This design comes from an exercise in tuning for small area on the open sky130 flow, not from production work. At most, simulation tests tie the RTL to the original design; equivalence was not proved. The series may have gaps, and a smaller design here may also do less where the tests do not look. The RTL of runs 4 to 9 was laid out without a check of its function. Power figures rest on the tool's default switching activity, not on a simulated workload.

Figure 1. Sequential cells grouped by signal name (run 1).
Drawn at 1.5 px/um.
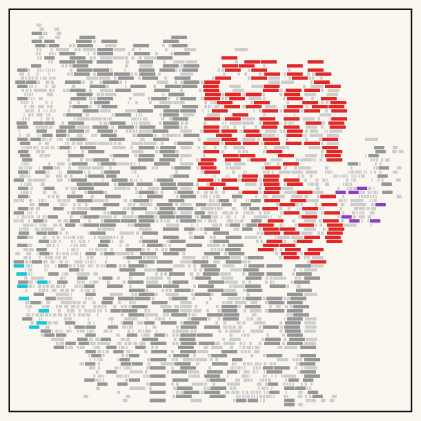
Figure 2. M4 wires (run 1).
Drawn at 2 px/um. Supply wires on this layer in grey.
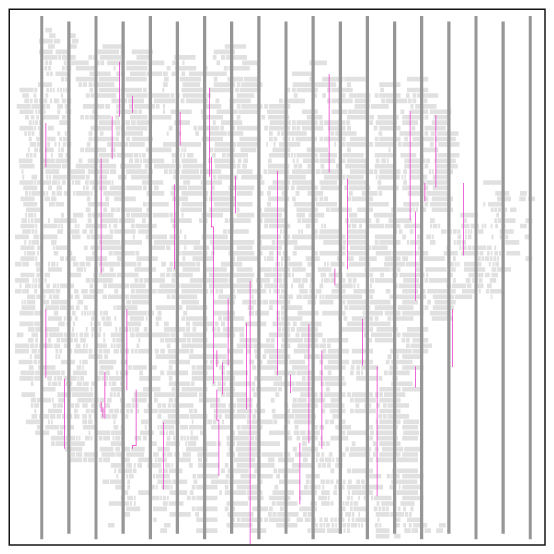
Figure 3. Sizing map (run 1).
Drawn at 3 px/um.
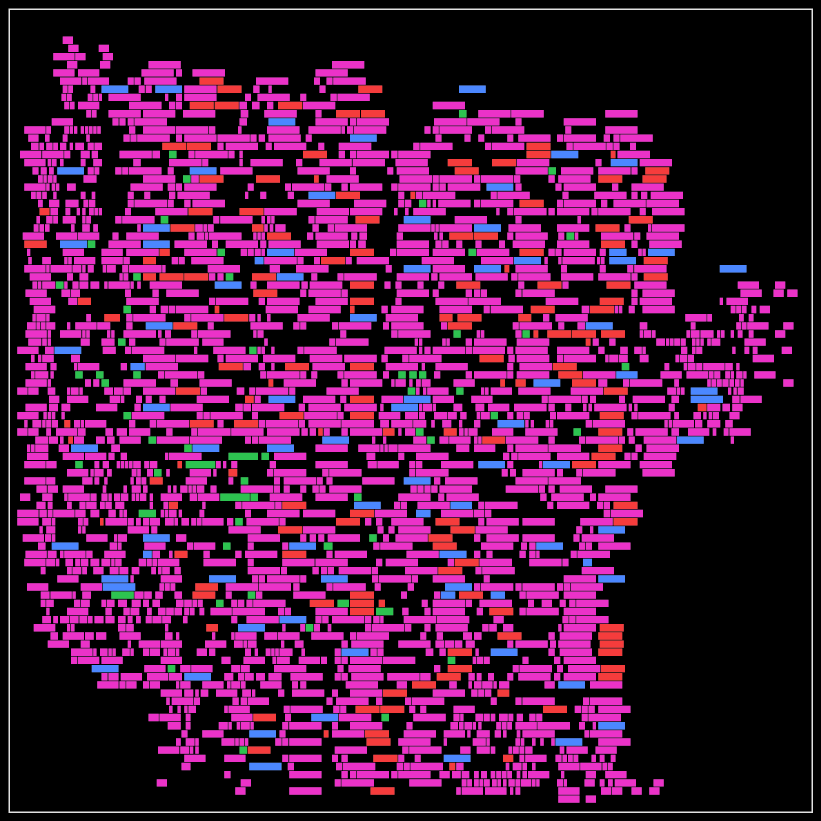
[flow/config.mk]
export PLATFORM = sky130hd
export DESIGN_NAME = router_top
export DESIGN_NICKNAME = router_top
export VERILOG_FILES = /design/flow/design.v
export SDC_FILE = /design/flow/constraint.sdc
export NUM_CORES = 4
export LEC_CHECK = 0
export CAP_MARGIN = 20
export CORE_MARGIN = 2
export CORE_UTILIZATION = 40
export SLEW_MARGIN = 20
[flow/constraint.sdc]
create_clock -name core_clock -period 5.0 [get_ports {clock}]
set_input_delay 1.0000 -clock core_clock [delete_from_list [all_inputs] [get_ports {clock}]]
set_output_delay 1.0000 -clock core_clock [all_outputs]
set_load 0.01 [all_outputs]
[flow/design.v]
module router_fifo(clock,resetn,write_enb,soft_reset,read_enb,data_in,lfd_state,empty,full,data_out);
reg [6:0] fifo_counter;
reg [8:0] mem [15:0];
reg [4:0] rd_ptr,wr_ptr;
reg temp_lfd;
integer i;
output reg [7:0] data_out;
input wire [7:0] data_in;
input clock,resetn,write_enb,soft_reset,read_enb,lfd_state;
output empty,full;
always@(posedge clock)
begin
if(~resetn||soft_reset)
temp_lfd<=0;
else
temp_lfd<=lfd_state;
end
always@(posedge clock)
begin
if(~resetn||soft_reset)
fifo_counter<=0;
else if(read_enb&&(~empty))
begin
if(mem[rd_ptr[3:0]][8]==1'b1)
fifo_counter<=mem[rd_ptr[3:0]][7:2]+1'b1;
else if(fifo_counter!=0)
begin
fifo_counter<=fifo_counter-1'b1;
end
end
end
always@(posedge clock)
begin
if(!resetn)
begin
rd_ptr<=0;
wr_ptr<=0;
end
else if(soft_reset)
begin
rd_ptr<=0;
wr_ptr<=0;
end
else 
begin
if((write_enb)&&(!full))
wr_ptr<=wr_ptr+1;
else
wr_ptr<=wr_ptr;
if((read_enb)&&(!empty))
rd_ptr<=rd_ptr+1;
else
rd_ptr<=rd_ptr;
end
end
always@(posedge clock)
begin
if(!resetn)
begin
for(i=0;i<16;i=i+1)
mem[i]<=0;
end
else if(soft_reset)
begin
for(i=0;i<16;i=i+1)
mem[i]<=0;
end
else if(write_enb&&(!full))
{mem[wr_ptr[3:0]][8],mem[wr_ptr[3:0]][7:0]}<={temp_lfd,data_in};
end
always@(posedge clock)
begin
if(!resetn)
data_out<=0;
else if(soft_reset)
data_out<=0;
else if(read_enb&&(!empty))
data_out<=mem[rd_ptr[3:0]][7:0];
else if(fifo_counter==0&&data_out!=0)
data_out<=8'b0;
end
assign empty=(wr_ptr==rd_ptr)?1'b1:1'b0;
assign full=(wr_ptr=={~rd_ptr[4],rd_ptr[3:0]})?1'b1:1'b0;
endmodule
module router_fsm(clock,resetn,pkt_valid,data_in,soft_reset_0,soft_reset_1,soft_reset_2,fifo_full,low_pkt_valid,fifo_empty_0,fifo_empty_1,fifo_empty_2,parity_done,detect_add,busy,ld_state,laf_state,full_state,write_enb_reg,rst_int_reg,lfd_state);
input wire[1:0] data_in;
input clock,resetn,pkt_valid,soft_reset_0,soft_reset_1,soft_reset_2,fifo_full,low_pkt_valid,fifo_empty_0,fifo_empty_1,fifo_empty_2,parity_done;
output detect_add,busy,ld_state,laf_state,full_state,write_enb_reg,rst_int_reg,lfd_state;
parameter decode_address=3'b000,
          load_first_data=3'b001,
	  load_data=3'b010,
	  fifo_full_state=3'b011,
	  load_after_full=3'b100,
			 load_parity=3'b101,
			 check_parity_error=3'b110,
			 wait_till_empty=3'b111;
reg [2:0] pre_state,next_state;
always@(posedge clock)
begin
if(~resetn)
pre_state<=decode_address;
else if((soft_reset_0&&data_in==2'b00)||(soft_reset_1&&data_in==2'b01)||(soft_reset_2&&data_in==2'b10))
pre_state<=decode_address;
else
pre_state<=next_state;
end
always@(*)
begin
begin
next_state<=decode_address;
case(pre_state)
decode_address:begin
               if((pkt_valid&&(data_in[1:0]==0&&fifo_empty_0))||(pkt_valid&&(data_in[1:0]==1&&fifo_empty_1))||(pkt_valid&&(data_in[1:0]==2&&fifo_empty_2)))
					next_state<=load_first_data;
					else if((pkt_valid&&(data_in[1:0]==0&&(!fifo_empty_0)))||(pkt_valid&&(data_in[1:0]==1&&(!fifo_empty_1)))||(pkt_valid&&(data_in[1:0]==2&&(!fifo_empty_2))))
					next_state<=wait_till_empty;
					else
					next_state<=decode_address;
					end
wait_till_empty:begin
                if((data_in[1:0]==0&&fifo_empty_0)||(data_in[1:0]==1&&fifo_empty_1)||(data_in[1:0]==2&&fifo_empty_2))
					 next_state<=load_first_data;
					 else if(data_in[1:0]==3)
					 next_state<=decode_address;
					 else
					 next_state<=wait_till_empty;
					 end
load_first_data:next_state<=load_data;
load_data:begin
          if(fifo_full)
			 next_state<=fifo_full_state;
			 else if((!fifo_full)&&(!pkt_valid))
			 next_state<=load_parity;
			 else
			 next_state<=load_data;
			 end
fifo_full_state:begin
                if(!fifo_full)
					 next_state<=load_after_full;
					 else
					 next_state<=fifo_full_state;
					 end
load_after_full:begin
                if((!parity_done)&&(!low_pkt_valid))
					 next_state<=load_data;
					 else if((!parity_done)&&low_pkt_valid)
					 next_state<=load_parity;
					 else if(parity_done)
					 next_state<=decode_address;
					 else
					 next_state<=load_after_full;
					 end
load_parity:next_state<=check_parity_error;
check_parity_error:begin
                   if(fifo_full)
						 next_state<=fifo_full_state;
						 else if(!fifo_full)
						 next_state<=decode_address;
						 end
default:next_state<=decode_address;
endcase
end
end
assign detect_add=(pre_state==decode_address)?1'b1:1'b0;
assign lfd_state=(pre_state==load_first_data)?1'b1:1'b0;
assign ld_state=(pre_state==load_data)?1'b1:1'b0;
assign full_state=(pre_state==fifo_full_state)?1'b1:1'b0;
assign laf_state=(pre_state==load_after_full)?1'b1:1'b0;
assign write_enb_reg=((pre_state==load_data)||(pre_state==load_parity)||(pre_state==load_after_full))?1'b1:1'b0;
assign busy=((pre_state==load_first_data)||(pre_state==fifo_full_state)||(pre_state==load_parity)||(pre_state==load_after_full)||(pre_state==wait_till_empty)||(pre_state==check_parity_error))?1'b1:1'b0;
assign rst_int_reg=(pre_state==check_parity_error)?1'b1:1'b0;
endmodule
module router_reg(clock,resetn,pkt_valid,data_in,fifo_full,rst_int_reg,detect_add,ld_state,laf_state,full_state,lfd_state,err,data_out,low_pkt_valid,parity_done);
input wire [7:0] data_in;
input clock,resetn,pkt_valid,fifo_full,rst_int_reg,detect_add,ld_state,laf_state,full_state,lfd_state;
output reg [7:0] data_out;
output reg err,low_pkt_valid,parity_done;
reg [7:0] Header_byte,fifo_full_state,internal_parity,packet_parity;
always@(posedge clock)
begin
if(~resetn)
{fifo_full_state,Header_byte}<=0;
else 
begin
if(detect_add&&pkt_valid)
Header_byte<=data_in;
else if(ld_state && fifo_full)
fifo_full_state<=data_in;
end
end
always@(posedge clock)
begin
if(~resetn)
data_out<=0;
else
begin
if(lfd_state)
data_out<=Header_byte;
else if(ld_state&&(~fifo_full))
data_out<=data_in;
else if(laf_state)
data_out<=fifo_full_state;
end
end
always@(posedge clock)
begin
if(~resetn)
parity_done<=0;
else
begin
if(ld_state&&~pkt_valid&&~fifo_full)
parity_done<=1;
else if(laf_state&&~parity_done&&low_pkt_valid)
parity_done<=1;
if(detect_add)
parity_done<=0;
end
end
always@(posedge clock)
begin
if(~resetn)
packet_parity<=0;
else if(ld_state&&~pkt_valid&&~fifo_full)
packet_parity<=data_in;
else if(laf_state&&low_pkt_valid&&~parity_done)
packet_parity<=fifo_full_state;
else
begin
if(detect_add)
packet_parity<=0;
end
end
always@(posedge clock)
begin
if(~resetn)
low_pkt_valid<=0;
else
begin
if(ld_state&&~pkt_valid)
low_pkt_valid<=1;
if(rst_int_reg)
low_pkt_valid<=0;
end
end
always@(posedge clock)
begin
if(~resetn)
internal_parity<=0;
else if(detect_add)
internal_parity<=8'b0;
else if(lfd_state)
internal_parity<=internal_parity^Header_byte;
else if(ld_state&&pkt_valid&&~fifo_full)
internal_parity<=internal_parity^data_in;
else if(laf_state&&~low_pkt_valid)
internal_parity<=internal_parity^fifo_full_state;
end
always@(posedge clock)
begin
if(!resetn)
err<=1'b0;
else
begin
if(parity_done)
begin
if(internal_parity==packet_parity)
err<=1'b0;
else
err<=1'b1;
end
end
end
endmodule
module router_sync(clock,resetn,read_enb_0,read_enb_1,read_enb_2,write_enb_reg,detect_add,data_in,empty_0,empty_1,empty_2,full_0,full_1,full_2,soft_reset_0,soft_reset_1,soft_reset_2,write_enb,fifo_full,vld_out_0,vld_out_1,vld_out_2);
input clock,resetn,read_enb_0,read_enb_1,read_enb_2,write_enb_reg,detect_add,empty_0,empty_1,empty_2,full_0,full_1,full_2;
input [1:0]data_in;
output reg soft_reset_0,soft_reset_1,soft_reset_2,fifo_full;
output reg [2:0]write_enb;
output vld_out_0,vld_out_1,vld_out_2;
reg [1:0]temp_reg;
reg [5:0] timer0,timer1,timer2;
always@(posedge clock)
begin
if(~resetn)
temp_reg<=0;
else if(detect_add)
temp_reg<=data_in;
end
always@(*)
begin
if(write_enb_reg)
begin
case(temp_reg)
2'b00:write_enb<=3'b001;
2'b01:write_enb<=3'b010;
2'b10:write_enb<=3'b100;
default:write_enb<=3'b000;
endcase
end
else
write_enb<=3'b000;
end
always@(*)
begin
case(temp_reg)
2'b00:fifo_full<=full_0;
2'b01:fifo_full<=full_1;
2'b10:fifo_full<=full_2;
default:fifo_full<=1'b0;
endcase
end
assign vld_out_0=!(empty_0);
assign vld_out_1=!(empty_1);
assign vld_out_2=!(empty_2);
always@(posedge clock)
begin
if(~resetn)
begin
timer0<=0;
soft_reset_0<=0;
end
else if(vld_out_0&&(!read_enb_0))
begin
if(timer0==6'd29)
begin
soft_reset_0<=1;
timer0<=0;
end
else 
begin
timer0<=timer0+1'b1;
soft_reset_0<=0;
end
end
else
begin
timer0<=0;
soft_reset_0<=0;
end
end
always@(posedge clock)
begin
if(~resetn)
begin
timer1<=0;
soft_reset_1<=0;
end
else if(vld_out_1&&(!read_enb_1))
begin
if(timer1==6'd29)
begin
soft_reset_1<=1;
timer1<=0;
end
else 
begin
timer1<=timer1+1'b1;
soft_reset_1<=0;
end
end
else
begin
timer1<=0;
soft_reset_1<=0;
end
end
always@(posedge clock)
begin
if(~resetn)
begin
timer2<=0;
soft_reset_2<=0;
end
else if(vld_out_2&&(!read_enb_2))
begin
if(timer2==6'd29)
begin
soft_reset_2<=1;
timer2<=0;
end
else 
begin
timer2<=timer2+1'b1;
soft_reset_2<=0;
end
end
else
begin
timer2<=0;
soft_reset_2<=0;
end
end
endmodule
module router_top(clock,resetn,read_enb_0,read_enb_1,read_enb_2,data_in,pkt_valid,
       data_out_0,data_out_1,data_out_2,valid_out_0,valid_out_1,valid_out_2,err,busy);
input clock,resetn,read_enb_0,read_enb_1,read_enb_2,pkt_valid;
input wire [7:0]data_in;
output valid_out_0,valid_out_1,valid_out_2,err,busy;
output wire [7:0]data_out_0,data_out_1,data_out_2;
wire [7:0]data_out;
wire [2:0]write_enb;
router_fifo  f0(clock,resetn,write_enb[0],soft_reset_0,read_enb_0,data_out,lfd_state,empty_0,full_0,data_out_0);
router_fifo  f1(clock,resetn,write_enb[1],soft_reset_1,read_enb_1,data_out,lfd_state,empty_1,full_1,data_out_1);
router_fifo  f2(clock,resetn,write_enb[2],soft_reset_2,read_enb_2,data_out,lfd_state,empty_2,full_2,data_out_2);
router_fsm  fsm(clock,resetn,pkt_valid,data_in[1:0],soft_reset_0,soft_reset_1,soft_reset_2,fifo_full,low_pkt_valid,empty_0,empty_1,
empty_2,parity_done,detect_add,busy,ld_state,laf_state,full_state,write_enb_reg,rst_int_reg,lfd_state);
router_reg reg1(clock,resetn,pkt_valid,data_in,fifo_full,rst_int_reg,detect_add,ld_state,laf_state,full_state,lfd_state,
err,data_out,low_pkt_valid,parity_done);
router_sync   sync(clock,resetn,read_enb_0,read_enb_1,read_enb_2,write_enb_reg,detect_add,data_in[1:0],empty_0,empty_1,
empty_2,full_0,full_1,full_2,soft_reset_0,soft_reset_1,soft_reset_2,write_enb,fifo_full,valid_out_0,valid_out_1,valid_out_2);
endmodule
[flow/run.sh]
#!/bin/bash
# synth_recipe.tcl (not shown) runs the flow's synth.tcl, then flattens the netlist and writes it again
# the make line also repeats each setting of config.mk as NAME=value (left out here)
make -C /OpenROAD-flow-scripts/flow DESIGN_CONFIG=/design/flow/config.mk WORK_HOME=/design/flow/orfs CLKGATE_MAP_FILE= SYNTH_SCRIPT=/design/flow/synth_recipe.tcl finish
==> run_results.csv, run 1 <==
group,metric,value,unit
synthesis,synth_commonest_cells,"432 x edfxtp_1, 307 x and3_1, 159 x dfxtp_1, 155 x and2_1, 155 x nand2_1",
global_routing,use_met3,0.0305,
power,vdd_drop_max,0.000318,V
route,wl_met1,30300,um
synthesis,synthAdderAreaFrac,0.0136,
final_layout,drive_gt1_frac,0.135,
worst_setup_path,worstPathArrival,2.93,ns
final_layout,num-fill-cells,6054,
worst_setup_path,worstPathBufferInverterCount,1,
floorplan,pin_count,43,
worst_setup_path,startpoint_type,"flip-flop",
sta,period_share,0.786,
clock_tree,cts_hold_buf,0,
route,top_layer_used,"met4",
synthesis,netlist.area_leader.share,0.468,
worst_setup_path,r2r-start,"fsm.pre_state[1]$_SDFF_PP0_",
worst_setup_path,cp.depth,4,
placed_design,routabilityCongestion,0.828,
min_path,hold_class,"reg2reg",
global_routing,grt_pass1_vias,17500,
final_layout,multiInputGateArea,10600,sq um
floorplan,fp-row-count,96,
global_routing,grt_pass1_wl,106000,um
route,wire_per_inst,21.8,um
route,wl_met3,4040,um
power,finalPower,12.7,mW
worst_setup_path,crit_slowest_cell,"nor4_2",
global_routing,grt-busiest-layer,"met2",
synthesis,syn_nets,2257,
worst_setup_path,crit_required,4.00,ns
clock_tree,cts_made_buffers,66,
route,antenna_left,0,
sta,rsz0062_at_grt,"no",
worst_setup_path,crit_family,"simple AND/OR/NAND/NOR gates",
global_routing,antenna_found_initial,0,
placed_design,dpl_cell_area,28800,sq um
synthesis,synth_top_family_by_area,"simple AND/OR/NAND/NOR gates",
final_layout,fin_area,30900,sq um
sta,min_period,3.93,ns
sta,tightestPinTransition,1.12,ns
final_layout,final_cells,3150,
synthesis,syn_area,27700,sq um
sta,holdWs,0.465,ns
placed_design,dp_cells,3028,
synthesis,yosys_register_bits,591,
synthesis,synth.most_common_cell,"edfxtp_1",
global_routing,met1_usage,0.270,
route,wl_met2,32800,um
route,drtPass1Iterations,5,
route,drcViolationCount,0,
sta,hold_violations,0,
synthesis,synth_simple_gate_area_share,0.182,
synthesis,synthTopCellsByArea,"edfxtp_1 47%, dfxtp_1 11%, mux4_2 9.3%",
synthesis,synth_compound_gate_area_share,0.0607,
final_layout,fin_nets,2209,
synthesis,synth_xor_area_frac,0.0231,
sta,finClkSkew,0.0210,ns
worst_setup_path,r2r_slack,1.33,ns
clock_tree,cts_tree,"yes",
min_path,holdPathStages,1,
synthesis,synth_mux_area_frac,0.103,
worst_setup_path,path_class,"reg2out",
worst_setup_path,critPathMaxStageDelay,0.70,ns
sta,max_freq,255,MHz
global_routing,grt_use_total,0.194,
clock_tree,path_clk_slew,0.06,ns
outcome,status,"finished clean",
clock_tree,root_buffer,"clkbuf_16",
synthesis,yosysWarnings,23,
synthesis,synth_seq_area_share,0.583,
synthesis,synth.distinct_cells,66,
floorplan,core_area,68600,sq um
clock_tree,cts_sinks,591,
clock_tree,clk_latency,0.60,ns
worst_setup_path,crit_path_cell_trace,"xor2_1 > nor4_2 > nand2_1 > clkdlybuf4s50_1",
power,leakage,11.9,nW
sta,drv_slew,0,
min_path,min_from,"sync.timer1[0]$_SDFF_PP0_",
final_layout,n_antenna_cell,0,
min_path,worstHoldEndpoint,"sync.timer1[0]$_SDFF_PP0_",
global_routing,met2_usage,0.317,
route,via_per_inst,5.60,
synthesis,synthArstFlopShare,0,
worst_setup_path,reg2reg_depth,8,
synthesis,ys.flop_type,"edfxtp_1",
floorplan,die_h,267,um
floorplan,dieWidth,267,um
placed_design,hpwl,44100,um
floorplan,start_util,0.404,
sta,tns,0,ns
clock_tree,htreeDepth,3,
floorplan,dieArea,71400,sq um
worst_setup_path,cp_max_fo,6,
synthesis,yosys.area.top_type,"edfxtp_1",
clock_tree,postCtsSetupBuffers,0,
synthesis,syn-instance-count,2213,
route,drt_iter0_drc,1752,
clock_tree,cts_resized,0,
final_layout,reg.largest.list,"f0.mem x144, f1.mem x144, f2.mem x144",
synthesis,synth_enable_flop_cells,432,
worst_setup_path,reg2reg_to,"f0.mem[3][1]$_SDFFCE_PN0P_",
placed_design,port-buffer-count,42,
sta,finalSetupViolations,0,
synthesis,avgSynthCellArea,12.5,sq um
worst_setup_path,worstSetupStartpoint,"f2.wr_ptr[3]$_SDFFE_PP0N_",
power,p_per_area,410,nW/um^2
placed_design,dp_slack,1.07,ns
worst_setup_path,endpoint_kind,"output pin",
global_routing,grt_max_degree,50,
sta,slew_headroom,0.249,
global_routing,grt.overflow.total,0,
flow_run,drv_cap,0,
clock_tree,cts_buffer_depth,3,
worst_setup_path,endpoint,"valid_out_2",
Back to the opening pictures, Figure 1:
| colour | name in the netlist | sequential cells |
|---|---|---|
| red | f2.mem | 144 |
| purple | f2.fifo_counter | 7 |
| cyan | reg1.internal_parity | 8 |
Seq. pwr: 5.79 mW
Seq/total area: 0.523
Register Area: 16200 sq um
Core Util, Final: 0.451

Back to the opening pictures, Figure 2:
nets with wire on the layer: 22
longest straight run: 131 um
wire length on this layer: 1510 um
DRT Wirelength: 68700 um
via count: 17600

Back to the opening pictures, Figure 3:
| colour | size | cells |
|---|---|---|
| red | _2 cells | 159 |
| green | _3 and _4 cells | 59 |
| blue | _6 and larger | 81 |
| magenta | _0 and _1 cells | 1920 |
PnR worst setup slack: 1.07 ns
non-clock buffer count: 88
Layout area overhead: 11.7%

==> run 1: cell usage in the layout (no fill, tap or decap), types with 14 or more instances in the layout <==
cell             netlist  layout
a21boi_0              27      25
a21o_1                14      14
a21oi_1               50      50
a22oi_1               27      27
a31oi_1               18      18
and2_1               155     155
and3_1               307     307
buf_4                  8      45
clkbuf_1             150      16
clkbuf_16              0      68
clkdlybuf4s50_1        0      42
clkinv_2               0      14
dfxtp_1              159     153
edfxtp_1             432     432
ha_1                  30      29
inv_1                 27      27
mux2i_1               26      26
mux4_2               114     114
nand2_1              155     155
nand2b_1              26      26
nand3_1               57      57
nand4_1               15      15
nor2_1               104     104
nor2b_1               27      26
o21ai_0               39      39
xnor2_1               20      20
xor2_1                53      53
==> run 1: power by group <==
part           leakage (nW)  switching (mW)  total [mW]  internal [mW]
logic                  5.17            1.41        2.15          0.739
clock network          1.03            2.01        4.75           2.75
registers              5.75           0.278        5.79           5.51
==> run 1: cell type report <==
type,count,share of cell area
Multi-Input combinational cell,1390,0.343
Clock inverter,33,0.00931
Clock buffer,89,0.0590
Tap cell,931,0.0377
Inverter,28,0.00340
Timing Repair Buffer,88,0.0252
Sequential cell,591,0.523
Figure 4. Full-chip view from the flow's report step (run 1).
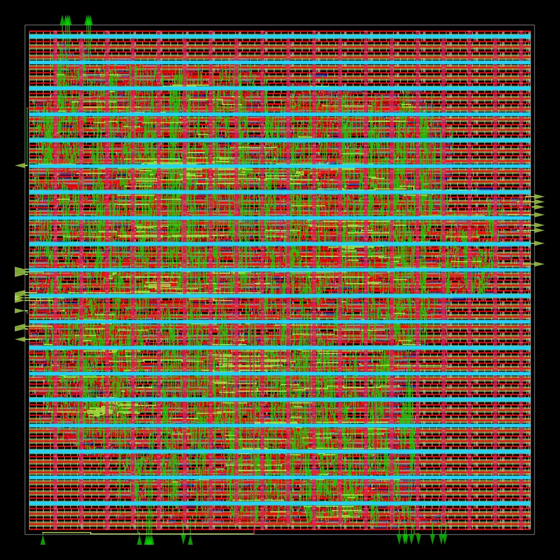

==> run 2: a larger rewrite; changed files in full <==
==> flow/design.v <==
module router_top(clock,resetn,read_enb_0,read_enb_1,read_enb_2,data_in,pkt_valid,
       data_out_0,data_out_1,data_out_2,valid_out_0,valid_out_1,valid_out_2,err,busy);
input clock,resetn,read_enb_0,read_enb_1,read_enb_2,pkt_valid;
input wire [7:0]data_in;
output valid_out_0,valid_out_1,valid_out_2,err,busy;
output wire [7:0]data_out_0,data_out_1,data_out_2;
localparam DA  = 3'b000,  
           LFD = 3'b001,  
           LD  = 3'b010,  
           FFS = 3'b011,  
           LAF = 3'b100,  
           LP  = 3'b101,  
           CPE = 3'b110,  
           WTE = 3'b111;  
reg [2:0] st, nst;
wire s_da  = st == DA;
wire s_lfd = st == LFD;
wire s_ld  = st == LD;
wire s_laf = st == LAF;
reg [4:0] t0, t1, t2;
wire sr0 = t0 == 5'd30;
wire sr1 = t1 == 5'd30;
wire sr2 = t2 == 5'd30;
wire [2:0] empty, full;
assign valid_out_0 = ~empty[0];
assign valid_out_1 = ~empty[1];
assign valid_out_2 = ~empty[2];
wire c0 = ~empty[0] & ~read_enb_0;
wire c1 = ~empty[1] & ~read_enb_1;
wire c2 = ~empty[2] & ~read_enb_2;
always @(posedge clock) begin
  if (~resetn) begin
    t0 <= 0; t1 <= 0; t2 <= 0;
  end else begin
    t0 <= c0 ? (sr0 ? 5'd1 : t0 + 1'b1) : 5'd0;
    t1 <= c1 ? (sr1 ? 5'd1 : t1 + 1'b1) : 5'd0;
    t2 <= c2 ? (sr2 ? 5'd1 : t2 + 1'b1) : 5'd0;
  end
end
reg [1:0] dst;       
reg lpv, pd;         
wire ffull = (dst == 2'd0) ? full[0] : (dst == 2'd1) ? full[1] : (dst == 2'd2) ? full[2] : 1'b0;
wire [1:0] a = data_in[1:0];
wire a_empty = (a == 2'd0) ? empty[0] : (a == 2'd1) ? empty[1] : (a == 2'd2) ? empty[2] : 1'b0;
always @(*) begin
  case (st)
    DA:  nst = (pkt_valid && a != 2'd3) ? (a_empty ? LFD : WTE) : DA;
    WTE: nst = a_empty ? LFD : (a == 2'd3) ? DA : WTE;
    LFD: nst = LD;
    LD:  nst = ffull ? FFS : (~pkt_valid ? LP : LD);
    FFS: nst = ffull ? FFS : LAF;
    LAF: nst = pd ? DA : (lpv ? LP : LD);
    LP:  nst = CPE;
    default: nst = ffull ? FFS : DA;  
  endcase
end
always @(posedge clock) begin
  if (~resetn)
    st <= DA;
  else if ((sr0 && a == 2'd0) || (sr1 && a == 2'd1) || (sr2 && a == 2'd2))
    st <= DA;
  else
    st <= nst;
end
assign busy = ~(s_da | s_ld);
wire wr_state = s_ld | s_laf | (st == LP);
reg [7:0] dreg;      
reg [7:0] hold;      
reg [7:0] par;       
reg e;
assign err = e;
always @(posedge clock) begin
  if (~resetn)
    hold <= 0;
  else if (s_ld & ffull)
    hold <= data_in;
end
always @(posedge clock) begin
  if ((s_da & pkt_valid) | (s_ld & ~ffull))
    dreg <= data_in;
  else if (s_laf)
    dreg <= hold;
end
always @(posedge clock) begin
  if (s_da)
    par <= 0;
  else if (s_lfd)
    par <= par ^ dreg;
  else if (s_ld & ~ffull)
    par <= par ^ data_in;
  else if (s_laf & (~lpv | ~pd))
    par <= par ^ hold;
end
always @(posedge clock) begin
  if (~resetn | s_da)
    pd <= 0;
  else if ((s_ld & ~pkt_valid & ~ffull) | (s_laf & lpv))
    pd <= 1;
end
always @(posedge clock) begin
  if (~resetn | (st == CPE))
    lpv <= 0;
  else if (s_ld & ~pkt_valid)
    lpv <= 1;
end
always @(posedge clock) begin
  if (~resetn)
    e <= 0;
  else if (pd)
    e <= |par;
end
always @(posedge clock)
  if (s_da)
    dst <= a;
reg hf;
wire srd = (dst == 2'd0) ? sr0 : (dst == 2'd1) ? sr1 : (dst == 2'd2) ? sr2 : 1'b0;
always @(posedge clock)
  hf <= s_lfd & ~srd;
wire [2:0] we;
assign we[0] = wr_state & (dst == 2'd0);
assign we[1] = wr_state & (dst == 2'd1);
assign we[2] = wr_state & (dst == 2'd2);
router_fifo f0(.clock(clock), .clr(~resetn | sr0), .we(we[0]), .re(read_enb_0),
               .din({hf, dreg}), .empty(empty[0]), .full(full[0]), .dout(data_out_0));
router_fifo f1(.clock(clock), .clr(~resetn | sr1), .we(we[1]), .re(read_enb_1),
               .din({hf, dreg}), .empty(empty[1]), .full(full[1]), .dout(data_out_1));
router_fifo f2(.clock(clock), .clr(~resetn | sr2), .we(we[2]), .re(read_enb_2),
               .din({hf, dreg}), .empty(empty[2]), .full(full[2]), .dout(data_out_2));
endmodule
module router_fifo(clock, clr, we, re, din, empty, full, dout);
input clock, clr, we, re;
input [8:0] din;
output empty, full;
output reg [7:0] dout;
reg [8:0] m [0:15];
reg [4:0] cnt;
reg [6:0] fc;
integer i;
assign empty = cnt == 5'd0;
assign full = cnt[4];
wire w = we & ~full;
wire r = re & ~empty;
wire [8:0] q = m[cnt[3:0] - 1'b1];
always @(posedge clock)
  if (w) begin
    m[0] <= din;
    for (i = 1; i < 16; i = i + 1)
      m[i] <= m[i-1];
  end
always @(posedge clock) begin
  if (clr)
    cnt <= 0;
  else
    cnt <= cnt + w - r;
end
always @(posedge clock) begin
  if (clr)
    fc <= 0;
  else if (r) begin
    if (q[8])
      fc <= q[7:2] + 1'b1;
    else if (fc != 0)
      fc <= fc - 1'b1;
  end
end
always @(posedge clock) begin
  if (clr)
    dout <= 0;
  else if (r)
    dout <= q[7:0];
  else if (fc == 0)
    dout <= 0;
end
endmodule
Figure 5. Full-chip view from the flow's report step (run 2).
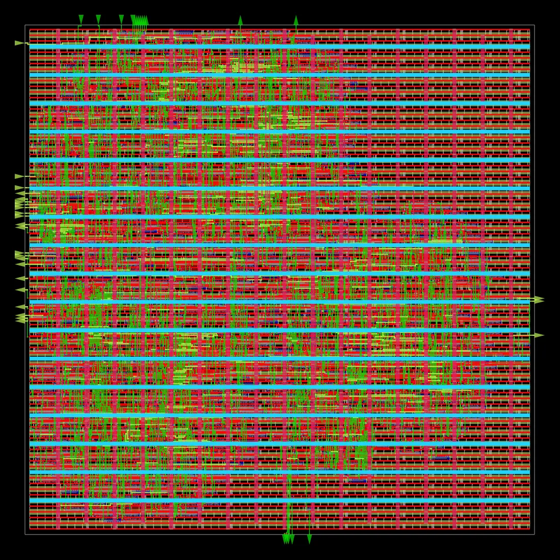
DRT Wirelength: 54100 um
I/O Pins: 43

Figure 6. Sizing map (run 2).
Drawn at 3 px/um.
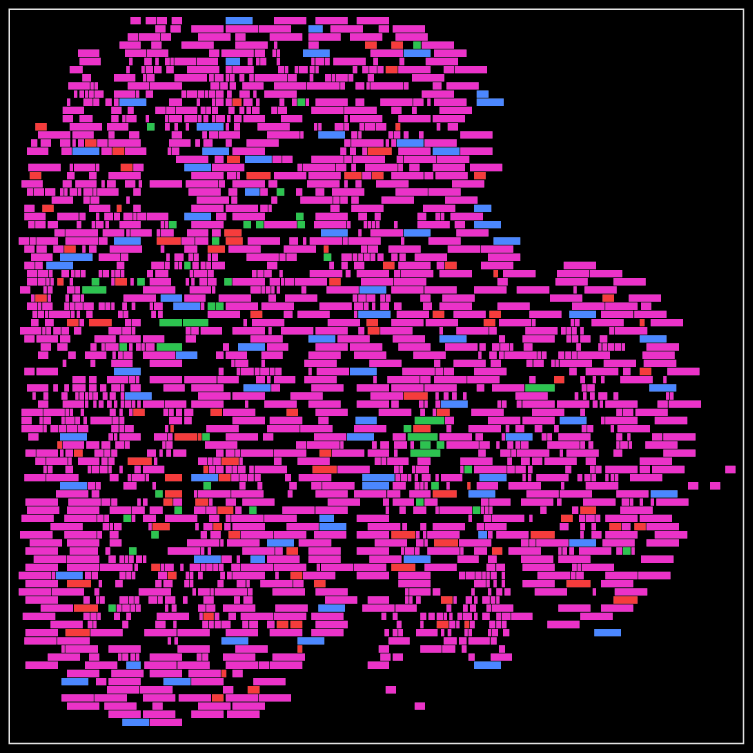
| colour | size | cells |
|---|---|---|
| red | _2 cells | 99 |
| blue | _6 and larger | 72 |
| green | _3 and _4 cells | 43 |
| magenta | _0 and _1 cells | 1582 |
final instance area: 26200 sq um
PnR worst setup slack: 1.05 ns
non-clock buffer count: 76
Layout area overhead: 13.5%

==> run 2 against run 1 <==
Against the previous run:
- maximum frequency fell by 0.43%
- worst hold slack got worse by 0.027 ns
- via count fell by 18%
- sequential share of layout area rose by 5.9 points
- total power rose by 28%
- sequential power rose by 3.8%
- synthesized area fell by 17%
- combinational power rose to 2.8 times the previous value
- cell count fell by 19%
- register-to-register slack got worse by 0.28 ns
- die area fell by 16%
- largest cell class unchanged
==> run_results.csv, run 2 <==
group,metric,value,unit
placed_design,port-buffer-count,42,
synthesis,synth_enable_flop_cells,442,
worst_setup_path,crit_path_cell_trace,"inv_1 > ha_1 > nand3b_1 > nand2_1 > inv_1 > ha_1 > inv_1 > ha_1 > inv_1 > fa_2 > nor2_1 > nor2_1 > nor2_1 > o21ai_0 > a21oi_1",
worst_setup_path,startpoint_type,"flip-flop",
synthesis,synth_compound_gate_area_share,0.103,
worst_setup_path,crit_required,5.54,ns
clock_tree,cts_made_buffers,55,
floorplan,dieArea,59700,sq um
synthesis,synthTopCellsByArea,"edfxtp_1 57%, dfxtp_1 8.5%, mux2i_1 2.9%",
global_routing,grt_use_total,0.182,
floorplan,die_h,244,um
worst_setup_path,r2r_slack,1.05,ns
floorplan,fp-row-count,88,
worst_setup_path,cp_max_fo,17,
placed_design,dp_cells,2457,
floorplan,core_area,57400,sq um
placed_design,routabilityCongestion,0.832,
route,drt_iter0_drc,1510,
power,finalPower,16.2,mW
power,top_power_group,"combinational logic",
clock_tree,cts_tree,"yes",
sta,tns,0,ns
floorplan,dieWidth,244,um
synthesis,synth_seq_area_share,0.660,
outcome,status,"finished clean",
synthesis,yosys_register_bits,540,
sta,slew_headroom,0.351,
clock_tree,cts_buffer_depth,3,
clock_tree,path_clk_slew,0.06,ns
power,leakage,8.91,nW
synthesis,synthArstFlopShare,0,
clock_tree,cts_hold_buf,0,
worst_setup_path,reg2reg_depth,15,
synthesis,synthAdderAreaFrac,0.0237,
synthesis,ys.flop_type,"edfxtp_1",
synthesis,syn-instance-count,1699,
global_routing,grt.overflow.total,0,
route,wire_per_inst,21.1,um
worst_setup_path,worstPathBufferInverterCount,4,
synthesis,synth.most_common_cell,"edfxtp_1",
clock_tree,cts_resized,0,
clock_tree,root_buffer,"clkbuf_16",
route,antenna_left,0,
power,clock_power,4.09,mW
worst_setup_path,worstSetupStartpoint,"f1.cnt[3]$_SDFF_PP0_",
synthesis,yosys.area.top_type,"edfxtp_1",
min_path,min_from,"f2.m[8][4]$_DFFE_PP_",
route,vias,14400,
synthesis,netlist.area_leader.share,0.575,
power,switching_power,5.97,mW
placed_design,hpwl,34800,um
global_routing,antenna_found_initial,0,
worst_setup_path,path_class,"reg2reg",
placed_design,dp_slack,0.856,ns
sta,hold_violations,0,
synthesis,synth.distinct_cells,91,
worst_setup_path,crit_slowest_cell,"dfxtp_1",
synthesis,synth_xor_area_frac,0.0203,
synthesis,syn_area,23100,sq um
power,p_comb,6.10,mW
route,drtPass1Iterations,5,
sta,min_period,3.95,ns
worst_setup_path,worstPathArrival,4.48,ns
power,p_per_area,618,nW/um^2
worst_setup_path,cp.depth,15,
min_path,holdPathStages,0,
global_routing,grt_pass1_vias,14500,
worst_setup_path,endpoint_kind,"flip-flop",
sta,period_share,0.789,
final_layout,final_cell_mix,"442 x edfxtp_1, 130 x nand2_1, 119 x nor2_1, 96 x dfxtp_1, 73 x nand3_1",
worst_setup_path,r2r-start,"f1.cnt[3]$_SDFF_PP0_",
power,p_int,10.2,mW
global_routing,grt_max_degree,145,
sta,finalSetupViolations,0,
worst_setup_path,critPathMaxStageDelay,0.64,ns
power,vdd_drop_max,0.000354,V
final_layout,reg.largest.list,"f0.m x144, f1.m x144, f2.m x144",
min_path,hold_class,"reg2reg",
synthesis,yosysWarnings,3,
flow_run,drv_cap,0,
sta,tightestPinTransition,0.970,ns
final_layout,final_common_cell,"edfxtp_1",
route,drcViolationCount,0,
worst_setup_path,reg2reg_to,"f1.cnt[4]$_SDFF_PP0_",
final_layout,final_util,0.457,
sta,finClkSkew,0.0249,ns
worst_setup_path,crit_family,"adder cells",
global_routing,grt_pass1_wl,85100,um
final_layout,fin_nets,1805,
final_layout,drive_gt1_frac,0.119,
synthesis,avgSynthCellArea,13.6,sq um
min_path,worstHoldEndpoint,"f2.m[9][4]$_DFFE_PP_",
synthesis,synth_simple_gate_area_share,0.103,
power,pwr-share-comb,0.376,
power,switching_share,0.368,
power,power.share.sequential,0.371,
final_layout,final_cells,2561,
clock_tree,clk_latency,0.61,ns
synthesis,synth_top_family_by_area,"simple AND/OR/NAND/NOR gates",
clock_tree,cts_sinks,540,
synthesis,synth_commonest_cells,"442 x edfxtp_1, 130 x nand2_1, 120 x nor2_1, 98 x dfxtp_1, 73 x nand3_1",
synthesis,syn_nets,1755,
sta,max_freq,253,MHz
synthesis,synth_mux_area_frac,0.0647,
power,powerSeq,6.01,mW
run 2: cell count changes after synthesis, sizes merged, moves of 41 or more:
| cell | before | now |
|---|---|---|
| mux2i | 26 | 68 |
| mux4 | 114 | 14 |
| and3 | 307 | 35 |
| mux2 | 3 | 44 |
| dfxtp | 159 | 98 |
| and2 | 155 | 11 |
| clkbuf | 150 | 28 |
run 2: through the flow:
| step | hold slack [ns] | cell area (sq um) |
|---|---|---|
| after floorplan | 0.417 | 23200 |
| after global placement | 0.422 | 24400 |
| after detailed placement | 0.429 | 24400 |
| after CTS | 0.442 | 26200 |
| after global routing | 0.453 | 26200 |
| final | 0.438 | 26200 |
run 2: area by class of cell:
cell class              instances  area [sq um]
repair buffers                 76           713
clock buffers                  80          1570
multi-input cells            1037          7370
clock inverters                24           216
fillers                      5032         31100
inverters                      39           146
well taps                     765           957
flip-flops and latches        540         15200
run 2: per-layer routing:
layer / GRT usage / vias up / routed length [um]
met1: 0.262 / 7038 / 24700
met2: 0.278 / 593 / 24300
met4: 0.0664 / 0 / 1530
met3: 0.0293 / 95 / 3650
li1: - / 6654 / -
met5: 0 / - / 0
Figure 7. M4 wires (run 2).
Drawn at 2 px/um. Supply wires on this layer in grey.
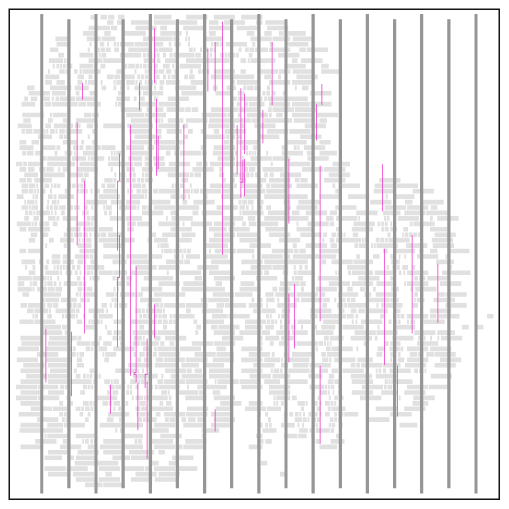

==> run 2 -> run 3 <==
--- a/flow/design.v
+++ b/flow/design.v
@@ -133,14 +133,25 @@
 output empty, full;
 output reg [7:0] dout;
 reg [8:0] m [0:15];
-reg [4:0] cnt;
-reg [6:0] fc;
+reg [4:0] cnt;       
+reg z;               
+reg [5:0] g;         
 integer i;
 assign empty = cnt == 5'd0;
 assign full = cnt[4];
 wire w = we & ~full;
 wire r = re & ~empty;
-wire [8:0] q = m[cnt[3:0] - 1'b1];
+wire [15:0] sel;
+genvar k;
+generate for (k = 0; k < 16; k = k + 1) begin : dec
+  assign sel[k] = cnt[3:0] == ((k + 1) % 16);
+end endgenerate
+reg [8:0] q;
+always @(*) begin
+  q = 0;
+  for (i = 0; i < 16; i = i + 1)
+    q = q | (m[i] & {9{sel[i]}});
+end
 always @(posedge clock)
   if (w) begin
     m[0] <= din;
@@ -155,20 +166,27 @@
 end
 always @(posedge clock) begin
   if (clr)
-    fc <= 0;
+    z <= 1'b1;
   else if (r) begin
     if (q[8])
-      fc <= q[7:2] + 1'b1;
-    else if (fc != 0)
-      fc <= fc - 1'b1;
+      z <= 1'b0;
+    else if (g == 0)
+      z <= 1'b1;
   end
 end
+always @(posedge clock)
+  if (r) begin
+    if (q[8])
+      g <= q[7:2];
+    else
+      g <= g - 1'b1;
+  end
 always @(posedge clock) begin
   if (clr)
     dout <= 0;
   else if (r)
     dout <= q[7:0];
-  else if (fc == 0)
+  else if (z)
     dout <= 0;
 end
 endmodule
Figure 8. M4 wires (run 3).
Drawn at 2 px/um. Supply wires on this layer in grey.
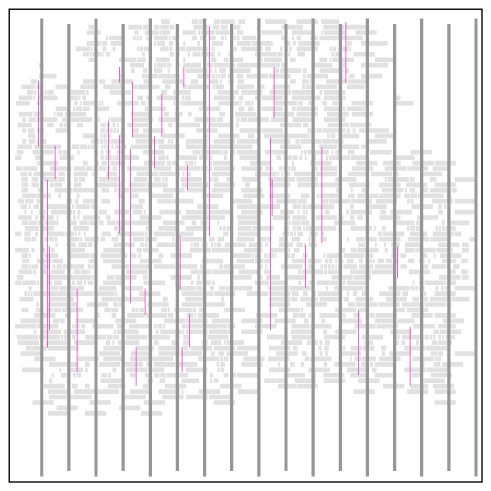
DRT Wirelength: 45800 um
via count: 12600

Figure 9. Sequential cells grouped by signal name (run 3).
Drawn at 1.5 px/um.
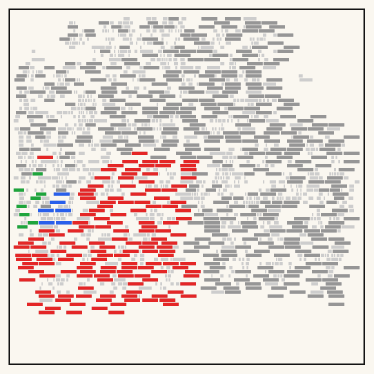
Seq. pwr: 6.16 mW
Register Area: 15400 sq um
Core Util, Final: 0.463
Seq/total area: 0.632

==> run 3 against run 2 <==
Against the previous run:
- non-clock buffer count fell by 10
- total power fell by 12%
- wire length fell by 15%
- cell area fell by 6.9%
- register-to-register slack improved by 0.41 ns
- core utilization rose by 0.56 points
- sequential share of layout area rose by 5.0 points
- synthesized cell count fell by 16%
- global-route usage fell by 1.8 points
- sequential power rose by 2%
- synthesized area fell by 7.0%
- highest routed layer is now met5
==> run_results.csv, run 3 <==
group,metric,value,unit
synthesis,synth.most_common_cell,"edfxtp_1",
min_path,min_from,"f1.m[4][0]$_DFFE_PP_",
power,power.share.sequential,0.434,
synthesis,yosysWarnings,3,
global_routing,met1_usage,0.250,
floorplan,pin_count,43,
route,drt_iter0_drc,1653,
floorplan,dieArea,55500,sq um
synthesis,synth_seq_area_share,0.718,
power,p_per_area,581,nW/um^2
power,p_comb,3.99,mW
clock_tree,cts_resized,0,
worst_setup_path,endpoint_kind,"output pin",
global_routing,antenna_found_initial,2,
worst_setup_path,worstSetupStartpoint,"f2.cnt[2]$_SDFF_PP0_",
route,wire_per_inst,20.8,um
route,antenna_left,0,
synthesis,ys.flop_type,"edfxtp_1",
global_routing,grt.overflow.total,0,
outcome,status,"finished clean",
final_layout,area_growth,13.7,%
final_layout,final_common_cell,"edfxtp_1",
sta,tightestPinTransition,0.928,ns
power,switching_power,4.62,mW
power,vdd_drop_max,0.000314,V
synthesis,syn_nets,1484,
clock_tree,cts_buffer_depth,3,
synthesis,synthTopCellsByArea,"edfxtp_1 64%, dfxtp_1 7.5%, a22oi_1 2.5%",
power,p_int,9.56,mW
final_layout,final_cells,2201,
worst_setup_path,worstPathArrival,2.79,ns
route,wl_met3,3230,um
clock_tree,cts_tree,"yes",
worst_setup_path,r2r_slack,1.46,ns
floorplan,dieWidth,236,um
synthesis,avgSynthCellArea,15.0,sq um
final_layout,num-fill-cells,4565,
sta,finClkSkew,0.0240,ns
min_path,holdPathStages,0,
synthesis,synth_commonest_cells,"460 x edfxtp_1, 80 x dfxtp_1, 78 x a21oi_1, 78 x nand2_1, 71 x a22oi_1",
min_path,hold_class,"reg2reg",
flow_run,drv_cap,0,
synthesis,syn_area,21500,sq um
worst_setup_path,crit_required,4.00,ns
sta,period_share,0.758,
final_layout,final_cell_mix,"460 x edfxtp_1, 80 x dfxtp_1, 78 x nand2_1, 77 x a21oi_1, 71 x a22oi_1",
final_layout,fin_nets,1523,
synthesis,yosys.area.top_type,"edfxtp_1",
synthesis,synth_mux_area_frac,0.0304,
floorplan,die_h,236,um
sta,worst_slack,1.21,ns
global_routing,grt_pass1_wl,71900,um
clock_tree,cts_sinks,540,
route,wl_met2,20000,um
sta,hold_violations,0,
synthesis,synth.distinct_cells,73,
synthesis,syn-instance-count,1431,
floorplan,fp-row-count,84,
synthesis,synth_enable_flop_cells,460,
placed_design,dp_slack,1.46,ns
clock_tree,cts_made_buffers,55,
global_routing,grt-busiest-layer,"met1",
synthesis,synth_compound_gate_area_share,0.129,
worst_setup_path,path_class,"reg2out",
sta,holdWs,0.440,ns
power,clock_power,4.03,mW
route,drtPass1Iterations,7,
worst_setup_path,r2r-start,"f0.cnt[2]$_SDFF_PP0_",
power,switching_share,0.326,
route,wl_met1,21500,um
power,leakage,8.06,nW
power,top_power_group,"registers",
clock_tree,clk_latency,0.61,ns
worst_setup_path,startpoint_type,"flip-flop",
sta,min_period,3.79,ns
placed_design,hpwl,27600,um
synthesis,synthArstFlopShare,0,
## run 3: cell types whose count changed after synthesis, moves of 18 or more
cell      change
nor2_1       -69
nand2_1      -52
a22oi_1      +39
a222oi_1     +36
nand3_1      -33
mux2i_1      -32
a221oi_1     +26
and3_1       -22
a21oi_1      +18
a31oi_1      -18
dfxtp_1      -18
edfxtp_1     +18
mux2_2       -18
## run 3: critical path, cell delays in order (launching register included)
cell and delay, ns:
dfxtp_1 0.33, inv_1 0.11, ha_1 0.15, buf_4 0.38, or4b_1 0.64, clkdlybuf4s50_1 0.58
## run 3: kinds of logic (layout without fill, tap and decap cells)
family          after synthesis  after routing
flops                       540            540
compound gates              371            371
simple gates                257            257
buf+inv                     133            215
mux                          61             61
fa+ha+maj                    39             39
xor+xnor                     30             30
## run 3: layout make-up
cell class / instances / area [sq um] / area share
multi-input cells: 758 / 5550 / 0.227
clock buffers: 73 / 1520 / 0.0621
well taps: 688 / 861 / 0.0353
repair buffers: 66 / 638 / 0.0261
clock inverters: 27 / 249 / 0.0102
inverters: 49 / 184 / 0.00754
flip-flops and latches: 540 / 15400 / 0.632
Figure 10. Nets reached from selected ports (run 3).
Drawn at 2 px/um.
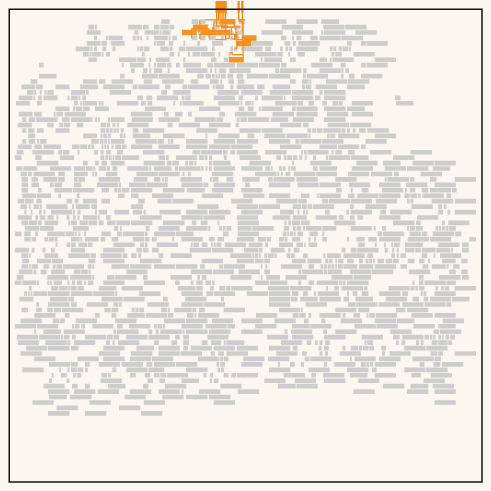

==> run 3 -> run 4 <==
--- a/flow/design.v
+++ b/flow/design.v
@@ -75,22 +75,13 @@
   else if (s_ld & ffull)
     hold <= data_in;
 end
-always @(posedge clock) begin
-  if ((s_da & pkt_valid) | (s_ld & ~ffull))
-    dreg <= data_in;
-  else if (s_laf)
-    dreg <= hold;
-end
-always @(posedge clock) begin
-  if (s_da)
-    par <= 0;
-  else if (s_lfd)
-    par <= par ^ dreg;
-  else if (s_ld & ~ffull)
-    par <= par ^ data_in;
-  else if (s_laf & (~lpv | ~pd))
-    par <= par ^ hold;
-end
+wire [7:0] dmux = s_laf ? hold : data_in;
+always @(posedge clock)
+  if ((s_da & pkt_valid) | (s_ld & ~ffull) | s_laf)
+    dreg <= dmux;
+wire pen = (s_da & pkt_valid) | (s_ld & ~ffull) | (s_laf & (~lpv | ~pd));
+always @(posedge clock)
+  par <= (par & {8{~s_da}}) ^ (dmux & {8{pen}});
 always @(posedge clock) begin
   if (~resetn | s_da)
     pd <= 0;
--- a/flow/config.mk
+++ b/flow/config.mk
@@ -7,5 +7,8 @@
 export LEC_CHECK = 0
 export CAP_MARGIN = 20
 export CORE_MARGIN = 2
-export CORE_UTILIZATION = 40
+export CORE_UTILIZATION = 60
+export CTS_BUF_LIST = sky130_fd_sc_hd__clkbuf_8
+export CTS_CLUSTER_DIAMETER = 50
+export CTS_CLUSTER_SIZE = 16
 export SLEW_MARGIN = 20
Figure 11. Nets reached from selected ports (run 4).
Drawn at 2 px/um.
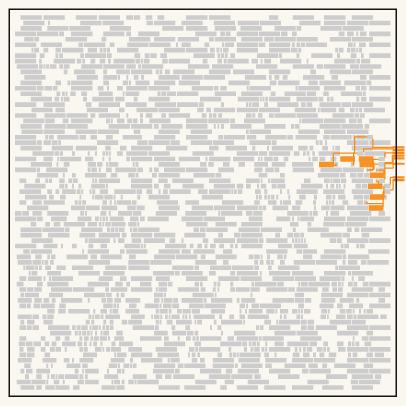
| colour | port | bits | direction | edge | end cells | buffers | wire |
|---|---|---|---|---|---|---|---|
| orange | data_out_1 | 8 | output | right | 8 | 8 | 177 um |
input/output buffers: 42

Figure 12. Full-chip view from the flow's report step (run 4).
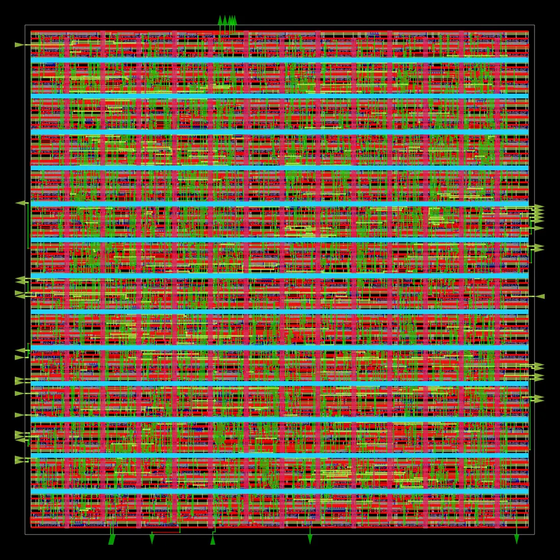
DRT Wirelength: 44500 um
Die Wd: 193 um
Die Span Y: 193 um

==> run 4 against run 3 <==
Against the previous run:
- highest routed layer is now met4
- sequential share of layout area up 2.6 points
- worst hold slack better by 0.0039 ns
- clock skew up 0.017 ns
- global-route usage up 8.2 points
- core utilization up 20 points
- critical endpoint is now valid_out_1
- total power down 6.9%
- largest cell class unchanged
- cell area down 3.9%
- register-to-register slack better by 0.05 ns
- worst setup slack better by 0.068 ns
- cell count down 11%
- largest power group unchanged
==> run_results.csv, run 4 <==
group,metric,value,unit
global_routing,grt_pass1_vias,12100,
final_layout,final_util,0.664,
sta,finalSetupViolations,0,
worst_setup_path,cp.depth,4,
global_routing,grt_pass1_wl,69500,um
floorplan,core_area,35300,sq um
sta,period_share,0.744,
sta,rsz0062_at_grt,"no",
sta,max_freq,269,MHz
synthesis,synth.most_common_cell,"edfxtp_1",
synthesis,syn-instance-count,1426,
final_layout,final_common_cell,"edfxtp_1",
worst_setup_path,r2r-start,"f1.cnt[3]$_SDFF_PP0_",
route,via_per_inst,6.34,
power,vdd_drop_max,0.000325,V
min_path,min_from,"f1.m[3][8]$_DFFE_PP_",
final_layout,sh_seq_area,0.657,
synthesis,synth_seq_area_share,0.721,
global_routing,grt.overflow.total,0,
power,top_power_group,"registers",
outcome,status,"finished clean",
synthesis,yosysWarnings,3,
power,powerSeq,6.21,mW
final_layout,num-fill-cells,2539,
route,drcViolationCount,0,
route,top_layer_used,"met4",
worst_setup_path,endpoint,"valid_out_1",
power,finalPower,13.2,mW
global_routing,antenna_found_initial,1,
final_layout,area.sequential,15400,sq um
synthesis,synth_enable_flop_cells,460,
final_layout,drive_gt1_frac,0.0869,
final_layout,nNonClkBuffers,65,
global_routing,met1_usage,0.366,
placed_design,hpwl,27400,um
route,drtPass1Iterations,8,
floorplan,start_util,0.606,
power,p_comb,4.02,mW
power,pwr-share-comb,0.304,
final_layout,nClkBuffers,51,
global_routing,grt_use_total,0.246,
clock_tree,cts_made_buffers,47,
worst_setup_path,reg2reg_to,"f1.cnt[4]$_SDFF_PP0_",
route,wl_met3,2900,um
final_layout,area_growth,9.66,%
sta,min_period,3.72,ns
flow_run,drv_cap,0,
worst_setup_path,worstPathBufferInverterCount,2,
worst_setup_path,worstPathArrival,2.72,ns
worst_setup_path,crit_family,"buffers and inverters",
synthesis,ys.flop_type,"edfxtp_1",
final_layout,multi_input_comb_cells,744,
clock_tree,htreeDepth,2,
sta,slew_headroom,0.353,
sta,finClkSkew,0.0410,ns
final_layout,reg.largest.list,"f0.m x144, f1.m x144, f2.m x144",
synthesis,synth_commonest_cells,"460 x edfxtp_1, 82 x a22oi_1, 80 x dfxtp_1, 67 x a21oi_1, 63 x nand2_1",
sta,tns,0,ns
sta,tightestPinTransition,0.971,ns
clock_tree,cts_hold_buf,0,
synthesis,avgSynthCellArea,15.0,sq um
final_layout,buffer_area_frac,0.0269,
worst_setup_path,reg2reg_depth,15,
worst_setup_path,path_class,"reg2out",
power,clock_power,2.97,mW
synthesis,yosys_register_bits,540,
worst_setup_path,startpoint_type,"flip-flop",
worst_setup_path,cp_max_fo,15,
global_routing,met2_usage,0.384,
floorplan,dieArea,37200,sq um
route,drt_iter0_drc,1308,
final_layout,final_cell_mix,"460 x edfxtp_1, 82 x a22oi_1, 78 x dfxtp_1, 67 x a21oi_1",
final_layout,multi_input_area_share,0.234,
worst_setup_path,r2r_slack,1.51,ns
floorplan,tap_cells,461,
worst_setup_path,endpoint_kind,"output pin",
clock_tree,path_clk_slew,0.10,ns
synthesis,synth.distinct_cells,73,
power,switching_share,0.339,
global_routing,grt-busiest-layer,"met2",
floorplan,fp-row-count,69,
clock_tree,clk_latency,0.66,ns
power,p_per_area,563,nW/um^2
route,wire_per_inst,22.8,um
worst_setup_path,crit_slowest_cell,"clkdlybuf4s50_1",
clock_tree,cts_resized,0,
synthesis,yosys.area.top_type,"edfxtp_1",
global_routing,grt_max_degree,145,
final_layout,multiInputGateArea,5480,sq um
power,switching_power,4.47,mW
synthesis,syn_area,21400,sq um
synthesis,netlist.area_leader.share,0.646,
final_layout,clock_area_frac,0.0481,
worst_setup_path,worstSetupStartpoint,"f1.cnt[3]$_SDFF_PP0_",
worst_setup_path,critPathMaxStageDelay,0.68,ns
power,clkPwrFrac,0.225,
worst_setup_path,crit_required,4.00,ns
synthesis,synthTopCellsByArea,"edfxtp_1 65%, dfxtp_1 7.5%, a22oi_1 2.9%",
synthesis,syn_nets,1479,
synthesis,synthArstFlopShare,0,
route,wl_met1,20100,um
min_path,hold_class,"reg2reg",
power,power.share.sequential,0.471,
sta,hold_violations,0,
final_layout,n_antenna_cell,0,
final_layout,fin_nets,1510,
clock_tree,cts_tree,"yes",
final_layout,largest_class,"flip-flops and latches",
final_layout,inverters,59,
route,antenna_left,0,
route,vias,12400,
placed_design,routabilityCongestion,0.805,
final_layout,seq_cell_count,540,
final_layout,fin_area,23500,sq um
clock_tree,postCtsSetupBuffers,0,
sta,drv_slew,0,
clock_tree,root_buffer,"clkbuf_8",
placed_design,dpl_cell_area,22300,sq um
power,leakage,7.70,nW
route,wl_met2,20900,um
global_routing,use_met3,0.0347,
worst_setup_path,crit_path_cell_trace,"inv_1 > ha_1 > nand3b_1 > clkdlybuf4s50_1",
clock_tree,cts_buffer_depth,3,
min_path,holdPathStages,0,
floorplan,pin_count,43,
min_path,worstHoldEndpoint,"f1.m[4][8]$_DFFE_PP_",
clock_tree,cts_sinks,540,
power,p_int,8.73,mW
-- run 4: changes by cell type after synthesis, moves of 8 or more --
cell / change
a21oi_1: -11
a221oi_1: -14
a22oi_1: +11
clkbuf_1: +28
a22o_1: -10
nand2_1: -15
mux2_2: -15
a32oi_1: -8
o32ai_1: +12
xnor2_1: +9
o21ai_1: +12
buf_2: -22
nor2b_1: -8
mux2_1: +11
-- run 4: logic make-up (layout without fill, tap and decap cells) --
group	Yosys count	after routing	share of synthesized area
flip-flops	540	540	0.721
AO/OA/AOI/OAI	359	359	0.123
AND/OR/NAND/NOR	246	246	0.0576
buffers and inverters	142	212	0.0260
multiplexers	62	62	0.0333
adder cells (fa/ha/maj)	39	39	0.0239
XOR/XNOR	38	38	0.0156
-- run 4: through the flow --
stage / hold WS, ns / instances / setup slack (ns)
after floorplan: 0.418 / 1426 / -1.94
after global placement: 0.424 / 1869 / 1.59
after detailed placement: 0.433 / 1869 / 1.54
after CTS: 0.441 / 1957 / 1.21
after global routing: 0.453 / 1957 / 1.10
final: 0.444 / 1957 / 1.28
Figure 13. Sizing map (run 4).
Drawn at 4 px/um.
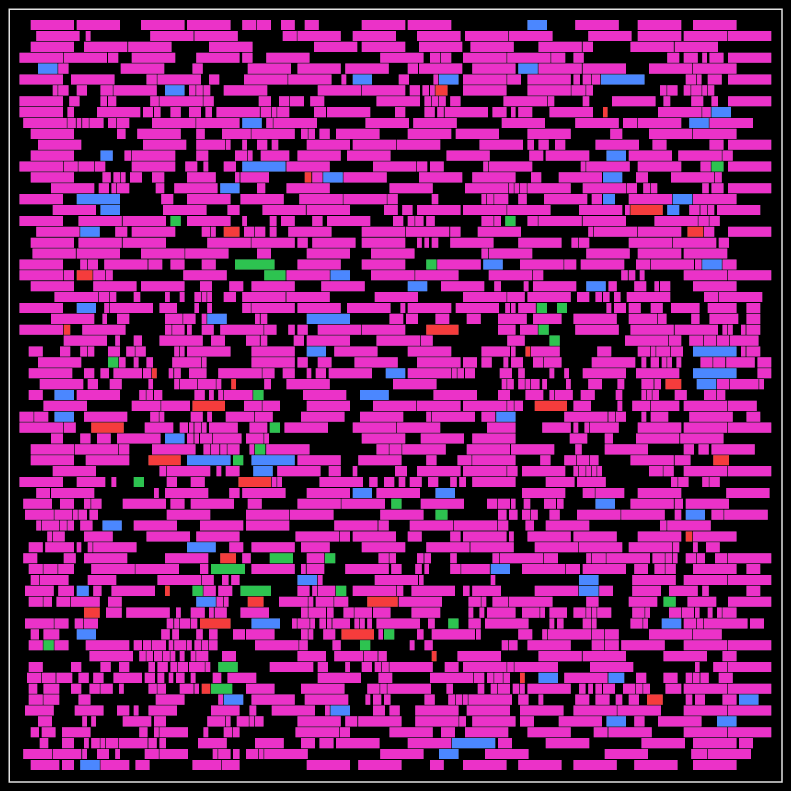

==> run 4 -> run 5 <==
--- a/flow/config.mk
+++ b/flow/config.mk
@@ -8,7 +8,7 @@
 export CAP_MARGIN = 20
 export CORE_MARGIN = 2
 export CORE_UTILIZATION = 60
-export CTS_BUF_LIST = sky130_fd_sc_hd__clkbuf_8
-export CTS_CLUSTER_DIAMETER = 50
-export CTS_CLUSTER_SIZE = 16
+export CTS_BUF_LIST = sky130_fd_sc_hd__clkbuf_16
+export CTS_CLUSTER_DIAMETER = 60
+export CTS_CLUSTER_SIZE = 25
 export SLEW_MARGIN = 20
Figure 14. Sizing map (run 5).
Drawn at 4 px/um.
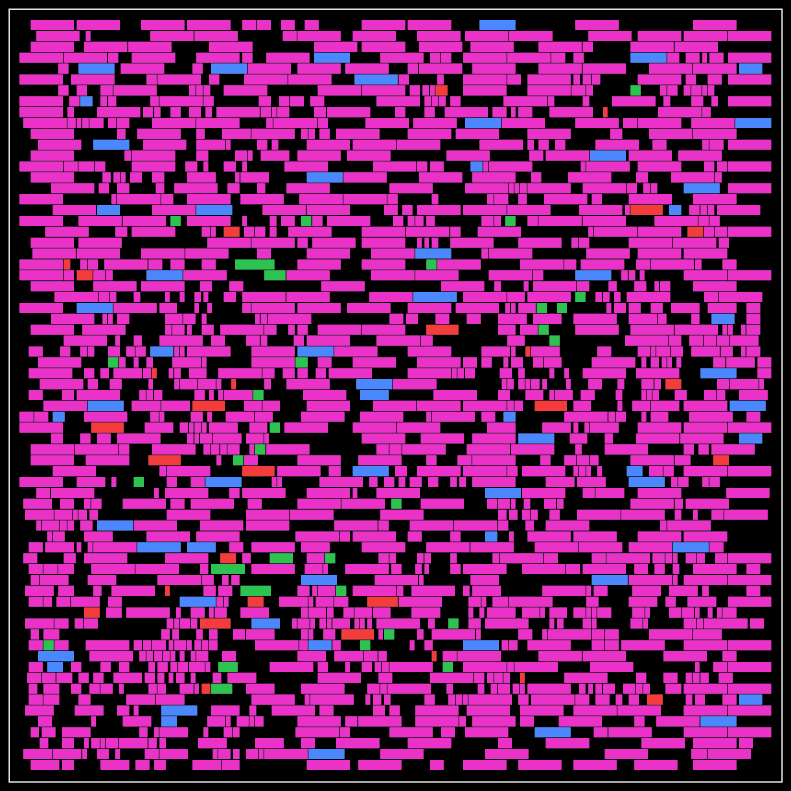
| colour | size | cells |
|---|---|---|
| green | _3 and _4 cells | 32 |
| magenta | _0 and _1 cells | 1353 |
| red | _2 cells | 29 |
| blue | _6 and larger | 59 |
PnR worst setup slack: 1.38 ns
final instance area: 23600 sq um
Layout area overhead: 10.3%
non-clock buffer count: 65

Figure 15. Full-chip view from the flow's report step (run 5).
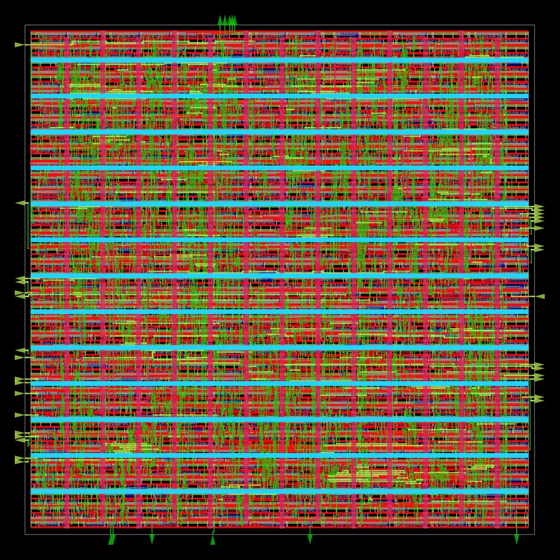
DRT Wirelength: 44200 um
Row Count: 69

==> run 5 against run 4 <==
Against the previous run:
- critical endpoint unchanged
- critical path depth is the same
- register-to-register slack is essentially flat
- largest power group unchanged
- total power grew 2.0%
==> run_results.csv, run 5 <==
group,metric,value,unit
worst_setup_path,reg2reg_to,"f1.cnt[4]$_SDFF_PP0_",
worst_setup_path,crit_slowest_cell,"clkdlybuf4s50_1",
final_layout,final_cells,1935,
sta,min_period,3.62,ns
synthesis,ys.flop_type,"edfxtp_1",
clock_tree,cts_resized,0,
synthesis,syn_area,21400,sq um
worst_setup_path,path_class,"reg2out",
sta,tightestPinTransition,0.946,ns
final_layout,fin_nets,1500,
sta,finalSetupViolations,0,
sta,slew_headroom,0.369,
clock_tree,root_buffer,"clkbuf_16",
global_routing,grt_pass1_wl,69300,um
placed_design,port-buffer-count,42,
synthesis,synthArstFlopShare,0,
clock_tree,cts_tree,"yes",
sta,drv_slew,0,
worst_setup_path,cp.depth,4,
synthesis,synth_commonest_cells,"460 x edfxtp_1, 82 x a22oi_1, 80 x dfxtp_1, 67 x a21oi_1, 63 x nand2_1",
sta,finClkSkew,0.0169,ns
floorplan,start_util,0.606,
synthesis,synth_top_family_by_area,"compound AO/OA/AOI/OAI gates",
power,pwr-share-comb,0.298,
final_layout,drive_gt1_frac,0.0815,
route,wl_met2,20500,um
synthesis,synth_seq_area_share,0.721,
route,via_per_inst,6.35,
flow_run,drv_cap,0,
final_layout,final_cell_mix,"460 x edfxtp_1, 82 x a22oi_1, 78 x dfxtp_1, 67 x a21oi_1, 63 x nand2_1",
synthesis,yosys.area.top_type,"edfxtp_1",
floorplan,pin_count,43,
clock_tree,cts_hold_buf,0,
clock_tree,cts_sinks,540,
synthesis,synth_enable_flop_cells,460,
global_routing,grt_use_total,0.245,
floorplan,core_area,35300,sq um
power,p_per_area,571,nW/um^2
worst_setup_path,startpoint_type,"flip-flop",
worst_setup_path,reg2reg_depth,15,
floorplan,dieArea,37200,sq um
worst_setup_path,crit_family,"buffers and inverters",
sta,holdWs,0.444,ns
power,switching_share,0.340,
sta,period_share,0.723,
synthesis,synth.distinct_cells,73,
worst_setup_path,worstPathArrival,2.62,ns
outcome,status,"finished clean",
power,switching_power,4.58,mW
power,leakage,7.70,nW
synthesis,avgSynthCellArea,15.0,sq um
final_layout,reg.largest.list,"f0.m x144, f1.m x144, f2.m x144",
clock_tree,htreeDepth,2,
route,wl_met1,20100,um
global_routing,grt.overflow.total,0,
power,clock_power,3.23,mW
power,p_comb,4.02,mW
final_layout,final_util,0.668,
floorplan,die_h,193,um
global_routing,grt_pass1_vias,12000,
route,vias,12300,
## run 5: cell counts after synthesis
Identical to the previous run, type by type.
## run 5: metrics by stage
step / TNS, ns / worst slack [ns]
after floorplan: -288.63 / -1.94
after global placement: 0 / 1.59
after detailed placement: 0 / 1.54
after CTS: 0 / 1.32
after global routing: 0 / 1.19
final: 0 / 1.38
## run 5: worst min-delay path by stage
stage	start	to
3_5_place_dp	f1.m[1][5]$_DFFE_PP_	f1.m[2][5]$_DFFE_PP_
3_3_place_gp	f0.m[14][3]$_DFFE_PP_	f0.m[15][3]$_DFFE_PP_
6_report	f2.m[10][0]$_DFFE_PP_	f2.m[11][0]$_DFFE_PP_
5_1_grt	f2.m[5][2]$_DFFE_PP_	f2.m[6][2]$_DFFE_PP_
2_1_floorplan	f2.m[3][5]$_DFFE_PP_	f2.m[4][5]$_DFFE_PP_
4_1_cts	f2.m[10][0]$_DFFE_PP_	f2.m[11][0]$_DFFE_PP_
## run 5: area by class of cell
class	instances	area [sq um]
multi-input cells	744	5480
fillers	2486	11700
diodes	1	2.50
repair buffers	65	631
clock inverters	28	345
well taps	461	577
flip-flops and latches	540	15400
clock buffers	37	926
inverters	59	221
Figure 16. M4 wires (run 5).
Drawn at 2 px/um. Supply wires on this layer in grey.
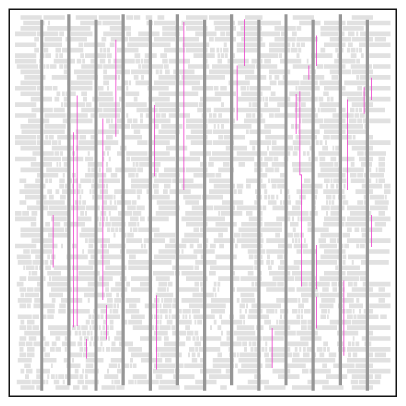

==> run 5 -> run 6 <==
--- a/flow/design.v
+++ b/flow/design.v
@@ -111,73 +111,72 @@
 assign we[0] = wr_state & (dst == 2'd0);
 assign we[1] = wr_state & (dst == 2'd1);
 assign we[2] = wr_state & (dst == 2'd2);
-router_fifo f0(.clock(clock), .clr(~resetn | sr0), .we(we[0]), .re(read_enb_0),
-               .din({hf, dreg}), .empty(empty[0]), .full(full[0]), .dout(data_out_0));
-router_fifo f1(.clock(clock), .clr(~resetn | sr1), .we(we[1]), .re(read_enb_1),
-               .din({hf, dreg}), .empty(empty[1]), .full(full[1]), .dout(data_out_1));
-router_fifo f2(.clock(clock), .clr(~resetn | sr2), .we(we[2]), .re(read_enb_2),
-               .din({hf, dreg}), .empty(empty[2]), .full(full[2]), .dout(data_out_2));
+wire [2:0] re = {read_enb_2, read_enb_1, read_enb_0};
+wire [2:0] srv = {sr2, sr1, sr0};
+wire [7:0] dout [0:2];
+assign data_out_0 = dout[0];
+assign data_out_1 = dout[1];
+assign data_out_2 = dout[2];
+genvar n, k;
+generate for (n = 0; n < 3; n = n + 1) begin : fifo
+  reg [8:0] m [0:15];
+  reg [4:0] cnt;       
+  reg z;               
+  reg [5:0] g;         
+  reg [7:0] q_out;
+  integer i;
+  wire clr = ~resetn | srv[n];
+  assign empty[n] = cnt == 5'd0;
+  assign full[n] = cnt[4];
+  wire w = we[n] & ~full[n];
+  wire r = re[n] & ~empty[n];
+  wire [15:0] sel;
+  for (k = 0; k < 16; k = k + 1) begin : dec
+    assign sel[k] = cnt[3:0] == ((k + 1) % 16);
+  end
+  reg [8:0] q;
+  always @(*) begin
+    q = 0;
+    for (i = 0; i < 16; i = i + 1)
+      q = q | (m[i] & {9{sel[i]}});
+  end
+  always @(posedge clock)
+    if (w) begin
+      m[0] <= {hf, dreg};
+      for (i = 1; i < 16; i = i + 1)
+        m[i] <= m[i-1];
+    end
+  always @(posedge clock) begin
+    if (clr)
+      cnt <= 0;
+    else
+      cnt <= cnt + w - r;
+  end
+  always @(posedge clock) begin
+    if (clr)
+      z <= 1'b1;
+    else if (r) begin
+      if (q[8])
+        z <= 1'b0;
+      else if (g == 0)
+        z <= 1'b1;
+    end
+  end
+  always @(posedge clock)
+    if (r) begin
+      if (q[8])
+        g <= q[7:2];
+      else
+        g <= g - 1'b1;
+    end
+  always @(posedge clock) begin
+    if (clr)
+      q_out <= 0;
+    else if (r)
+      q_out <= q[7:0];
+    else if (z)
+      q_out <= 0;
+  end
+  assign dout[n] = q_out;
+end endgenerate
 endmodule
-module router_fifo(clock, clr, we, re, din, empty, full, dout);
-input clock, clr, we, re;
-input [8:0] din;
-output empty, full;
-output reg [7:0] dout;
-reg [8:0] m [0:15];
-reg [4:0] cnt;       
-reg z;               
-reg [5:0] g;         
-integer i;
-assign empty = cnt == 5'd0;
-assign full = cnt[4];
-wire w = we & ~full;
-wire r = re & ~empty;
-wire [15:0] sel;
-genvar k;
-generate for (k = 0; k < 16; k = k + 1) begin : dec
-  assign sel[k] = cnt[3:0] == ((k + 1) % 16);
-end endgenerate
-reg [8:0] q;
-always @(*) begin
-  q = 0;
-  for (i = 0; i < 16; i = i + 1)
-    q = q | (m[i] & {9{sel[i]}});
-end
-always @(posedge clock)
-  if (w) begin
-    m[0] <= din;
-    for (i = 1; i < 16; i = i + 1)
-      m[i] <= m[i-1];
-  end
-always @(posedge clock) begin
-  if (clr)
-    cnt <= 0;
-  else
-    cnt <= cnt + w - r;
-end
-always @(posedge clock) begin
-  if (clr)
-    z <= 1'b1;
-  else if (r) begin
-    if (q[8])
-      z <= 1'b0;
-    else if (g == 0)
-      z <= 1'b1;
-  end
-end
-always @(posedge clock)
-  if (r) begin
-    if (q[8])
-      g <= q[7:2];
-    else
-      g <= g - 1'b1;
-  end
-always @(posedge clock) begin
-  if (clr)
-    dout <= 0;
-  else if (r)
-    dout <= q[7:0];
-  else if (z)
-    dout <= 0;
-end
-endmodule
Figure 17. M4 wires (run 6).
Drawn at 2 px/um. Supply wires on this layer in grey.
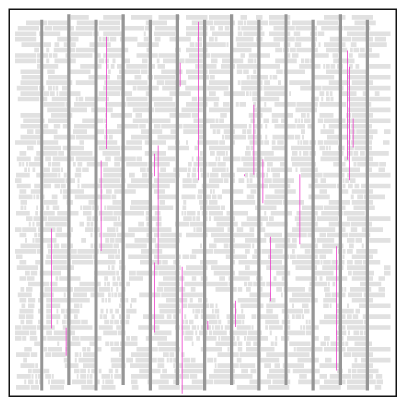
nets with wire on the layer: 11
main direction: vertical
DRT Wirelength: 43700 um
via count: 12100

==> run 6 against run 5 <==
Against the previous run:
- still clean
- first-iteration DRC count is 4.7% lower
- die area hardly changed
- critical path depth is 11 higher
- clock skew is 0.016 ns higher
- flip-flop and latch count stayed put
- worst hold slack worse by 0.0080 ns
- critical path type is now reg2reg
- critical endpoint is now fifo[2].cnt[4]$_SDFF_PP0_
- largest cell class unchanged
- largest power group unchanged
==> run_results.csv, run 6 <==
group,metric,value,unit
outcome,status,"finished clean",
clock_tree,cts_tree,"yes",
clock_tree,root_buffer,"clkbuf_16",
sta,min_period,3.32,ns
synthesis,syn_nets,1437,
worst_setup_path,crit_slowest_cell,"or4b_4",
worst_setup_path,crit_required,5.47,ns
synthesis,yosysWarnings,4,
placed_design,port-buffer-count,42,
final_layout,area_growth,9.96,%
global_routing,antenna_found_initial,2,
final_layout,largest_reg_flops,432,
synthesis,syn-instance-count,1385,
clock_tree,clk_latency,0.55,ns
global_routing,grt_pass1_vias,11600,
final_layout,drive_gt1_frac,0.0972,
worst_setup_path,endpoint,"fifo[2].cnt[4]$_SDFF_PP0_",
clock_tree,cts_buffer_depth,3,
sta,drv_slew,0,
final_layout,reg.largest.list,"fifo.m x432, fifo.q_out x24, fifo.g x18",
worst_setup_path,reg2reg_to,"fifo[2].cnt[4]$_SDFF_PP0_",
clock_tree,path_clk_slew,0.08,ns
synthesis,ys.flop_type,"edfxtp_1",
final_layout,num-fill-cells,2495,
clock_tree,cts_hold_buf,0,
global_routing,met1_usage,0.368,
synthesis,yosys_register_bits,540,
synthesis,yosys.area.top_type,"edfxtp_1",
route,top_layer_used,"met4",
synthesis,synth.most_common_cell,"edfxtp_1",
sta,tightestPinTransition,0.936,ns
min_path,hold_class,"reg2reg",
min_path,worstHoldEndpoint,"fifo[0].m[14][0]$_DFFE_PP_",
placed_design,dpl_cell_area,22300,sq um
floorplan,fp-row-count,69,
global_routing,grt-busiest-layer,"met1",
floorplan,dieArea,37100,sq um
flow_run,drv_cap,0,
sta,rsz0062_at_grt,"no",
synthesis,synthArstFlopShare,0,
worst_setup_path,cp_max_fo,13,
sta,slew_headroom,0.376,
route,wl_met1,19900,um
global_routing,use_met3,0.0342,
clock_tree,postCtsSetupBuffers,0,
floorplan,die_h,193,um
route,via_per_inst,6.36,
route,antenna_left,0,
synthesis,synth_enable_flop_cells,460,
power,vdd_drop_max,0.000385,V
floorplan,dieWidth,193,um
synthesis,synthTopCellsByArea,"edfxtp_1 65%, dfxtp_1 7.5%, ha_1 2.0%",
min_path,min_from,"fifo[0].m[13][0]$_DFFE_PP_",
worst_setup_path,startpoint_type,"flip-flop",
worst_setup_path,endpoint_kind,"flip-flop",
worst_setup_path,crit_family,"simple AND/OR/NAND/NOR gates",
clock_tree,cts_sinks,540,
worst_setup_path,worstSetupStartpoint,"fifo[2].cnt[3]$_SDFF_PP0_",
sta,finClkSkew,0.0332,ns
global_routing,met2_usage,0.361,
floorplan,pin_count,43,
sta,period_share,0.665,
final_layout,final_cell_mix,"460 x edfxtp_1, 79 x dfxtp_1, 66 x nand2_1, 52 x inv_1, 51 x a22oi_1",
floorplan,start_util,0.605,
global_routing,grt.overflow.total,0,
worst_setup_path,cp.depth,15,
global_routing,grt_pass1_wl,67300,um
clock_tree,cts_resized,0,
worst_setup_path,reg2reg_depth,15,
synthesis,avgSynthCellArea,15.4,sq um
worst_setup_path,worstPathArrival,3.79,ns
synthesis,synth.distinct_cells,69,
power,p_per_area,540,nW/um^2
power,leakage,7.78,nW
synthesis,netlist.area_leader.share,0.646,
sta,tns,0,ns
floorplan,core_area,35300,sq um
clock_tree,htreeDepth,2,
sta,finalSetupViolations,0,
placed_design,routabilityCongestion,0.782,
global_routing,grt_use_total,0.238,
final_layout,fin_nets,1466,
clock_tree,cts_made_buffers,37,
synthesis,synth_seq_area_share,0.721,
synthesis,synth_commonest_cells,"460 x edfxtp_1, 80 x dfxtp_1, 66 x nand2_1, 52 x inv_1, 51 x a22oi_1",
worst_setup_path,crit_path_cell_trace,"inv_1 > ha_1 > or4b_4 > nand2_1 > inv_1 > ha_1 > inv_1 > ha_1 > inv_1 > fa_1 > inv_1 > a21oi_1 > nor2_1 > or3_1 > a21oi_1",
final_layout,fin_area,23500,sq um
route,wl_met2,20400,um
worst_setup_path,path_class,"reg2reg",
synthesis,syn_area,21400,sq um
Figure 18. Sequential cells grouped by signal name (run 6).
Drawn at 2 px/um.
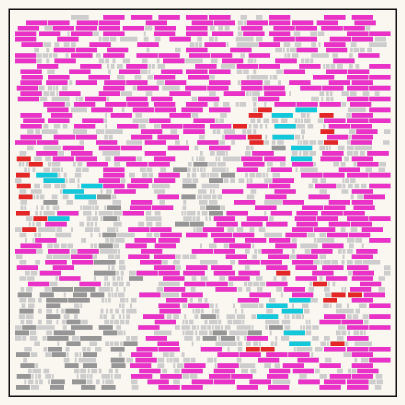
| colour | name in the netlist | sequential cells |
|---|---|---|
| cyan | fifo.g | 18 |
| magenta | fifo.m | 432 |
| red | fifo.q_out | 24 |
not coloured: 66
Core Util, Final: 0.666
Seq/total area: 0.656
Seq. pwr: 5.86 mW
Register Area: 15400 sq um

-- run 6: kinds of logic after synthesis --
group	count (synthesis)	share of synthesized area
xor+xnor	38	0.0156
simple gates	231	0.0549
mux	80	0.0442
fa+ha+maj	38	0.0233
buf+inv	131	0.0249
flops	540	0.721
compound gates	327	0.116
-- run 6: power breakdown --
group | switching, mW | internal (mW)
combinational | 2.17 | 1.52
sequential | 0.381 | 5.48
clock | 1.57 | 1.58
-- run 6: final cells by class --
class,instances,area (sq um),share of cell area
Antenna cell,1,2.50,0.000106
Multi-Input combinational cell,714,5430,0.231
Sequential cell,540,15400,0.656
Clock buffer,37,926,0.0394
Inverter,56,218,0.00926
Tap cell,461,577,0.0245
Clock inverter,28,308,0.0131
Timing Repair Buffer,65,631,0.0268
-- run 6: through the flow --
| step | setup WS (ns) | cells | hold slack (ns) | util |
|---|---|---|---|---|
| floorplan | 0.345 | 1385 | 0.418 | - |
| global placement | 1.44 | 1836 | 0.422 | 0.631 |
| detailed placement | 1.39 | 1836 | 0.426 | 0.631 |
| CTS | 1.64 | 1901 | 0.438 | 0.666 |
| global route | 1.38 | 1901 | 0.452 | 0.666 |
| finish | 1.68 | 1902 | 0.436 | 0.666 |
Figure 19. Full-chip view from the flow's report step (run 6).
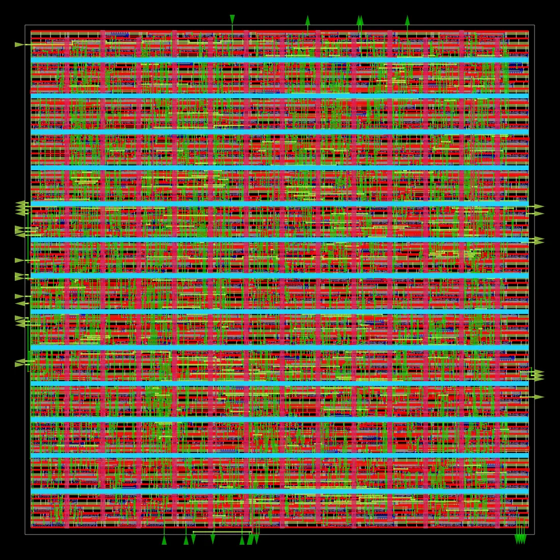

==> run 6 -> run 7 <==
==> flow/flow/run.sh (new file) <==
#!/bin/bash
# Standard layout, with two changes: clock tree synthesis without dummy loads,
# and the smallest buffer on the input and output ports.
set -euo pipefail
export CTS_ARGS="-sink_clustering_enable -repair_clock_nets -dont_use_dummy_load -sink_clustering_size 25 -sink_clustering_max_diameter 60 -buf_list sky130_fd_sc_hd__clkbuf_16"
export BUFFER_PORTS_ARGS="-buffer_cell sky130_fd_sc_hd__buf_1"
bash standard.sh > standard.log 2>&1
==> flow/standard.sh (new file) <==
#!/bin/bash
# synth_recipe.tcl (not shown) runs the flow's synth.tcl, then flattens the netlist and writes it again
# the make line also repeats each setting of config.mk as NAME=value (left out here)
make -C /OpenROAD-flow-scripts/flow DESIGN_CONFIG=/design/flow/config.mk WORK_HOME=/design/flow/orfs CLKGATE_MAP_FILE= SYNTH_SCRIPT=/design/flow/synth_recipe.tcl "${@:-finish}"
removed: flow/run.sh
Figure 20. Full-chip view from the flow's report step (run 7).
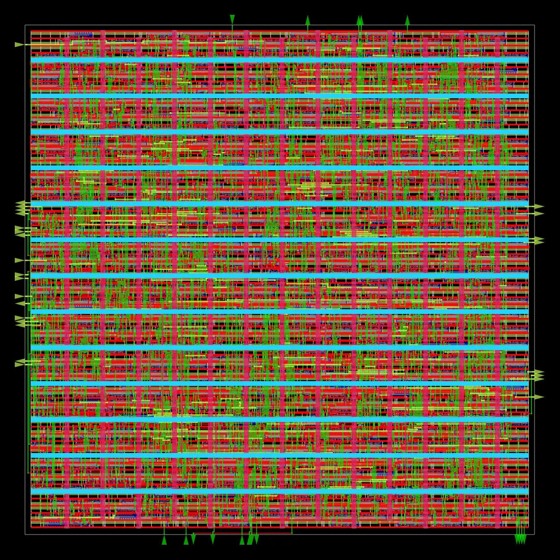
Finished Layout Cells: 1877
DRT Wirelength: 43400 um

==> run 7 against run 6 <==
Against the previous run:
- still clean
- wire length decreased by 0.77%
- clock skew rose by 0.016 ns
- global-route usage hardly changed
- die area unchanged
- total power fell by 4.5%
- sequential share of layout area is 1.6 points higher
- core utilization decreased by 1.6 points
- via count down 1.7%
- flip-flop and latch count did not move
- synthesized area unchanged
- register-to-register slack got worse by 0.27 ns
- critical path type unchanged
- critical endpoint unchanged
- largest cell class unchanged
- largest power group unchanged
==> run_results.csv, run 7 <==
group,metric,value,unit
route,vias,11900,
synthesis,ys.flop_type,"edfxtp_1",
clock_tree,cts_hold_buf,0,
floorplan,tap_cells,461,
sta,finalSetupViolations,0,
route,antenna_left,0,
floorplan,start_util,0.605,
worst_setup_path,startpoint_type,"flip-flop",
clock_tree,cts_made_buffers,37,
sta,drv_slew,0,
final_layout,final_cell_mix,"460 x edfxtp_1, 79 x dfxtp_1, 66 x nand2_1, 51 x a22oi_1, 50 x a21oi_1",
final_layout,multi_input_area_share,0.237,
final_layout,final_common_cell,"edfxtp_1",
synthesis,synth_xor_area_frac,0.0156,
synthesis,synthTopCellsByArea,"edfxtp_1 65%, dfxtp_1 7.5%, ha_1 2.0%",
worst_setup_path,worstPathBufferInverterCount,6,
sta,max_freq,279,MHz
power,vdd_drop_max,0.000425,V
clock_tree,cts_resized,0,
synthesis,synth_simple_gate_area_share,0.0549,
route,drtPass1Iterations,5,
sta,hold_violations,0,
clock_tree,root_buffer,"clkbuf_16",
sta,period_share,0.718,
global_routing,antenna_found_initial,1,
final_layout,final_util,0.650,
placed_design,dp_cells,1839,
power,switching_power,3.91,mW
sta,holdWs,0.416,ns
synthesis,synth_enable_flop_cells,460,
sta,tns,0,ns
worst_setup_path,crit_path_cell_trace,"inv_1 > ha_1 > buf_4 > or4b_4 > nand2_1 > inv_1 > ha_1 > inv_1 > ha_1 > inv_1 > fa_1 > inv_1 > a21oi_1 > nor2_1 > or3_1 > a21oi_1",
final_layout,nNonClkBuffers,68,
synthesis,synth.most_common_cell,"edfxtp_1",
worst_setup_path,cp_common_cell,"inv_1",
synthesis,synth_seq_area_share,0.721,
worst_setup_path,r2r-start,"fifo[2].cnt[3]$_SDFF_PP0_",
final_layout,buffer_area_frac,0.0165,
power,p_per_area,529,nW/um^2
floorplan,pin_count,43,
synthesis,synth_compound_gate_area_share,0.116,
synthesis,syn_area,21400,sq um
synthesis,avgSynthCellArea,15.4,sq um
power,switching_share,0.322,
synthesis,netlist.area_leader.share,0.646,
worst_setup_path,cp_max_fo,25,
final_layout,reg.largest.list,"fifo.m x432, fifo.q_out x24, fifo.g x18",
final_layout,sh_seq_area,0.672,
final_layout,inverters,56,
synthesis,yosysWarnings,4,
worst_setup_path,path_class,"reg2reg",
final_layout,multi_input_comb_cells,714,
final_layout,area.sequential,15400,sq um
power,leakage,7.54,nW
final_layout,fin_nets,1469,
sta,finClkSkew,0.0493,ns
min_path,hold_class,"reg2reg",
synthesis,syn-instance-count,1385,
final_layout,top_register,"fifo.m",
worst_setup_path,crit_slowest_cell,"or4b_4",
sta,min_period,3.59,ns
clock_tree,postCtsSetupBuffers,0,
route,via_per_inst,6.34,
placed_design,port-buffer-count,42,
global_routing,grt.overflow.total,0,
global_routing,grt_use_total,0.238,
floorplan,dieWidth,193,um
global_routing,grt_pass1_wl,66500,um
power,clkPwrFrac,0.222,
worst_setup_path,reg2reg_depth,16,
global_routing,grt_max_degree,89,
worst_setup_path,reg2reg_to,"fifo[2].cnt[4]$_SDFF_PP0_",
synthesis,synth.distinct_cells,69,
final_layout,multiInputGateArea,5430,sq um
clock_tree,htreeDepth,2,
worst_setup_path,worstPathArrival,4.06,ns
worst_setup_path,cp.depth,16,
synthesis,synthAdderAreaFrac,0.0233,
sta,slew_headroom,0.322,
final_layout,seq_cell_count,540,
route,drt_iter0_drc,1270,
route,wire_per_inst,23.1,um
final_layout,largest_reg_flops,432,
final_layout,num-fill-cells,2514,
floorplan,die_h,193,um
floorplan,dieArea,37100,sq um
final_layout,largest_class,"flip-flops and latches",
outcome,status,"finished clean",
min_path,min_from,"fifo[0].m[14][2]$_DFFE_PP_",
clock_tree,clk_latency,0.55,ns
flow_run,drv_cap,0,
synthesis,yosys_register_bits,540,
clock_tree,cts_tree,"yes",
synthesis,synth_commonest_cells,"460 x edfxtp_1, 80 x dfxtp_1, 66 x nand2_1, 52 x inv_1, 51 x a22oi_1",
power,pwr-share-comb,0.296,
synthesis,synthArstFlopShare,0,
power,p_int,8.22,mW
floorplan,core_area,35300,sq um
final_layout,n_antenna_cell,1,
synthesis,syn_nets,1437,
sta,rsz0062_at_grt,"no",
power,power.share.sequential,0.482,
worst_setup_path,worstSetupStartpoint,"fifo[2].cnt[3]$_SDFF_PP0_",
worst_setup_path,endpoint_kind,"flip-flop",
final_layout,clock_area_frac,0.0404,
final_layout,nClkBuffers,37,
worst_setup_path,endpoint,"fifo[2].cnt[4]$_SDFF_PP0_",
power,finalPower,12.1,mW
final_layout,area_growth,7.35,%
global_routing,grt_pass1_vias,11400,
clock_tree,path_clk_slew,0.09,ns
placed_design,routabilityCongestion,0.778,
final_layout,drive_gt1_frac,0.0869,
sta,tightestPinTransition,1.02,ns
floorplan,fp-row-count,69,
clock_tree,cts_sinks,540,
worst_setup_path,crit_family,"simple AND/OR/NAND/NOR gates",
clock_tree,cts_buffer_depth,3,
synthesis,yosys.area.top_type,"edfxtp_1",
synthesis,synth_mux_area_frac,0.0442,
synthesis,synth_top_family_by_area,"compound AO/OA/AOI/OAI gates",
worst_setup_path,crit_required,5.48,ns
min_path,worstHoldEndpoint,"fifo[0].m[15][2]$_DFFE_PP_",
Figure 21. Nets reached from selected ports (run 7).
Drawn at 2 px/um.
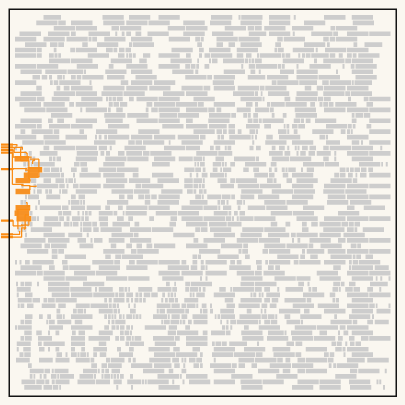
| colour | port | bits | direction | edge | end cells | buffers | wire |
|---|---|---|---|---|---|---|---|
| orange | data_out_1 | 8 | output | left | 8 | 8 | 187 um |

## run 7: cell counts after synthesis
No cell type changed its count.
## run 7: logic make-up (layout without fill, tap and decap cells)
group                      Yosys count  count (layout)
buffers and inverters              131             161
other                                0               1
AOI/OAI and AO/OA                  327             327
muxes                               80              80
and+or+nand+nor                    231             231
adders and majority gates           38              38
xor gates and xnor gates            38              38
DFF                                540             540
## run 7: layer usage
layer  global-route usage  wire (um)
met5                    0          0
met3               0.0336       2610
met2                0.364      20000
met1                0.362      19900
met4               0.0614        803
## run 7: power by group through the flow
stage / clock network [mW] / registers, mW / logic [mW]
floorplan: 0 / 5.84 / 2.67
global placement: 0 / 5.93 / 3.57
detailed placement: 0 / 5.94 / 3.60
CTS: 2.77 / 5.85 / 3.62
global route: 2.92 / 5.90 / 3.97
finish: 2.69 / 5.84 / 3.59
## run 7: through the flow
stage,setup slack [ns],cell area [sq um]
floorplan,0.345,21400
global route,1.13,22900
finish,1.41,22900
detailed placement,1.45,22000
global placement,1.49,22000
CTS,1.42,22900
Figure 22. M4 wires (run 7).
Drawn at 2 px/um. Supply wires on this layer in grey.
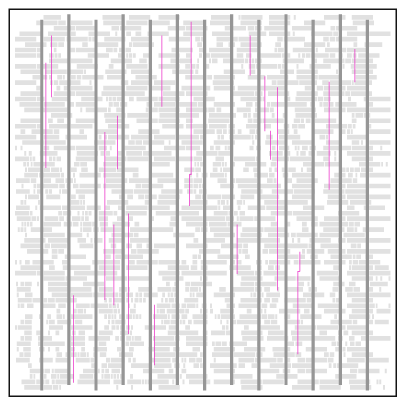

==> run 7 -> run 8 <==
==> flow/flow/run.sh (replaced) <==
#!/bin/bash
# Standard layout, with two changes: clock tree synthesis without dummy loads,
# and the smallest buffer on the input and output ports.
set -euo pipefail
export CTS_ARGS="-sink_clustering_enable -repair_clock_nets -dont_use_dummy_load -sink_clustering_size 30 -sink_clustering_max_diameter 70 -buf_list sky130_fd_sc_hd__clkbuf_16"
export BUFFER_PORTS_ARGS="-buffer_cell sky130_fd_sc_hd__buf_1"
bash standard.sh > standard.log 2>&1
==> flow/config.mk (replaced) <==
export PLATFORM = sky130hd
export DESIGN_NAME = router_top
export DESIGN_NICKNAME = router_top
export VERILOG_FILES = /design/flow/design.v
export SDC_FILE = /design/flow/constraint.sdc
export NUM_CORES = 4
export LEC_CHECK = 0
export CAP_MARGIN = 20
export CORE_MARGIN = 2
export CORE_UTILIZATION = 70
export SLEW_MARGIN = 20
Figure 23. M4 wires (run 8).
Drawn at 3 px/um. Supply wires on this layer in grey.
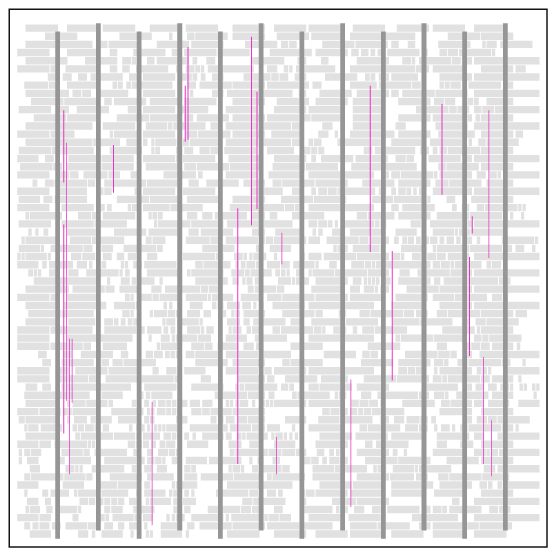
wire length on this layer: 870 um
nets with wire on the layer: 15
longest straight run: 85.7 um
share of all routed wire: 2.1%
main direction: vertical
via count: 12200
DRT Wirelength: 42500 um

==> run 8 against run 7 <==
Against the previous run:
- still clean
- clock power is 17% lower
- non-clock buffer count is 4 lower
- core utilization increased by 11 points
- register-to-register slack gained 0.08 ns
- worst setup slack better by 0.082 ns
- wire length shrank 2.1%
- combinational power is essentially flat
- largest cell class unchanged
- largest power group unchanged
==> run_results.csv, run 8 <==
group,metric,value,unit
final_layout,num-fill-cells,1797,
worst_setup_path,worstSetupStartpoint,"fifo[1].cnt[2]$_SDFF_PP0_",
synthesis,synth_commonest_cells,"460 x edfxtp_1, 80 x dfxtp_1, 66 x nand2_1, 52 x inv_1, 51 x a22oi_1",
worst_setup_path,cp_common_cell,"inv_1",
final_layout,inverters,56,
clock_tree,path_clk_slew,0.10,ns
floorplan,dieWidth,179,um
clock_tree,root_buffer,"clkbuf_16",
clock_tree,htreeDepth,1,
final_layout,final_cell_mix,"460 x edfxtp_1, 79 x dfxtp_1, 66 x nand2_1, 51 x a22oi_1, 50 x a21oi_1",
worst_setup_path,endpoint_kind,"flip-flop",
final_layout,final_cells,1793,
synthesis,netlist.area_leader.share,0.646,
synthesis,syn-instance-count,1385,
final_layout,sh_seq_area,0.682,
route,drtPass1Iterations,7,
final_layout,clock_area_frac,0.0299,
placed_design,routabilityCongestion,0.853,
worst_setup_path,crit_slowest_cell,"or4b_4",
worst_setup_path,crit_path_cell_trace,"inv_1 > ha_1 > buf_4 > or4b_4 > nand2_1 > inv_1 > ha_1 > inv_1 > ha_1 > inv_1 > fa_1 > inv_1 > a21oi_1 > nor2_1 > or3_1 > a21oi_1",
worst_setup_path,startpoint_type,"flip-flop",
final_layout,multi_input_area_share,0.240,
final_layout,final_common_cell,"edfxtp_1",
final_layout,area.sequential,15400,sq um
worst_setup_path,r2r-start,"fifo[1].cnt[2]$_SDFF_PP0_",
power,vdd_drop_max,0.000360,V
global_routing,grt_max_degree,133,
floorplan,start_util,0.715,
synthesis,synth_enable_flop_cells,460,
power,p_per_area,518,nW/um^2
flow_run,drv_cap,0,
global_routing,grt-busiest-layer,"met2",
route,wl_met2,20400,um
global_routing,met2_usage,0.430,
route,via_per_inst,6.81,
sta,finClkSkew,0.0620,ns
clock_tree,cts_hold_buf,0,
worst_setup_path,worstPathBufferInverterCount,6,
synthesis,synthArstFlopShare,0,
outcome,status,"finished clean",
synthesis,yosysWarnings,4,
global_routing,grt_pass1_vias,11700,
clock_tree,cts_sinks,540,
final_layout,nClkBuffers,27,
floorplan,pin_count,43,
synthesis,syn_area,21400,sq um
synthesis,ys.flop_type,"edfxtp_1",
worst_setup_path,crit_required,5.48,ns
global_routing,met1_usage,0.401,
clock_tree,cts_made_buffers,27,
clock_tree,clk_latency,0.59,ns
placed_design,dp_cells,1764,
route,wire_per_inst,23.7,um
final_layout,top_register,"fifo.m",
route,drt_iter0_drc,1683,
floorplan,tap_cells,390,
sta,tightestPinTransition,1.04,ns
clock_tree,postCtsSetupBuffers,0,
sta,finalSetupViolations,0,
floorplan,dieArea,31900,sq um
global_routing,antenna_found_initial,3,
final_layout,seq_cell_count,540,
synthesis,synthTopCellsByArea,"edfxtp_1 65%, dfxtp_1 7.5%, ha_1 2.0%",
worst_setup_path,cp_max_fo,36,
final_layout,final_util,0.756,
synthesis,yosys_register_bits,540,
power,finalPower,11.7,mW
sta,drv_slew,0,
sta,period_share,0.701,
final_layout,reg.largest.list,"fifo.m x432, fifo.q_out x24, fifo.g x18",
worst_setup_path,path_class,"reg2reg",
route,wl_met1,18100,um
final_layout,largest_reg_flops,432,
global_routing,grt_use_total,0.268,
final_layout,n_antenna_cell,2,
clock_tree,cts_tree,"yes",
route,top_layer_used,"met4",
sta,slew_headroom,0.307,
placed_design,dp_slack,1.56,ns
final_layout,largest_class,"flip-flops and latches",
clock_tree,cts_resized,0,
route,wl_met3,3020,um
sta,rsz0062_at_grt,"no",
sta,tns,0,ns
final_layout,drive_gt1_frac,0.0771,
synthesis,syn_nets,1437,
synthesis,avgSynthCellArea,15.4,sq um
min_path,min_from,"fifo[1].m[0][4]$_DFFE_PP_",
sta,holdWs,0.422,ns
worst_setup_path,worstPathArrival,3.98,ns
final_layout,buffer_area_frac,0.0160,
global_routing,use_met3,0.0339,
synthesis,synth_seq_area_share,0.721,
synthesis,synth.distinct_cells,69,
floorplan,core_area,29900,sq um
sta,hold_violations,0,
sta,min_period,3.51,ns
global_routing,grt.overflow.total,0,
final_layout,fin_nets,1455,
power,leakage,7.40,nW
synthesis,yosys.area.top_type,"edfxtp_1",
placed_design,dpl_cell_area,21900,sq um
synthesis,synth.most_common_cell,"edfxtp_1",
placed_design,port-buffer-count,42,
route,antenna_left,0,
worst_setup_path,crit_family,"simple AND/OR/NAND/NOR gates",
clock_tree,cts_buffer_depth,3,
floorplan,fp-row-count,63,
Figure 24. Sizing map (run 8).
Drawn at 4 px/um.
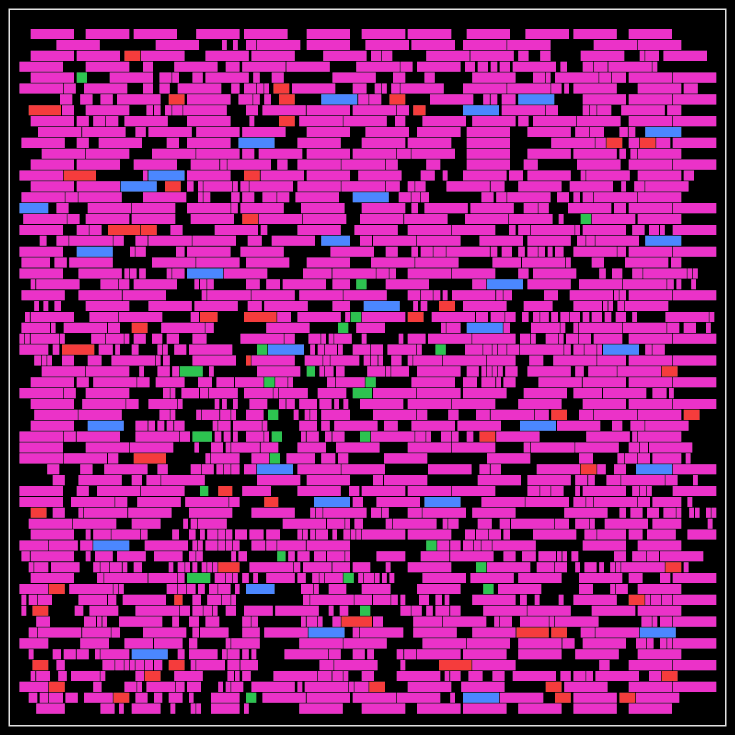
| colour | size | cells |
|---|---|---|
| red | _2 cells | 52 |
| magenta | _0 and _1 cells | 1293 |
| green | _3 and _4 cells | 26 |
| blue | _6 and larger | 30 |
non-clock buffer count: 64
final instance area: 22600 sq um
Layout area overhead: 5.68%
PnR worst setup slack: 1.49 ns

## run 8: final timing paths
kind / end / slack (ns) / cells after the start
hold / removal: fifo[1].m[1][4]$_DFFE_PP_ / 0.42 / 0
setup / recovery: fifo[1].cnt[4]$_SDFF_PP0_ / 1.49 / 16
hold reg to reg: fifo[1].m[1][4]$_DFFE_PP_ / 0.42 / 0
setup reg to reg: fifo[1].cnt[4]$_SDFF_PP0_ / 1.49 / 16
## run 8: report_power, final
part | total [mW] | internal (mW) | switching (mW)
clock network | 2.22 | 0.961 | 1.26
registers | 5.86 | 5.48 | 0.379
logic | 3.62 | 1.42 | 2.20
total | 11.7 | 7.86 | 3.84
## run 8: cell families after synthesis
| family | count (synthesis) | share of synthesized area |
|---|---|---|
| DFF | 540 | 0.721 |
| AOI/OAI and AO/OA | 327 | 0.116 |
| and+or+nand+nor | 231 | 0.0549 |
| buffers and inverters | 131 | 0.0249 |
| muxes | 80 | 0.0442 |
| xor gates and xnor gates | 38 | 0.0156 |
| adders and majority gates | 38 | 0.0233 |
Figure 25. Nets reached from selected ports (run 8).
Drawn at 3 px/um.
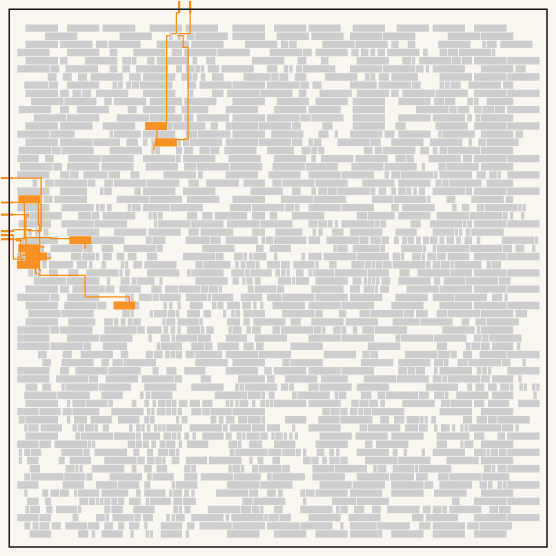

==> run 8 -> run 9 <==
==> flow/flow/run.sh (replaced) <==
#!/bin/bash
# The standard layout (standard.sh) with three changes:
#  - synthesis maps logic with an area-oriented ABC script (flow/synth.tcl);
#  - clock tree synthesis inserts no dummy loads and uses larger sink clusters;
#  - the input and output ports get the smallest buffer.
set -euo pipefail
here=$(pwd)
export AREA_ABC_SCRIPT=$here/flow/area.abc
export CTS_ARGS="-sink_clustering_enable -repair_clock_nets -dont_use_dummy_load -sink_clustering_size 30 -sink_clustering_max_diameter 70 -buf_list sky130_fd_sc_hd__clkbuf_16"
export BUFFER_PORTS_ARGS="-buffer_cell sky130_fd_sc_hd__buf_1"
sed "s|SYNTH_SCRIPT=[^ ]*|SYNTH_SCRIPT=$here/flow/synth.tcl|" standard.sh > layout.sh
grep -q "SYNTH_SCRIPT=$here/flow/synth.tcl" layout.sh
bash layout.sh > layout.log 2>&1
==> flow/flow/area.abc (new file) <==
strash
dc2
dch -f
amap
topo
==> flow/flow/synth.tcl (new file) <==
# The standard synthesis (synth_recipe.tcl), except that ABC maps the logic
# with an area-oriented script (flow/area.abc) instead of ORFS's speed script.
# Registers are mapped before ABC runs, so they are the standard ones.
proc synth {args} { yosys synth -nofsm -noshare {*}$args }
proc abc {args} {
  set i [lsearch -exact $args -script]
  if { $i >= 0 } { set args [lreplace $args $i [expr {$i + 1}] -script $::env(AREA_ABC_SCRIPT)] }
  yosys abc {*}$args
}
source $::env(SCRIPTS_DIR)/synth.tcl
# left out here: clear keep_hierarchy, flatten, clean up, hide names made inside functions, write 1_2_yosys.v
Figure 26. Nets reached from selected ports (run 9).
Drawn at 3 px/um.
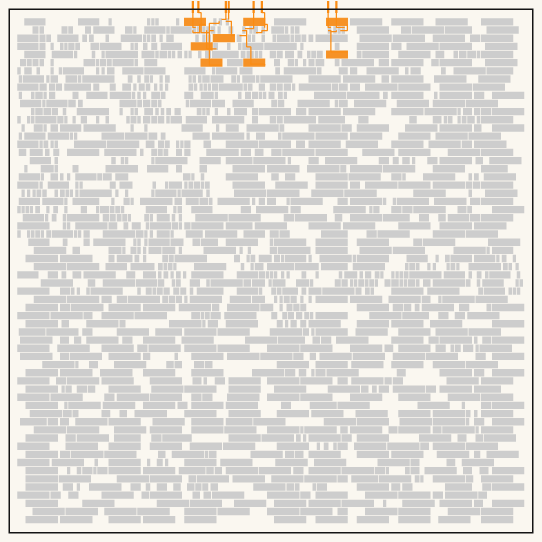
| colour | port | bits | direction | edge | end cells | buffers | wire |
|---|---|---|---|---|---|---|---|
| orange | data_out_1 | 8 | output | top | 8 | 8 | 151 um |

==> run 9 against run 8 <==
Against the previous run:
- still clean on timing, DRC and antenna
- sequential share of layout area up 2.7 points
- maximum frequency is 2.7% lower
- register-to-register slack worse by 0.097 ns
- via count up 1.3%
- flip-flop and latch count is the same
- cell area fell by 3.8%
- largest cell class unchanged
==> run_results.csv, run 9 <==
group,metric,value,unit
worst_setup_path,endpoint,"fifo[2].cnt[4]$_SDFF_PP0_",
route,drtPass1Iterations,7,
synthesis,yosys.area.top_type,"edfxtp_1",
final_layout,nNonClkBuffers,54,
sta,finalSetupViolations,0,
worst_setup_path,worstSetupStartpoint,"fifo[2].cnt[1]$_SDFF_PP0_",
sta,max_freq,278,MHz
route,wl_met3,4590,um
clock_tree,postCtsSetupBuffers,0,
worst_setup_path,crit_slowest_cell,"dfxtp_1",
worst_setup_path,crit_family,"simple AND/OR/NAND/NOR gates",
worst_setup_path,cp.depth,18,
synthesis,synth_xor_area_frac,0.00260,
synthesis,synth_enable_flop_cells,460,
final_layout,final_util,0.761,
global_routing,met2_usage,0.456,
synthesis,synth_commonest_cells,"460 x edfxtp_1, 132 x nor2_1, 104 x clkinv_1, 85 x a222oi_1, 80 x dfxtp_1",
synthesis,synth_compound_gate_area_share,0.117,
placed_design,dp_cells,1755,
synthesis,syn-instance-count,1318,
worst_setup_path,startpoint_type,"flip-flop",
clock_tree,path_clk_slew,0.10,ns
global_routing,grt_max_degree,92,
sta,drv_slew,0,
synthesis,synth_seq_area_share,0.762,
synthesis,synthTopCellsByArea,"edfxtp_1 68%, dfxtp_1 7.9%, a222oi_1 4.2%",
route,wl_met2,20400,um
final_layout,inverters,104,
sta,worst_slack,1.40,ns
final_layout,seq_cell_count,540,
worst_setup_path,cp_max_fo,11,
synthesis,avgSynthCellArea,15.3,sq um
final_layout,area_growth,7.51,%
synthesis,syn_area,20200,sq um
floorplan,die_h,174,um
global_routing,grt_pass1_wl,67600,um
final_layout,clock_area_frac,0.0311,
final_layout,multi_input_area_share,0.207,
worst_setup_path,r2r-start,"fifo[2].cnt[1]$_SDFF_PP0_",
power,p_per_area,572,nW/um^2
route,antenna_left,0,
route,via_per_inst,6.94,
sta,min_period,3.60,ns
global_routing,grt_pass1_vias,11600,
placed_design,port-buffer-count,42,
min_path,hold_class,"reg2reg",
synthesis,syn_nets,1370,
sta,rsz0062_at_grt,"no",
placed_design,hpwl,27800,um
final_layout,sh_seq_area,0.709,
final_layout,buffer_area_frac,0.0123,
synthesis,synth.distinct_cells,44,
synthesis,synth_simple_gate_area_share,0.0742,
worst_setup_path,cp_common_cell,"nor2_1",
worst_setup_path,reg2reg_to,"fifo[2].cnt[4]$_SDFF_PP0_",
clock_tree,htreeDepth,1,
final_layout,fin_nets,1453,
final_layout,top_register,"fifo.m",
floorplan,tap_cells,384,
sta,finClkSkew,0.0400,ns
synthesis,yosys_register_bits,540,
worst_setup_path,crit_path_cell_trace,"clkinv_1 > nand3_1 > nor2_1 > clkinv_1 > nand2_1 > clkinv_1 > ha_1 > clkinv_1 > ha_2 > clkinv_2 > fa_2 > nor2_2 > nor2_1 > nor2_1 > nor2_1 > nor2_1 > a21oi_1 > nor2_1",
sta,period_share,0.720,
global_routing,grt_use_total,0.293,
power,leakage,7.07,nW
worst_setup_path,endpoint_kind,"flip-flop",
global_routing,grt.overflow.total,0,
worst_setup_path,path_class,"reg2reg",
floorplan,core_area,28500,sq um
clock_tree,root_buffer,"clkbuf_16",
global_routing,use_met3,0.0466,
synthesis,yosysWarnings,4,
floorplan,start_util,0.708,
synthesis,synth.most_common_cell,"edfxtp_1",
power,finalPower,12.4,mW
placed_design,routabilityCongestion,0.912,
global_routing,grt-busiest-layer,"met2",
final_layout,reg.largest.list,"fifo.m x432, fifo.q_out x24, fifo.g x18",
worst_setup_path,critPathMaxStageDelay,0.43,ns
final_layout,final_cell_mix,"460 x edfxtp_1, 128 x nor2_1, 99 x clkinv_1, 85 x a222oi_1, 78 x dfxtp_1",
final_layout,nClkBuffers,27,
sta,hold_violations,0,
floorplan,fp-row-count,62,
worst_setup_path,crit_required,5.49,ns
route,wl_met1,18100,um
final_layout,area.sequential,15400,sq um
final_layout,num-fill-cells,1751,
clock_tree,cts_hold_buf,0,
worst_setup_path,r2r_slack,1.40,ns
floorplan,pin_count,43,
worst_setup_path,reg2reg_depth,18,
synthesis,synthAdderAreaFrac,0.0246,
clock_tree,cts_resized,0,
final_layout,n_antenna_cell,0,
synthesis,synth_mux_area_frac,0,
route,top_layer_used,"met5",
placed_design,dp_slack,1.47,ns
route,wire_per_inst,24.9,um
worst_setup_path,worstPathBufferInverterCount,5,
flow_run,drv_cap,0,
clock_tree,cts_buffer_depth,3,
final_layout,multi_input_comb_cells,674,
route,drcViolationCount,0,
final_layout,largest_reg_flops,432,
clock_tree,cts_sinks,540,
synthesis,ys.flop_type,"edfxtp_1",
final_layout,fin_area,21700,sq um
global_routing,antenna_found_initial,1,
clock_tree,cts_tree,"yes",
final_layout,final_cells,1783,
sta,tns,0,ns
final_layout,drive_gt1_frac,0.0443,
sta,slew_headroom,0.277,
global_routing,met1_usage,0.444,
sta,holdWs,0.429,ns
outcome,status,"finished clean",
power,vdd_drop_max,0.000479,V
route,drt_iter0_drc,2183,
floorplan,dieArea,30300,sq um
final_layout,final_common_cell,"edfxtp_1",
floorplan,dieWidth,174,um
synthesis,netlist.area_leader.share,0.683,
clock_tree,cts_made_buffers,27,
synthesis,synth_top_family_by_area,"compound AO/OA/AOI/OAI gates",
final_layout,multiInputGateArea,4500,sq um
synthesis,synthArstFlopShare,0,
placed_design,dpl_cell_area,21000,sq um
final_layout,largest_class,"flip-flops and latches",
worst_setup_path,worstPathArrival,4.09,ns
clock_tree,clk_latency,0.58,ns
sta,tightestPinTransition,1.08,ns
Figure 27. M4 wires (run 9).
Drawn at 3 px/um. Supply wires on this layer in grey.
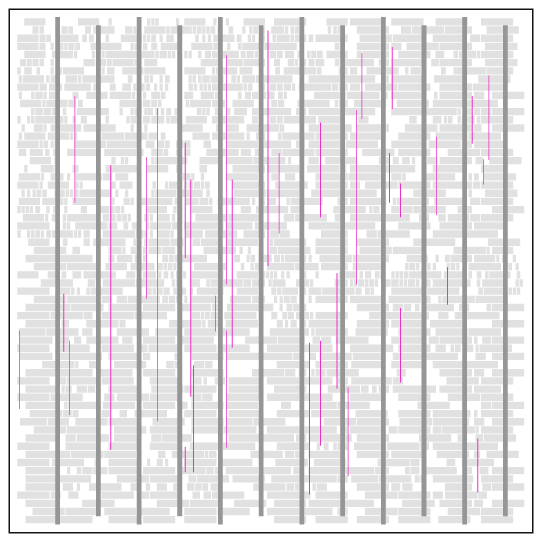
DRT Wirelength: 44400 um
via count: 12400

## run 9: power by group
group,leakage [nW],internal [mW],switching [mW]
Combinational,1.89,1.12,2.30
Clock,0.333,0.961,1.29
Sequential,4.84,6.12,0.637
Total,7.07,8.20,4.23
## run 9: how the worst min path moves through the flow
stage | depth (start not counted) | start | to | slack [ns]
after floorplan | 0 | fifo[1].m[5][5]$_DFFE_PP_ | fifo[1].m[6][5]$_DFFE_PP_ | 0.42
after global placement | 0 | fifo[1].m[3][5]$_DFFE_PP_ | fifo[1].m[4][5]$_DFFE_PP_ | 0.42
after detailed placement | 0 | fifo[1].m[13][4]$_DFFE_PP_ | fifo[1].m[14][4]$_DFFE_PP_ | 0.43
after CTS | 0 | fifo[1].m[12][7]$_DFFE_PP_ | fifo[1].m[13][7]$_DFFE_PP_ | 0.43
after global routing | 0 | fifo[1].m[2][7]$_DFFE_PP_ | fifo[1].m[3][7]$_DFFE_PP_ | 0.44
final | 0 | fifo[1].m[12][7]$_DFFE_PP_ | fifo[1].m[13][7]$_DFFE_PP_ | 0.43
Figure 28. Sequential cells grouped by signal name (run 9).
Drawn at 2 px/um.
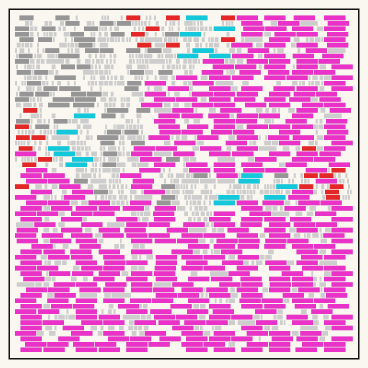

==> run 9 -> run 10 <==
--- a/flow/design.v
+++ b/flow/design.v
@@ -17,10 +17,6 @@
 wire s_lfd = st == LFD;
 wire s_ld  = st == LD;
 wire s_laf = st == LAF;
-reg [4:0] t0, t1, t2;
-wire sr0 = t0 == 5'd30;
-wire sr1 = t1 == 5'd30;
-wire sr2 = t2 == 5'd30;
 wire [2:0] empty, full;
 assign valid_out_0 = ~empty[0];
 assign valid_out_1 = ~empty[1];
@@ -28,14 +24,21 @@
 wire c0 = ~empty[0] & ~read_enb_0;
 wire c1 = ~empty[1] & ~read_enb_1;
 wire c2 = ~empty[2] & ~read_enb_2;
+reg [4:0] t0, t1, t2;
+wire sr0 = t0 == 5'd16;
+wire sr1 = t1 == 5'd16;
+wire sr2 = t2 == 5'd16;
+function fb;
+  input [4:0] t;
+  case (t)
+    5'd0, 5'd1, 5'd2, 5'd4, 5'd6, 5'd8, 5'd9, 5'd10, 5'd12, 5'd14, 5'd16, 5'd19, 5'd21, 5'd23, 5'd27, 5'd29, 5'd31: fb = 1'b1;
+    default: fb = 1'b0;
+  endcase
+endfunction
 always @(posedge clock) begin
-  if (~resetn) begin
-    t0 <= 0; t1 <= 0; t2 <= 0;
-  end else begin
-    t0 <= c0 ? (sr0 ? 5'd1 : t0 + 1'b1) : 5'd0;
-    t1 <= c1 ? (sr1 ? 5'd1 : t1 + 1'b1) : 5'd0;
-    t2 <= c2 ? (sr2 ? 5'd1 : t2 + 1'b1) : 5'd0;
-  end
+  t0 <= (~resetn | ~c0) ? 5'd0 : {t0[3:0], fb(t0)};
+  t1 <= (~resetn | ~c1) ? 5'd0 : {t1[3:0], fb(t1)};
+  t2 <= (~resetn | ~c2) ? 5'd0 : {t2[3:0], fb(t2)};
 end
 reg [1:0] dst;       
 reg lpv, pd;         
Figure 29. Sequential cells grouped by signal name (run 10).
Drawn at 2 px/um.
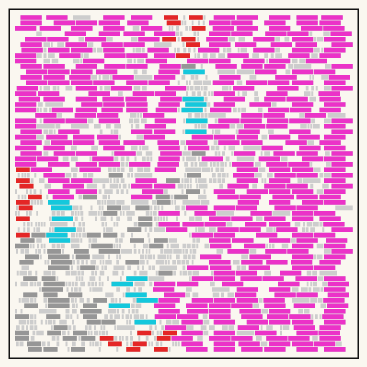
Register Area: 15400 sq um
Seq/total area: 0.711
Core Util, Final: 0.759

==> run 10 against run 9 <==
Against the previous run:
- still clean on timing, DRC and antenna
- combinational power down 5%
- synthesized area down 0.26%
- die area shrank 0.25%
- clock skew rose by 0.0043 ns
- largest cell class unchanged
==> run_results.csv, run 10 <==
group,metric,value,unit
outcome,status,"finished clean",
synthesis,synthTopCellsByArea,"edfxtp_1 68%, dfxtp_1 7.9%, a222oi_1 3.6%",
synthesis,synth.distinct_cells,39,
route,wl,43900,um
route,via_per_inst,6.87,
global_routing,grt_max_degree,91,
power,clock_power,2.27,mW
global_routing,grt_pass1_wl,67400,um
placed_design,dp_cells,1748,
power,switching_share,0.335,
synthesis,synthArstFlopShare,0,
final_layout,drive_gt1_frac,0.0417,
route,drt_iter0_drc,2004,
clock_tree,cts_hold_buf,0,
worst_setup_path,endpoint_kind,"flip-flop",
sta,tightestPinTransition,1.12,ns
placed_design,dp_slack,1.49,ns
global_routing,grt.overflow.total,0,
final_layout,largest_reg_flops,432,
power,p_per_area,570,nW/um^2
worst_setup_path,endpoint,"fifo[2].cnt[4]$_SDFF_PP0_",
global_routing,grt_pass1_vias,11700,
sta,finalSetupViolations,0,
worst_setup_path,r2r_slack,1.48,ns
route,antenna_left,0,
final_layout,reg.largest.list,"fifo.m x432, fifo.q_out x24, fifo.g x18",
route,wl_met2,20200,um
synthesis,synth.most_common_cell,"edfxtp_1",
clock_tree,postCtsSetupBuffers,0,
clock_tree,cts_buffer_depth,3,
clock_tree,root_buffer,"clkbuf_16",
worst_setup_path,critPathMaxStageDelay,0.41,ns
power,p_int,8.21,mW
final_layout,num-fill-cells,1801,
power,powerSeq,6.83,mW
power,finalPower,12.4,mW
global_routing,grt-busiest-layer,"met2",
clock_tree,clk_latency,0.59,ns
global_routing,met1_usage,0.443,
final_layout,fin_nets,1441,
sta,slew_headroom,0.234,
floorplan,core_area,28500,sq um
synthesis,yosys.area.top_type,"edfxtp_1",
flow_run,drv_cap,0,
power,top_power_group,"registers",
power,power.share.sequential,0.553,
sta,drv_slew,0,
final_layout,area_growth,7.48,%
route,wire_per_inst,24.7,um
clock_tree,htreeDepth,1,
min_path,hold_class,"reg2reg",
synthesis,yosysWarnings,4,
synthesis,synth_commonest_cells,"460 x edfxtp_1, 126 x nor2_1, 107 x clkinv_1, 80 x dfxtp_1, 73 x a222oi_1",
min_path,worstHoldEndpoint,"fifo[1].m[7][4]$_DFFE_PP_",
worst_setup_path,r2r-start,"fifo[2].cnt[3]$_SDFF_PP0_",
worst_setup_path,crit_path_cell_trace,"clkinv_1 > ha_1 > nand3_1 > nor2_1 > clkinv_1 > nand2_1 > clkinv_1 > ha_1 > clkinv_1 > ha_2 > clkinv_2 > fa_2 > nor2_2 > nor2_1 > nor2_1 > nor2_1 > a21oi_1 > nor2_1",
placed_design,port-buffer-count,42,
sta,finClkSkew,0.0443,ns
power,clkPwrFrac,0.184,
sta,tns,0,ns
power,pwr-share-comb,0.263,
global_routing,antenna_found_initial,0,
final_layout,final_cell_mix,"460 x edfxtp_1, 123 x nor2_1, 103 x clkinv_1, 78 x dfxtp_1, 73 x a222oi_1",
global_routing,use_met3,0.0491,
power,p_comb,3.25,mW
final_layout,fin_area,21700,sq um
placed_design,hpwl,27600,um
route,drcViolationCount,0,
worst_setup_path,reg2reg_to,"fifo[2].cnt[4]$_SDFF_PP0_",
sta,holdWs,0.414,ns
worst_setup_path,worstPathBufferInverterCount,5,
clock_tree,cts_sinks,540,
placed_design,dpl_cell_area,21000,sq um
global_routing,grt_use_total,0.292,
floorplan,dieWidth,174,um
global_routing,met2_usage,0.445,
clock_tree,path_clk_slew,0.11,ns
worst_setup_path,worstPathArrival,3.96,ns
synthesis,syn-instance-count,1312,
synthesis,syn_nets,1359,
worst_setup_path,crit_required,5.44,ns
route,top_layer_used,"met4",
sta,rsz0062_at_grt,"no",
route,wl_met3,4550,um
power,leakage,7.03,nW
min_path,min_from,"fifo[1].m[6][4]$_DFFE_PP_",
final_layout,final_common_cell,"edfxtp_1",
worst_setup_path,cp_common_cell,"nor2_1",
route,wl_met1,17800,um
worst_setup_path,path_class,"reg2reg",
floorplan,start_util,0.706,
sta,hold_violations,0,
clock_tree,cts_resized,0,
route,drtPass1Iterations,8,
synthesis,avgSynthCellArea,15.4,sq um
synthesis,synth_seq_area_share,0.764,
worst_setup_path,crit_family,"adder cells",
worst_setup_path,worstSetupStartpoint,"fifo[2].cnt[3]$_SDFF_PP0_",
synthesis,ys.flop_type,"edfxtp_1",
route,vias,12200,
worst_setup_path,reg2reg_depth,18,
sta,period_share,0.704,
clock_tree,cts_tree,"yes",
synthesis,yosys_register_bits,540,
clock_tree,cts_made_buffers,28,
sta,max_freq,284,MHz
final_layout,top_register,"fifo.m",
floorplan,pin_count,43,
floorplan,fp-row-count,62,
sta,min_period,3.52,ns
min_path,holdPathStages,0,
worst_setup_path,startpoint_type,"flip-flop",
synthesis,synth_enable_flop_cells,460,
worst_setup_path,cp.depth,18,
worst_setup_path,crit_slowest_cell,"ha_1",
power,vdd_drop_max,0.000395,V
worst_setup_path,cp_max_fo,12,
placed_design,routabilityCongestion,0.845,
power,switching_power,4.14,mW
synthesis,syn_area,20200,sq um
sta,worst_slack,1.48,ns
synthesis,netlist.area_leader.share,0.685,
Figure 30. Full-chip view from the flow's report step (run 10).
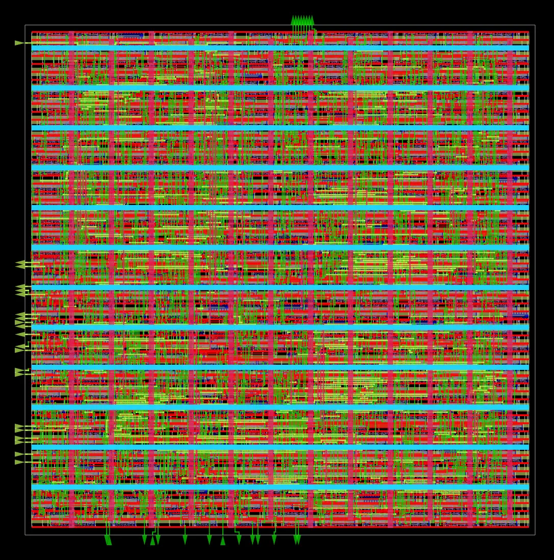
die area: 30200 sq um
Die Span Y: 174 um
Finished Layout Cells: 1779

-- run 10: cell types whose count changed in the layout (fill, tap and decap cells not counted), moves of 5 or more --
| cell | delta |
|---|---|
| nand2_1 | -11 |
| a21oi_1 | +8 |
| a222oi_1 | -12 |
| nand3_1 | +5 |
| and3_1 | -5 |
| a22o_1 | +7 |
| nor2_1 | -5 |
| a22oi_1 | -5 |
| o21ai_0 | +8 |
| o221a_1 | +6 |
| ha_1 | -5 |
| nor2b_1 | +13 |
-- run 10: logic make-up (layout without fill, tap and decap cells) --
| kind of cell | after synthesis | after routing | synth area share |
|---|---|---|---|
| XOR/XNOR | 8 | 8 | 0.00347 |
| adder cells (fa/ha/maj) | 33 | 33 | 0.0216 |
| buffers and inverters | 107 | 187 | 0.0199 |
| AND/OR/NAND/NOR | 317 | 317 | 0.0724 |
| flip-flops | 540 | 540 | 0.764 |
| AO/OA/AOI/OAI | 307 | 307 | 0.118 |
| other | 0 | 3 | 0 |
-- run 10: cell type report --
cell class,instances,area [sq um],area share
diodes,3,7.51,0.000346
clock buffers,28,701,0.0323
inverters,107,410,0.0189
multi-input cells,665,4430,0.204
flip-flops and latches,540,15400,0.711
well taps,384,480,0.0222
repair buffers,52,233,0.0107

==> gallery <==
Sequential cells grouped by signal name.
shot_01.png
Drawn at 2 px/um.
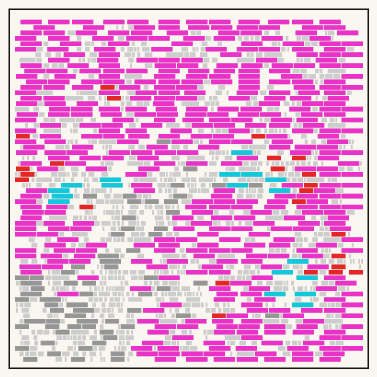
shot_02.png
Drawn at 1.5 px/um.
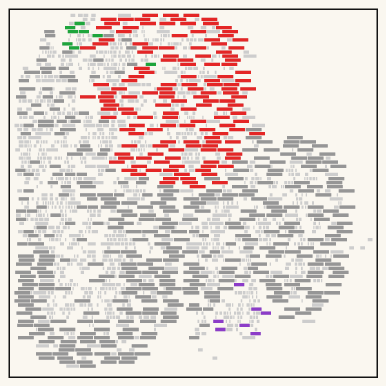
shot_03.png
Drawn at 2 px/um.
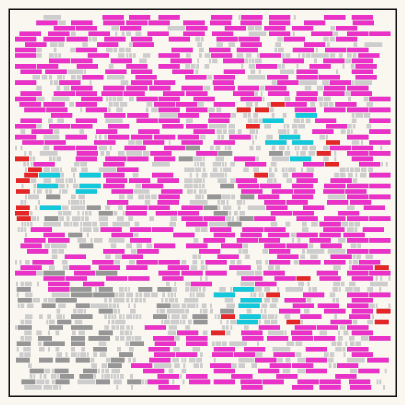
shot_04.png
Drawn at 2 px/um.
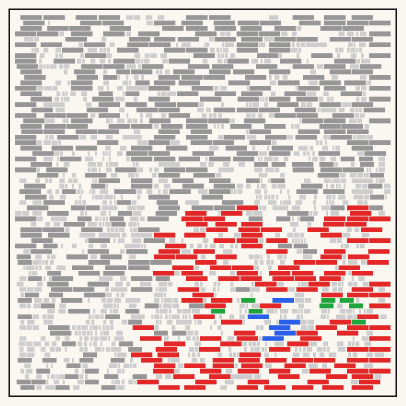
shot_01.png -> run 8
shot_03.png -> run 7
shot_02.png -> run 2
shot_04.png -> run 4

Key to shot_04.png:
| colour | name in the netlist | sequential cells |
|---|---|---|
| red | f0.m | 144 |
| blue | f0.g | 6 |
| green | f0.dout | 8 |
not coloured: 382


==> notes/layouts.md <==
Pictures saved along the way, in no particular order.

Nets reached from selected ports.
picture 1
Drawn at 2 px/um.
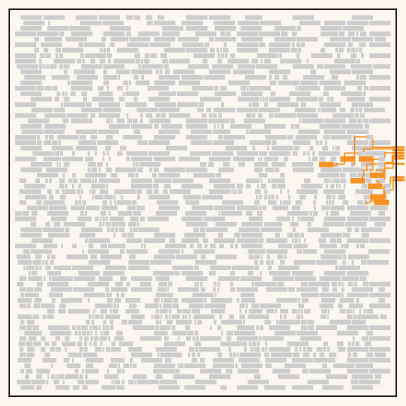
picture 2
Drawn at 3 px/um.
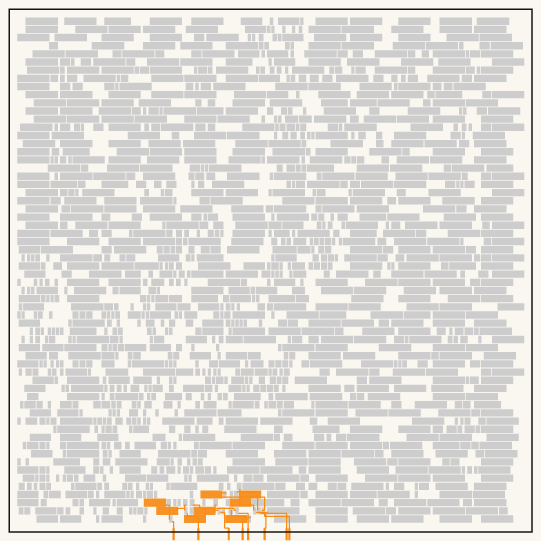
picture 3
Drawn at 2 px/um.
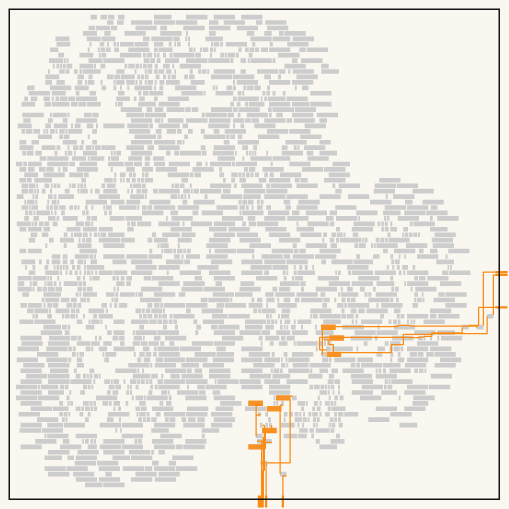
picture 4
Drawn at 2 px/um.
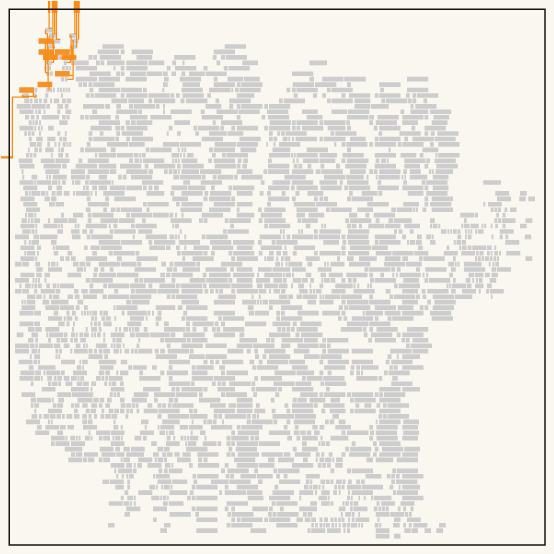
picture 5
Drawn at 2 px/um.
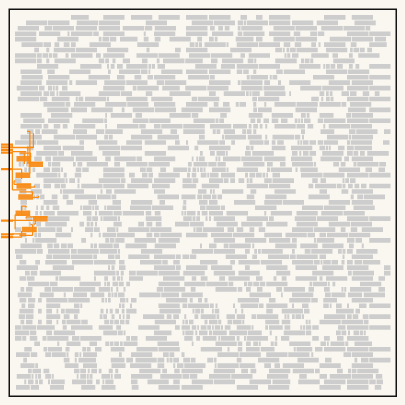
| from | picture |
|---|---|
| run 10 | picture 2 |
| run 2 | picture 3 |
| run 1 | picture 4 |
| run 5 | picture 1 |
| run 6 | picture 5 |
Of these, most cells: picture 4
Of these, smallest die: picture 2

==> static timing again, ports no longer ideal <==
How much do the figures lean on ideal ports? The routed layouts below were timed once more, with nothing changed but the port constraints. Step 1: set_driving_cell puts a clkbuf_16 on clock and a buf_2 on each other input, an assumption about the parent block. Step 2 adds t to the input delays and takes it off the output delays; t is the mean of the earliest and latest rising clock arrival at the registers after step 1. Input paths then give back, and output paths get back, about the clock's delay inside the block. Three values: no drivers, after step 1, after step 2; two values: the first two.
| run | shift t [ns] | setup slack, ns | hold slack, ns | worst slew at a driven data input, ns | pins driven straight from the clock port |
|---|---|---|---|---|---|
| run 1 | 0.649 | 1.071 / 1.013 / 1.042 | 0.465 / 0.465 / 0.465 | 0.06 | 1 |
| run 2 | 0.660 | 1.054 / 1.054 / 0.813 | 0.438 / 0.438 / 0.438 | 0.07 | 1 |
| run 3 | 0.654 | 1.211 / 1.154 / 1.455 | 0.440 / 0.440 / 0.440 | 0.04 | 1 |
| run 4 | 0.688 | 1.280 / 1.228 / 1.510 | 0.444 / 0.444 / 0.444 | 0.04 | 1 |
| run 5 | 0.611 | 1.383 / 1.331 / 1.506 | 0.444 / 0.444 / 0.444 | 0.04 | 1 |
| run 6 | 0.583 | 1.677 / 1.635 / 1.357 | 0.436 / 0.436 / 0.436 | 0.07 | 1 |
| run 7 | 0.589 | 1.412 / 1.412 / 1.412 | 0.416 / 0.416 / 0.416 | 0.07 | 1 |
| run 8 | 0.607 | 1.495 / 1.495 / 1.495 | 0.422 / 0.422 / 0.422 | 0.08 | 1 |
| run 9 | 0.615 | 1.398 / 1.398 / 1.398 | 0.429 / 0.429 / 0.429 | 0.05 | 1 |
| run 10 | 0.619 | 1.481 / 1.481 / 1.481 | 0.414 / 0.414 / 0.414 | 0.06 | 1 |
After both steps setup and hold are still met in every run listed. For run 6, which loses most, drivers alone change the setup slack by -0.042 ns; drivers and shift together by -0.320 ns.
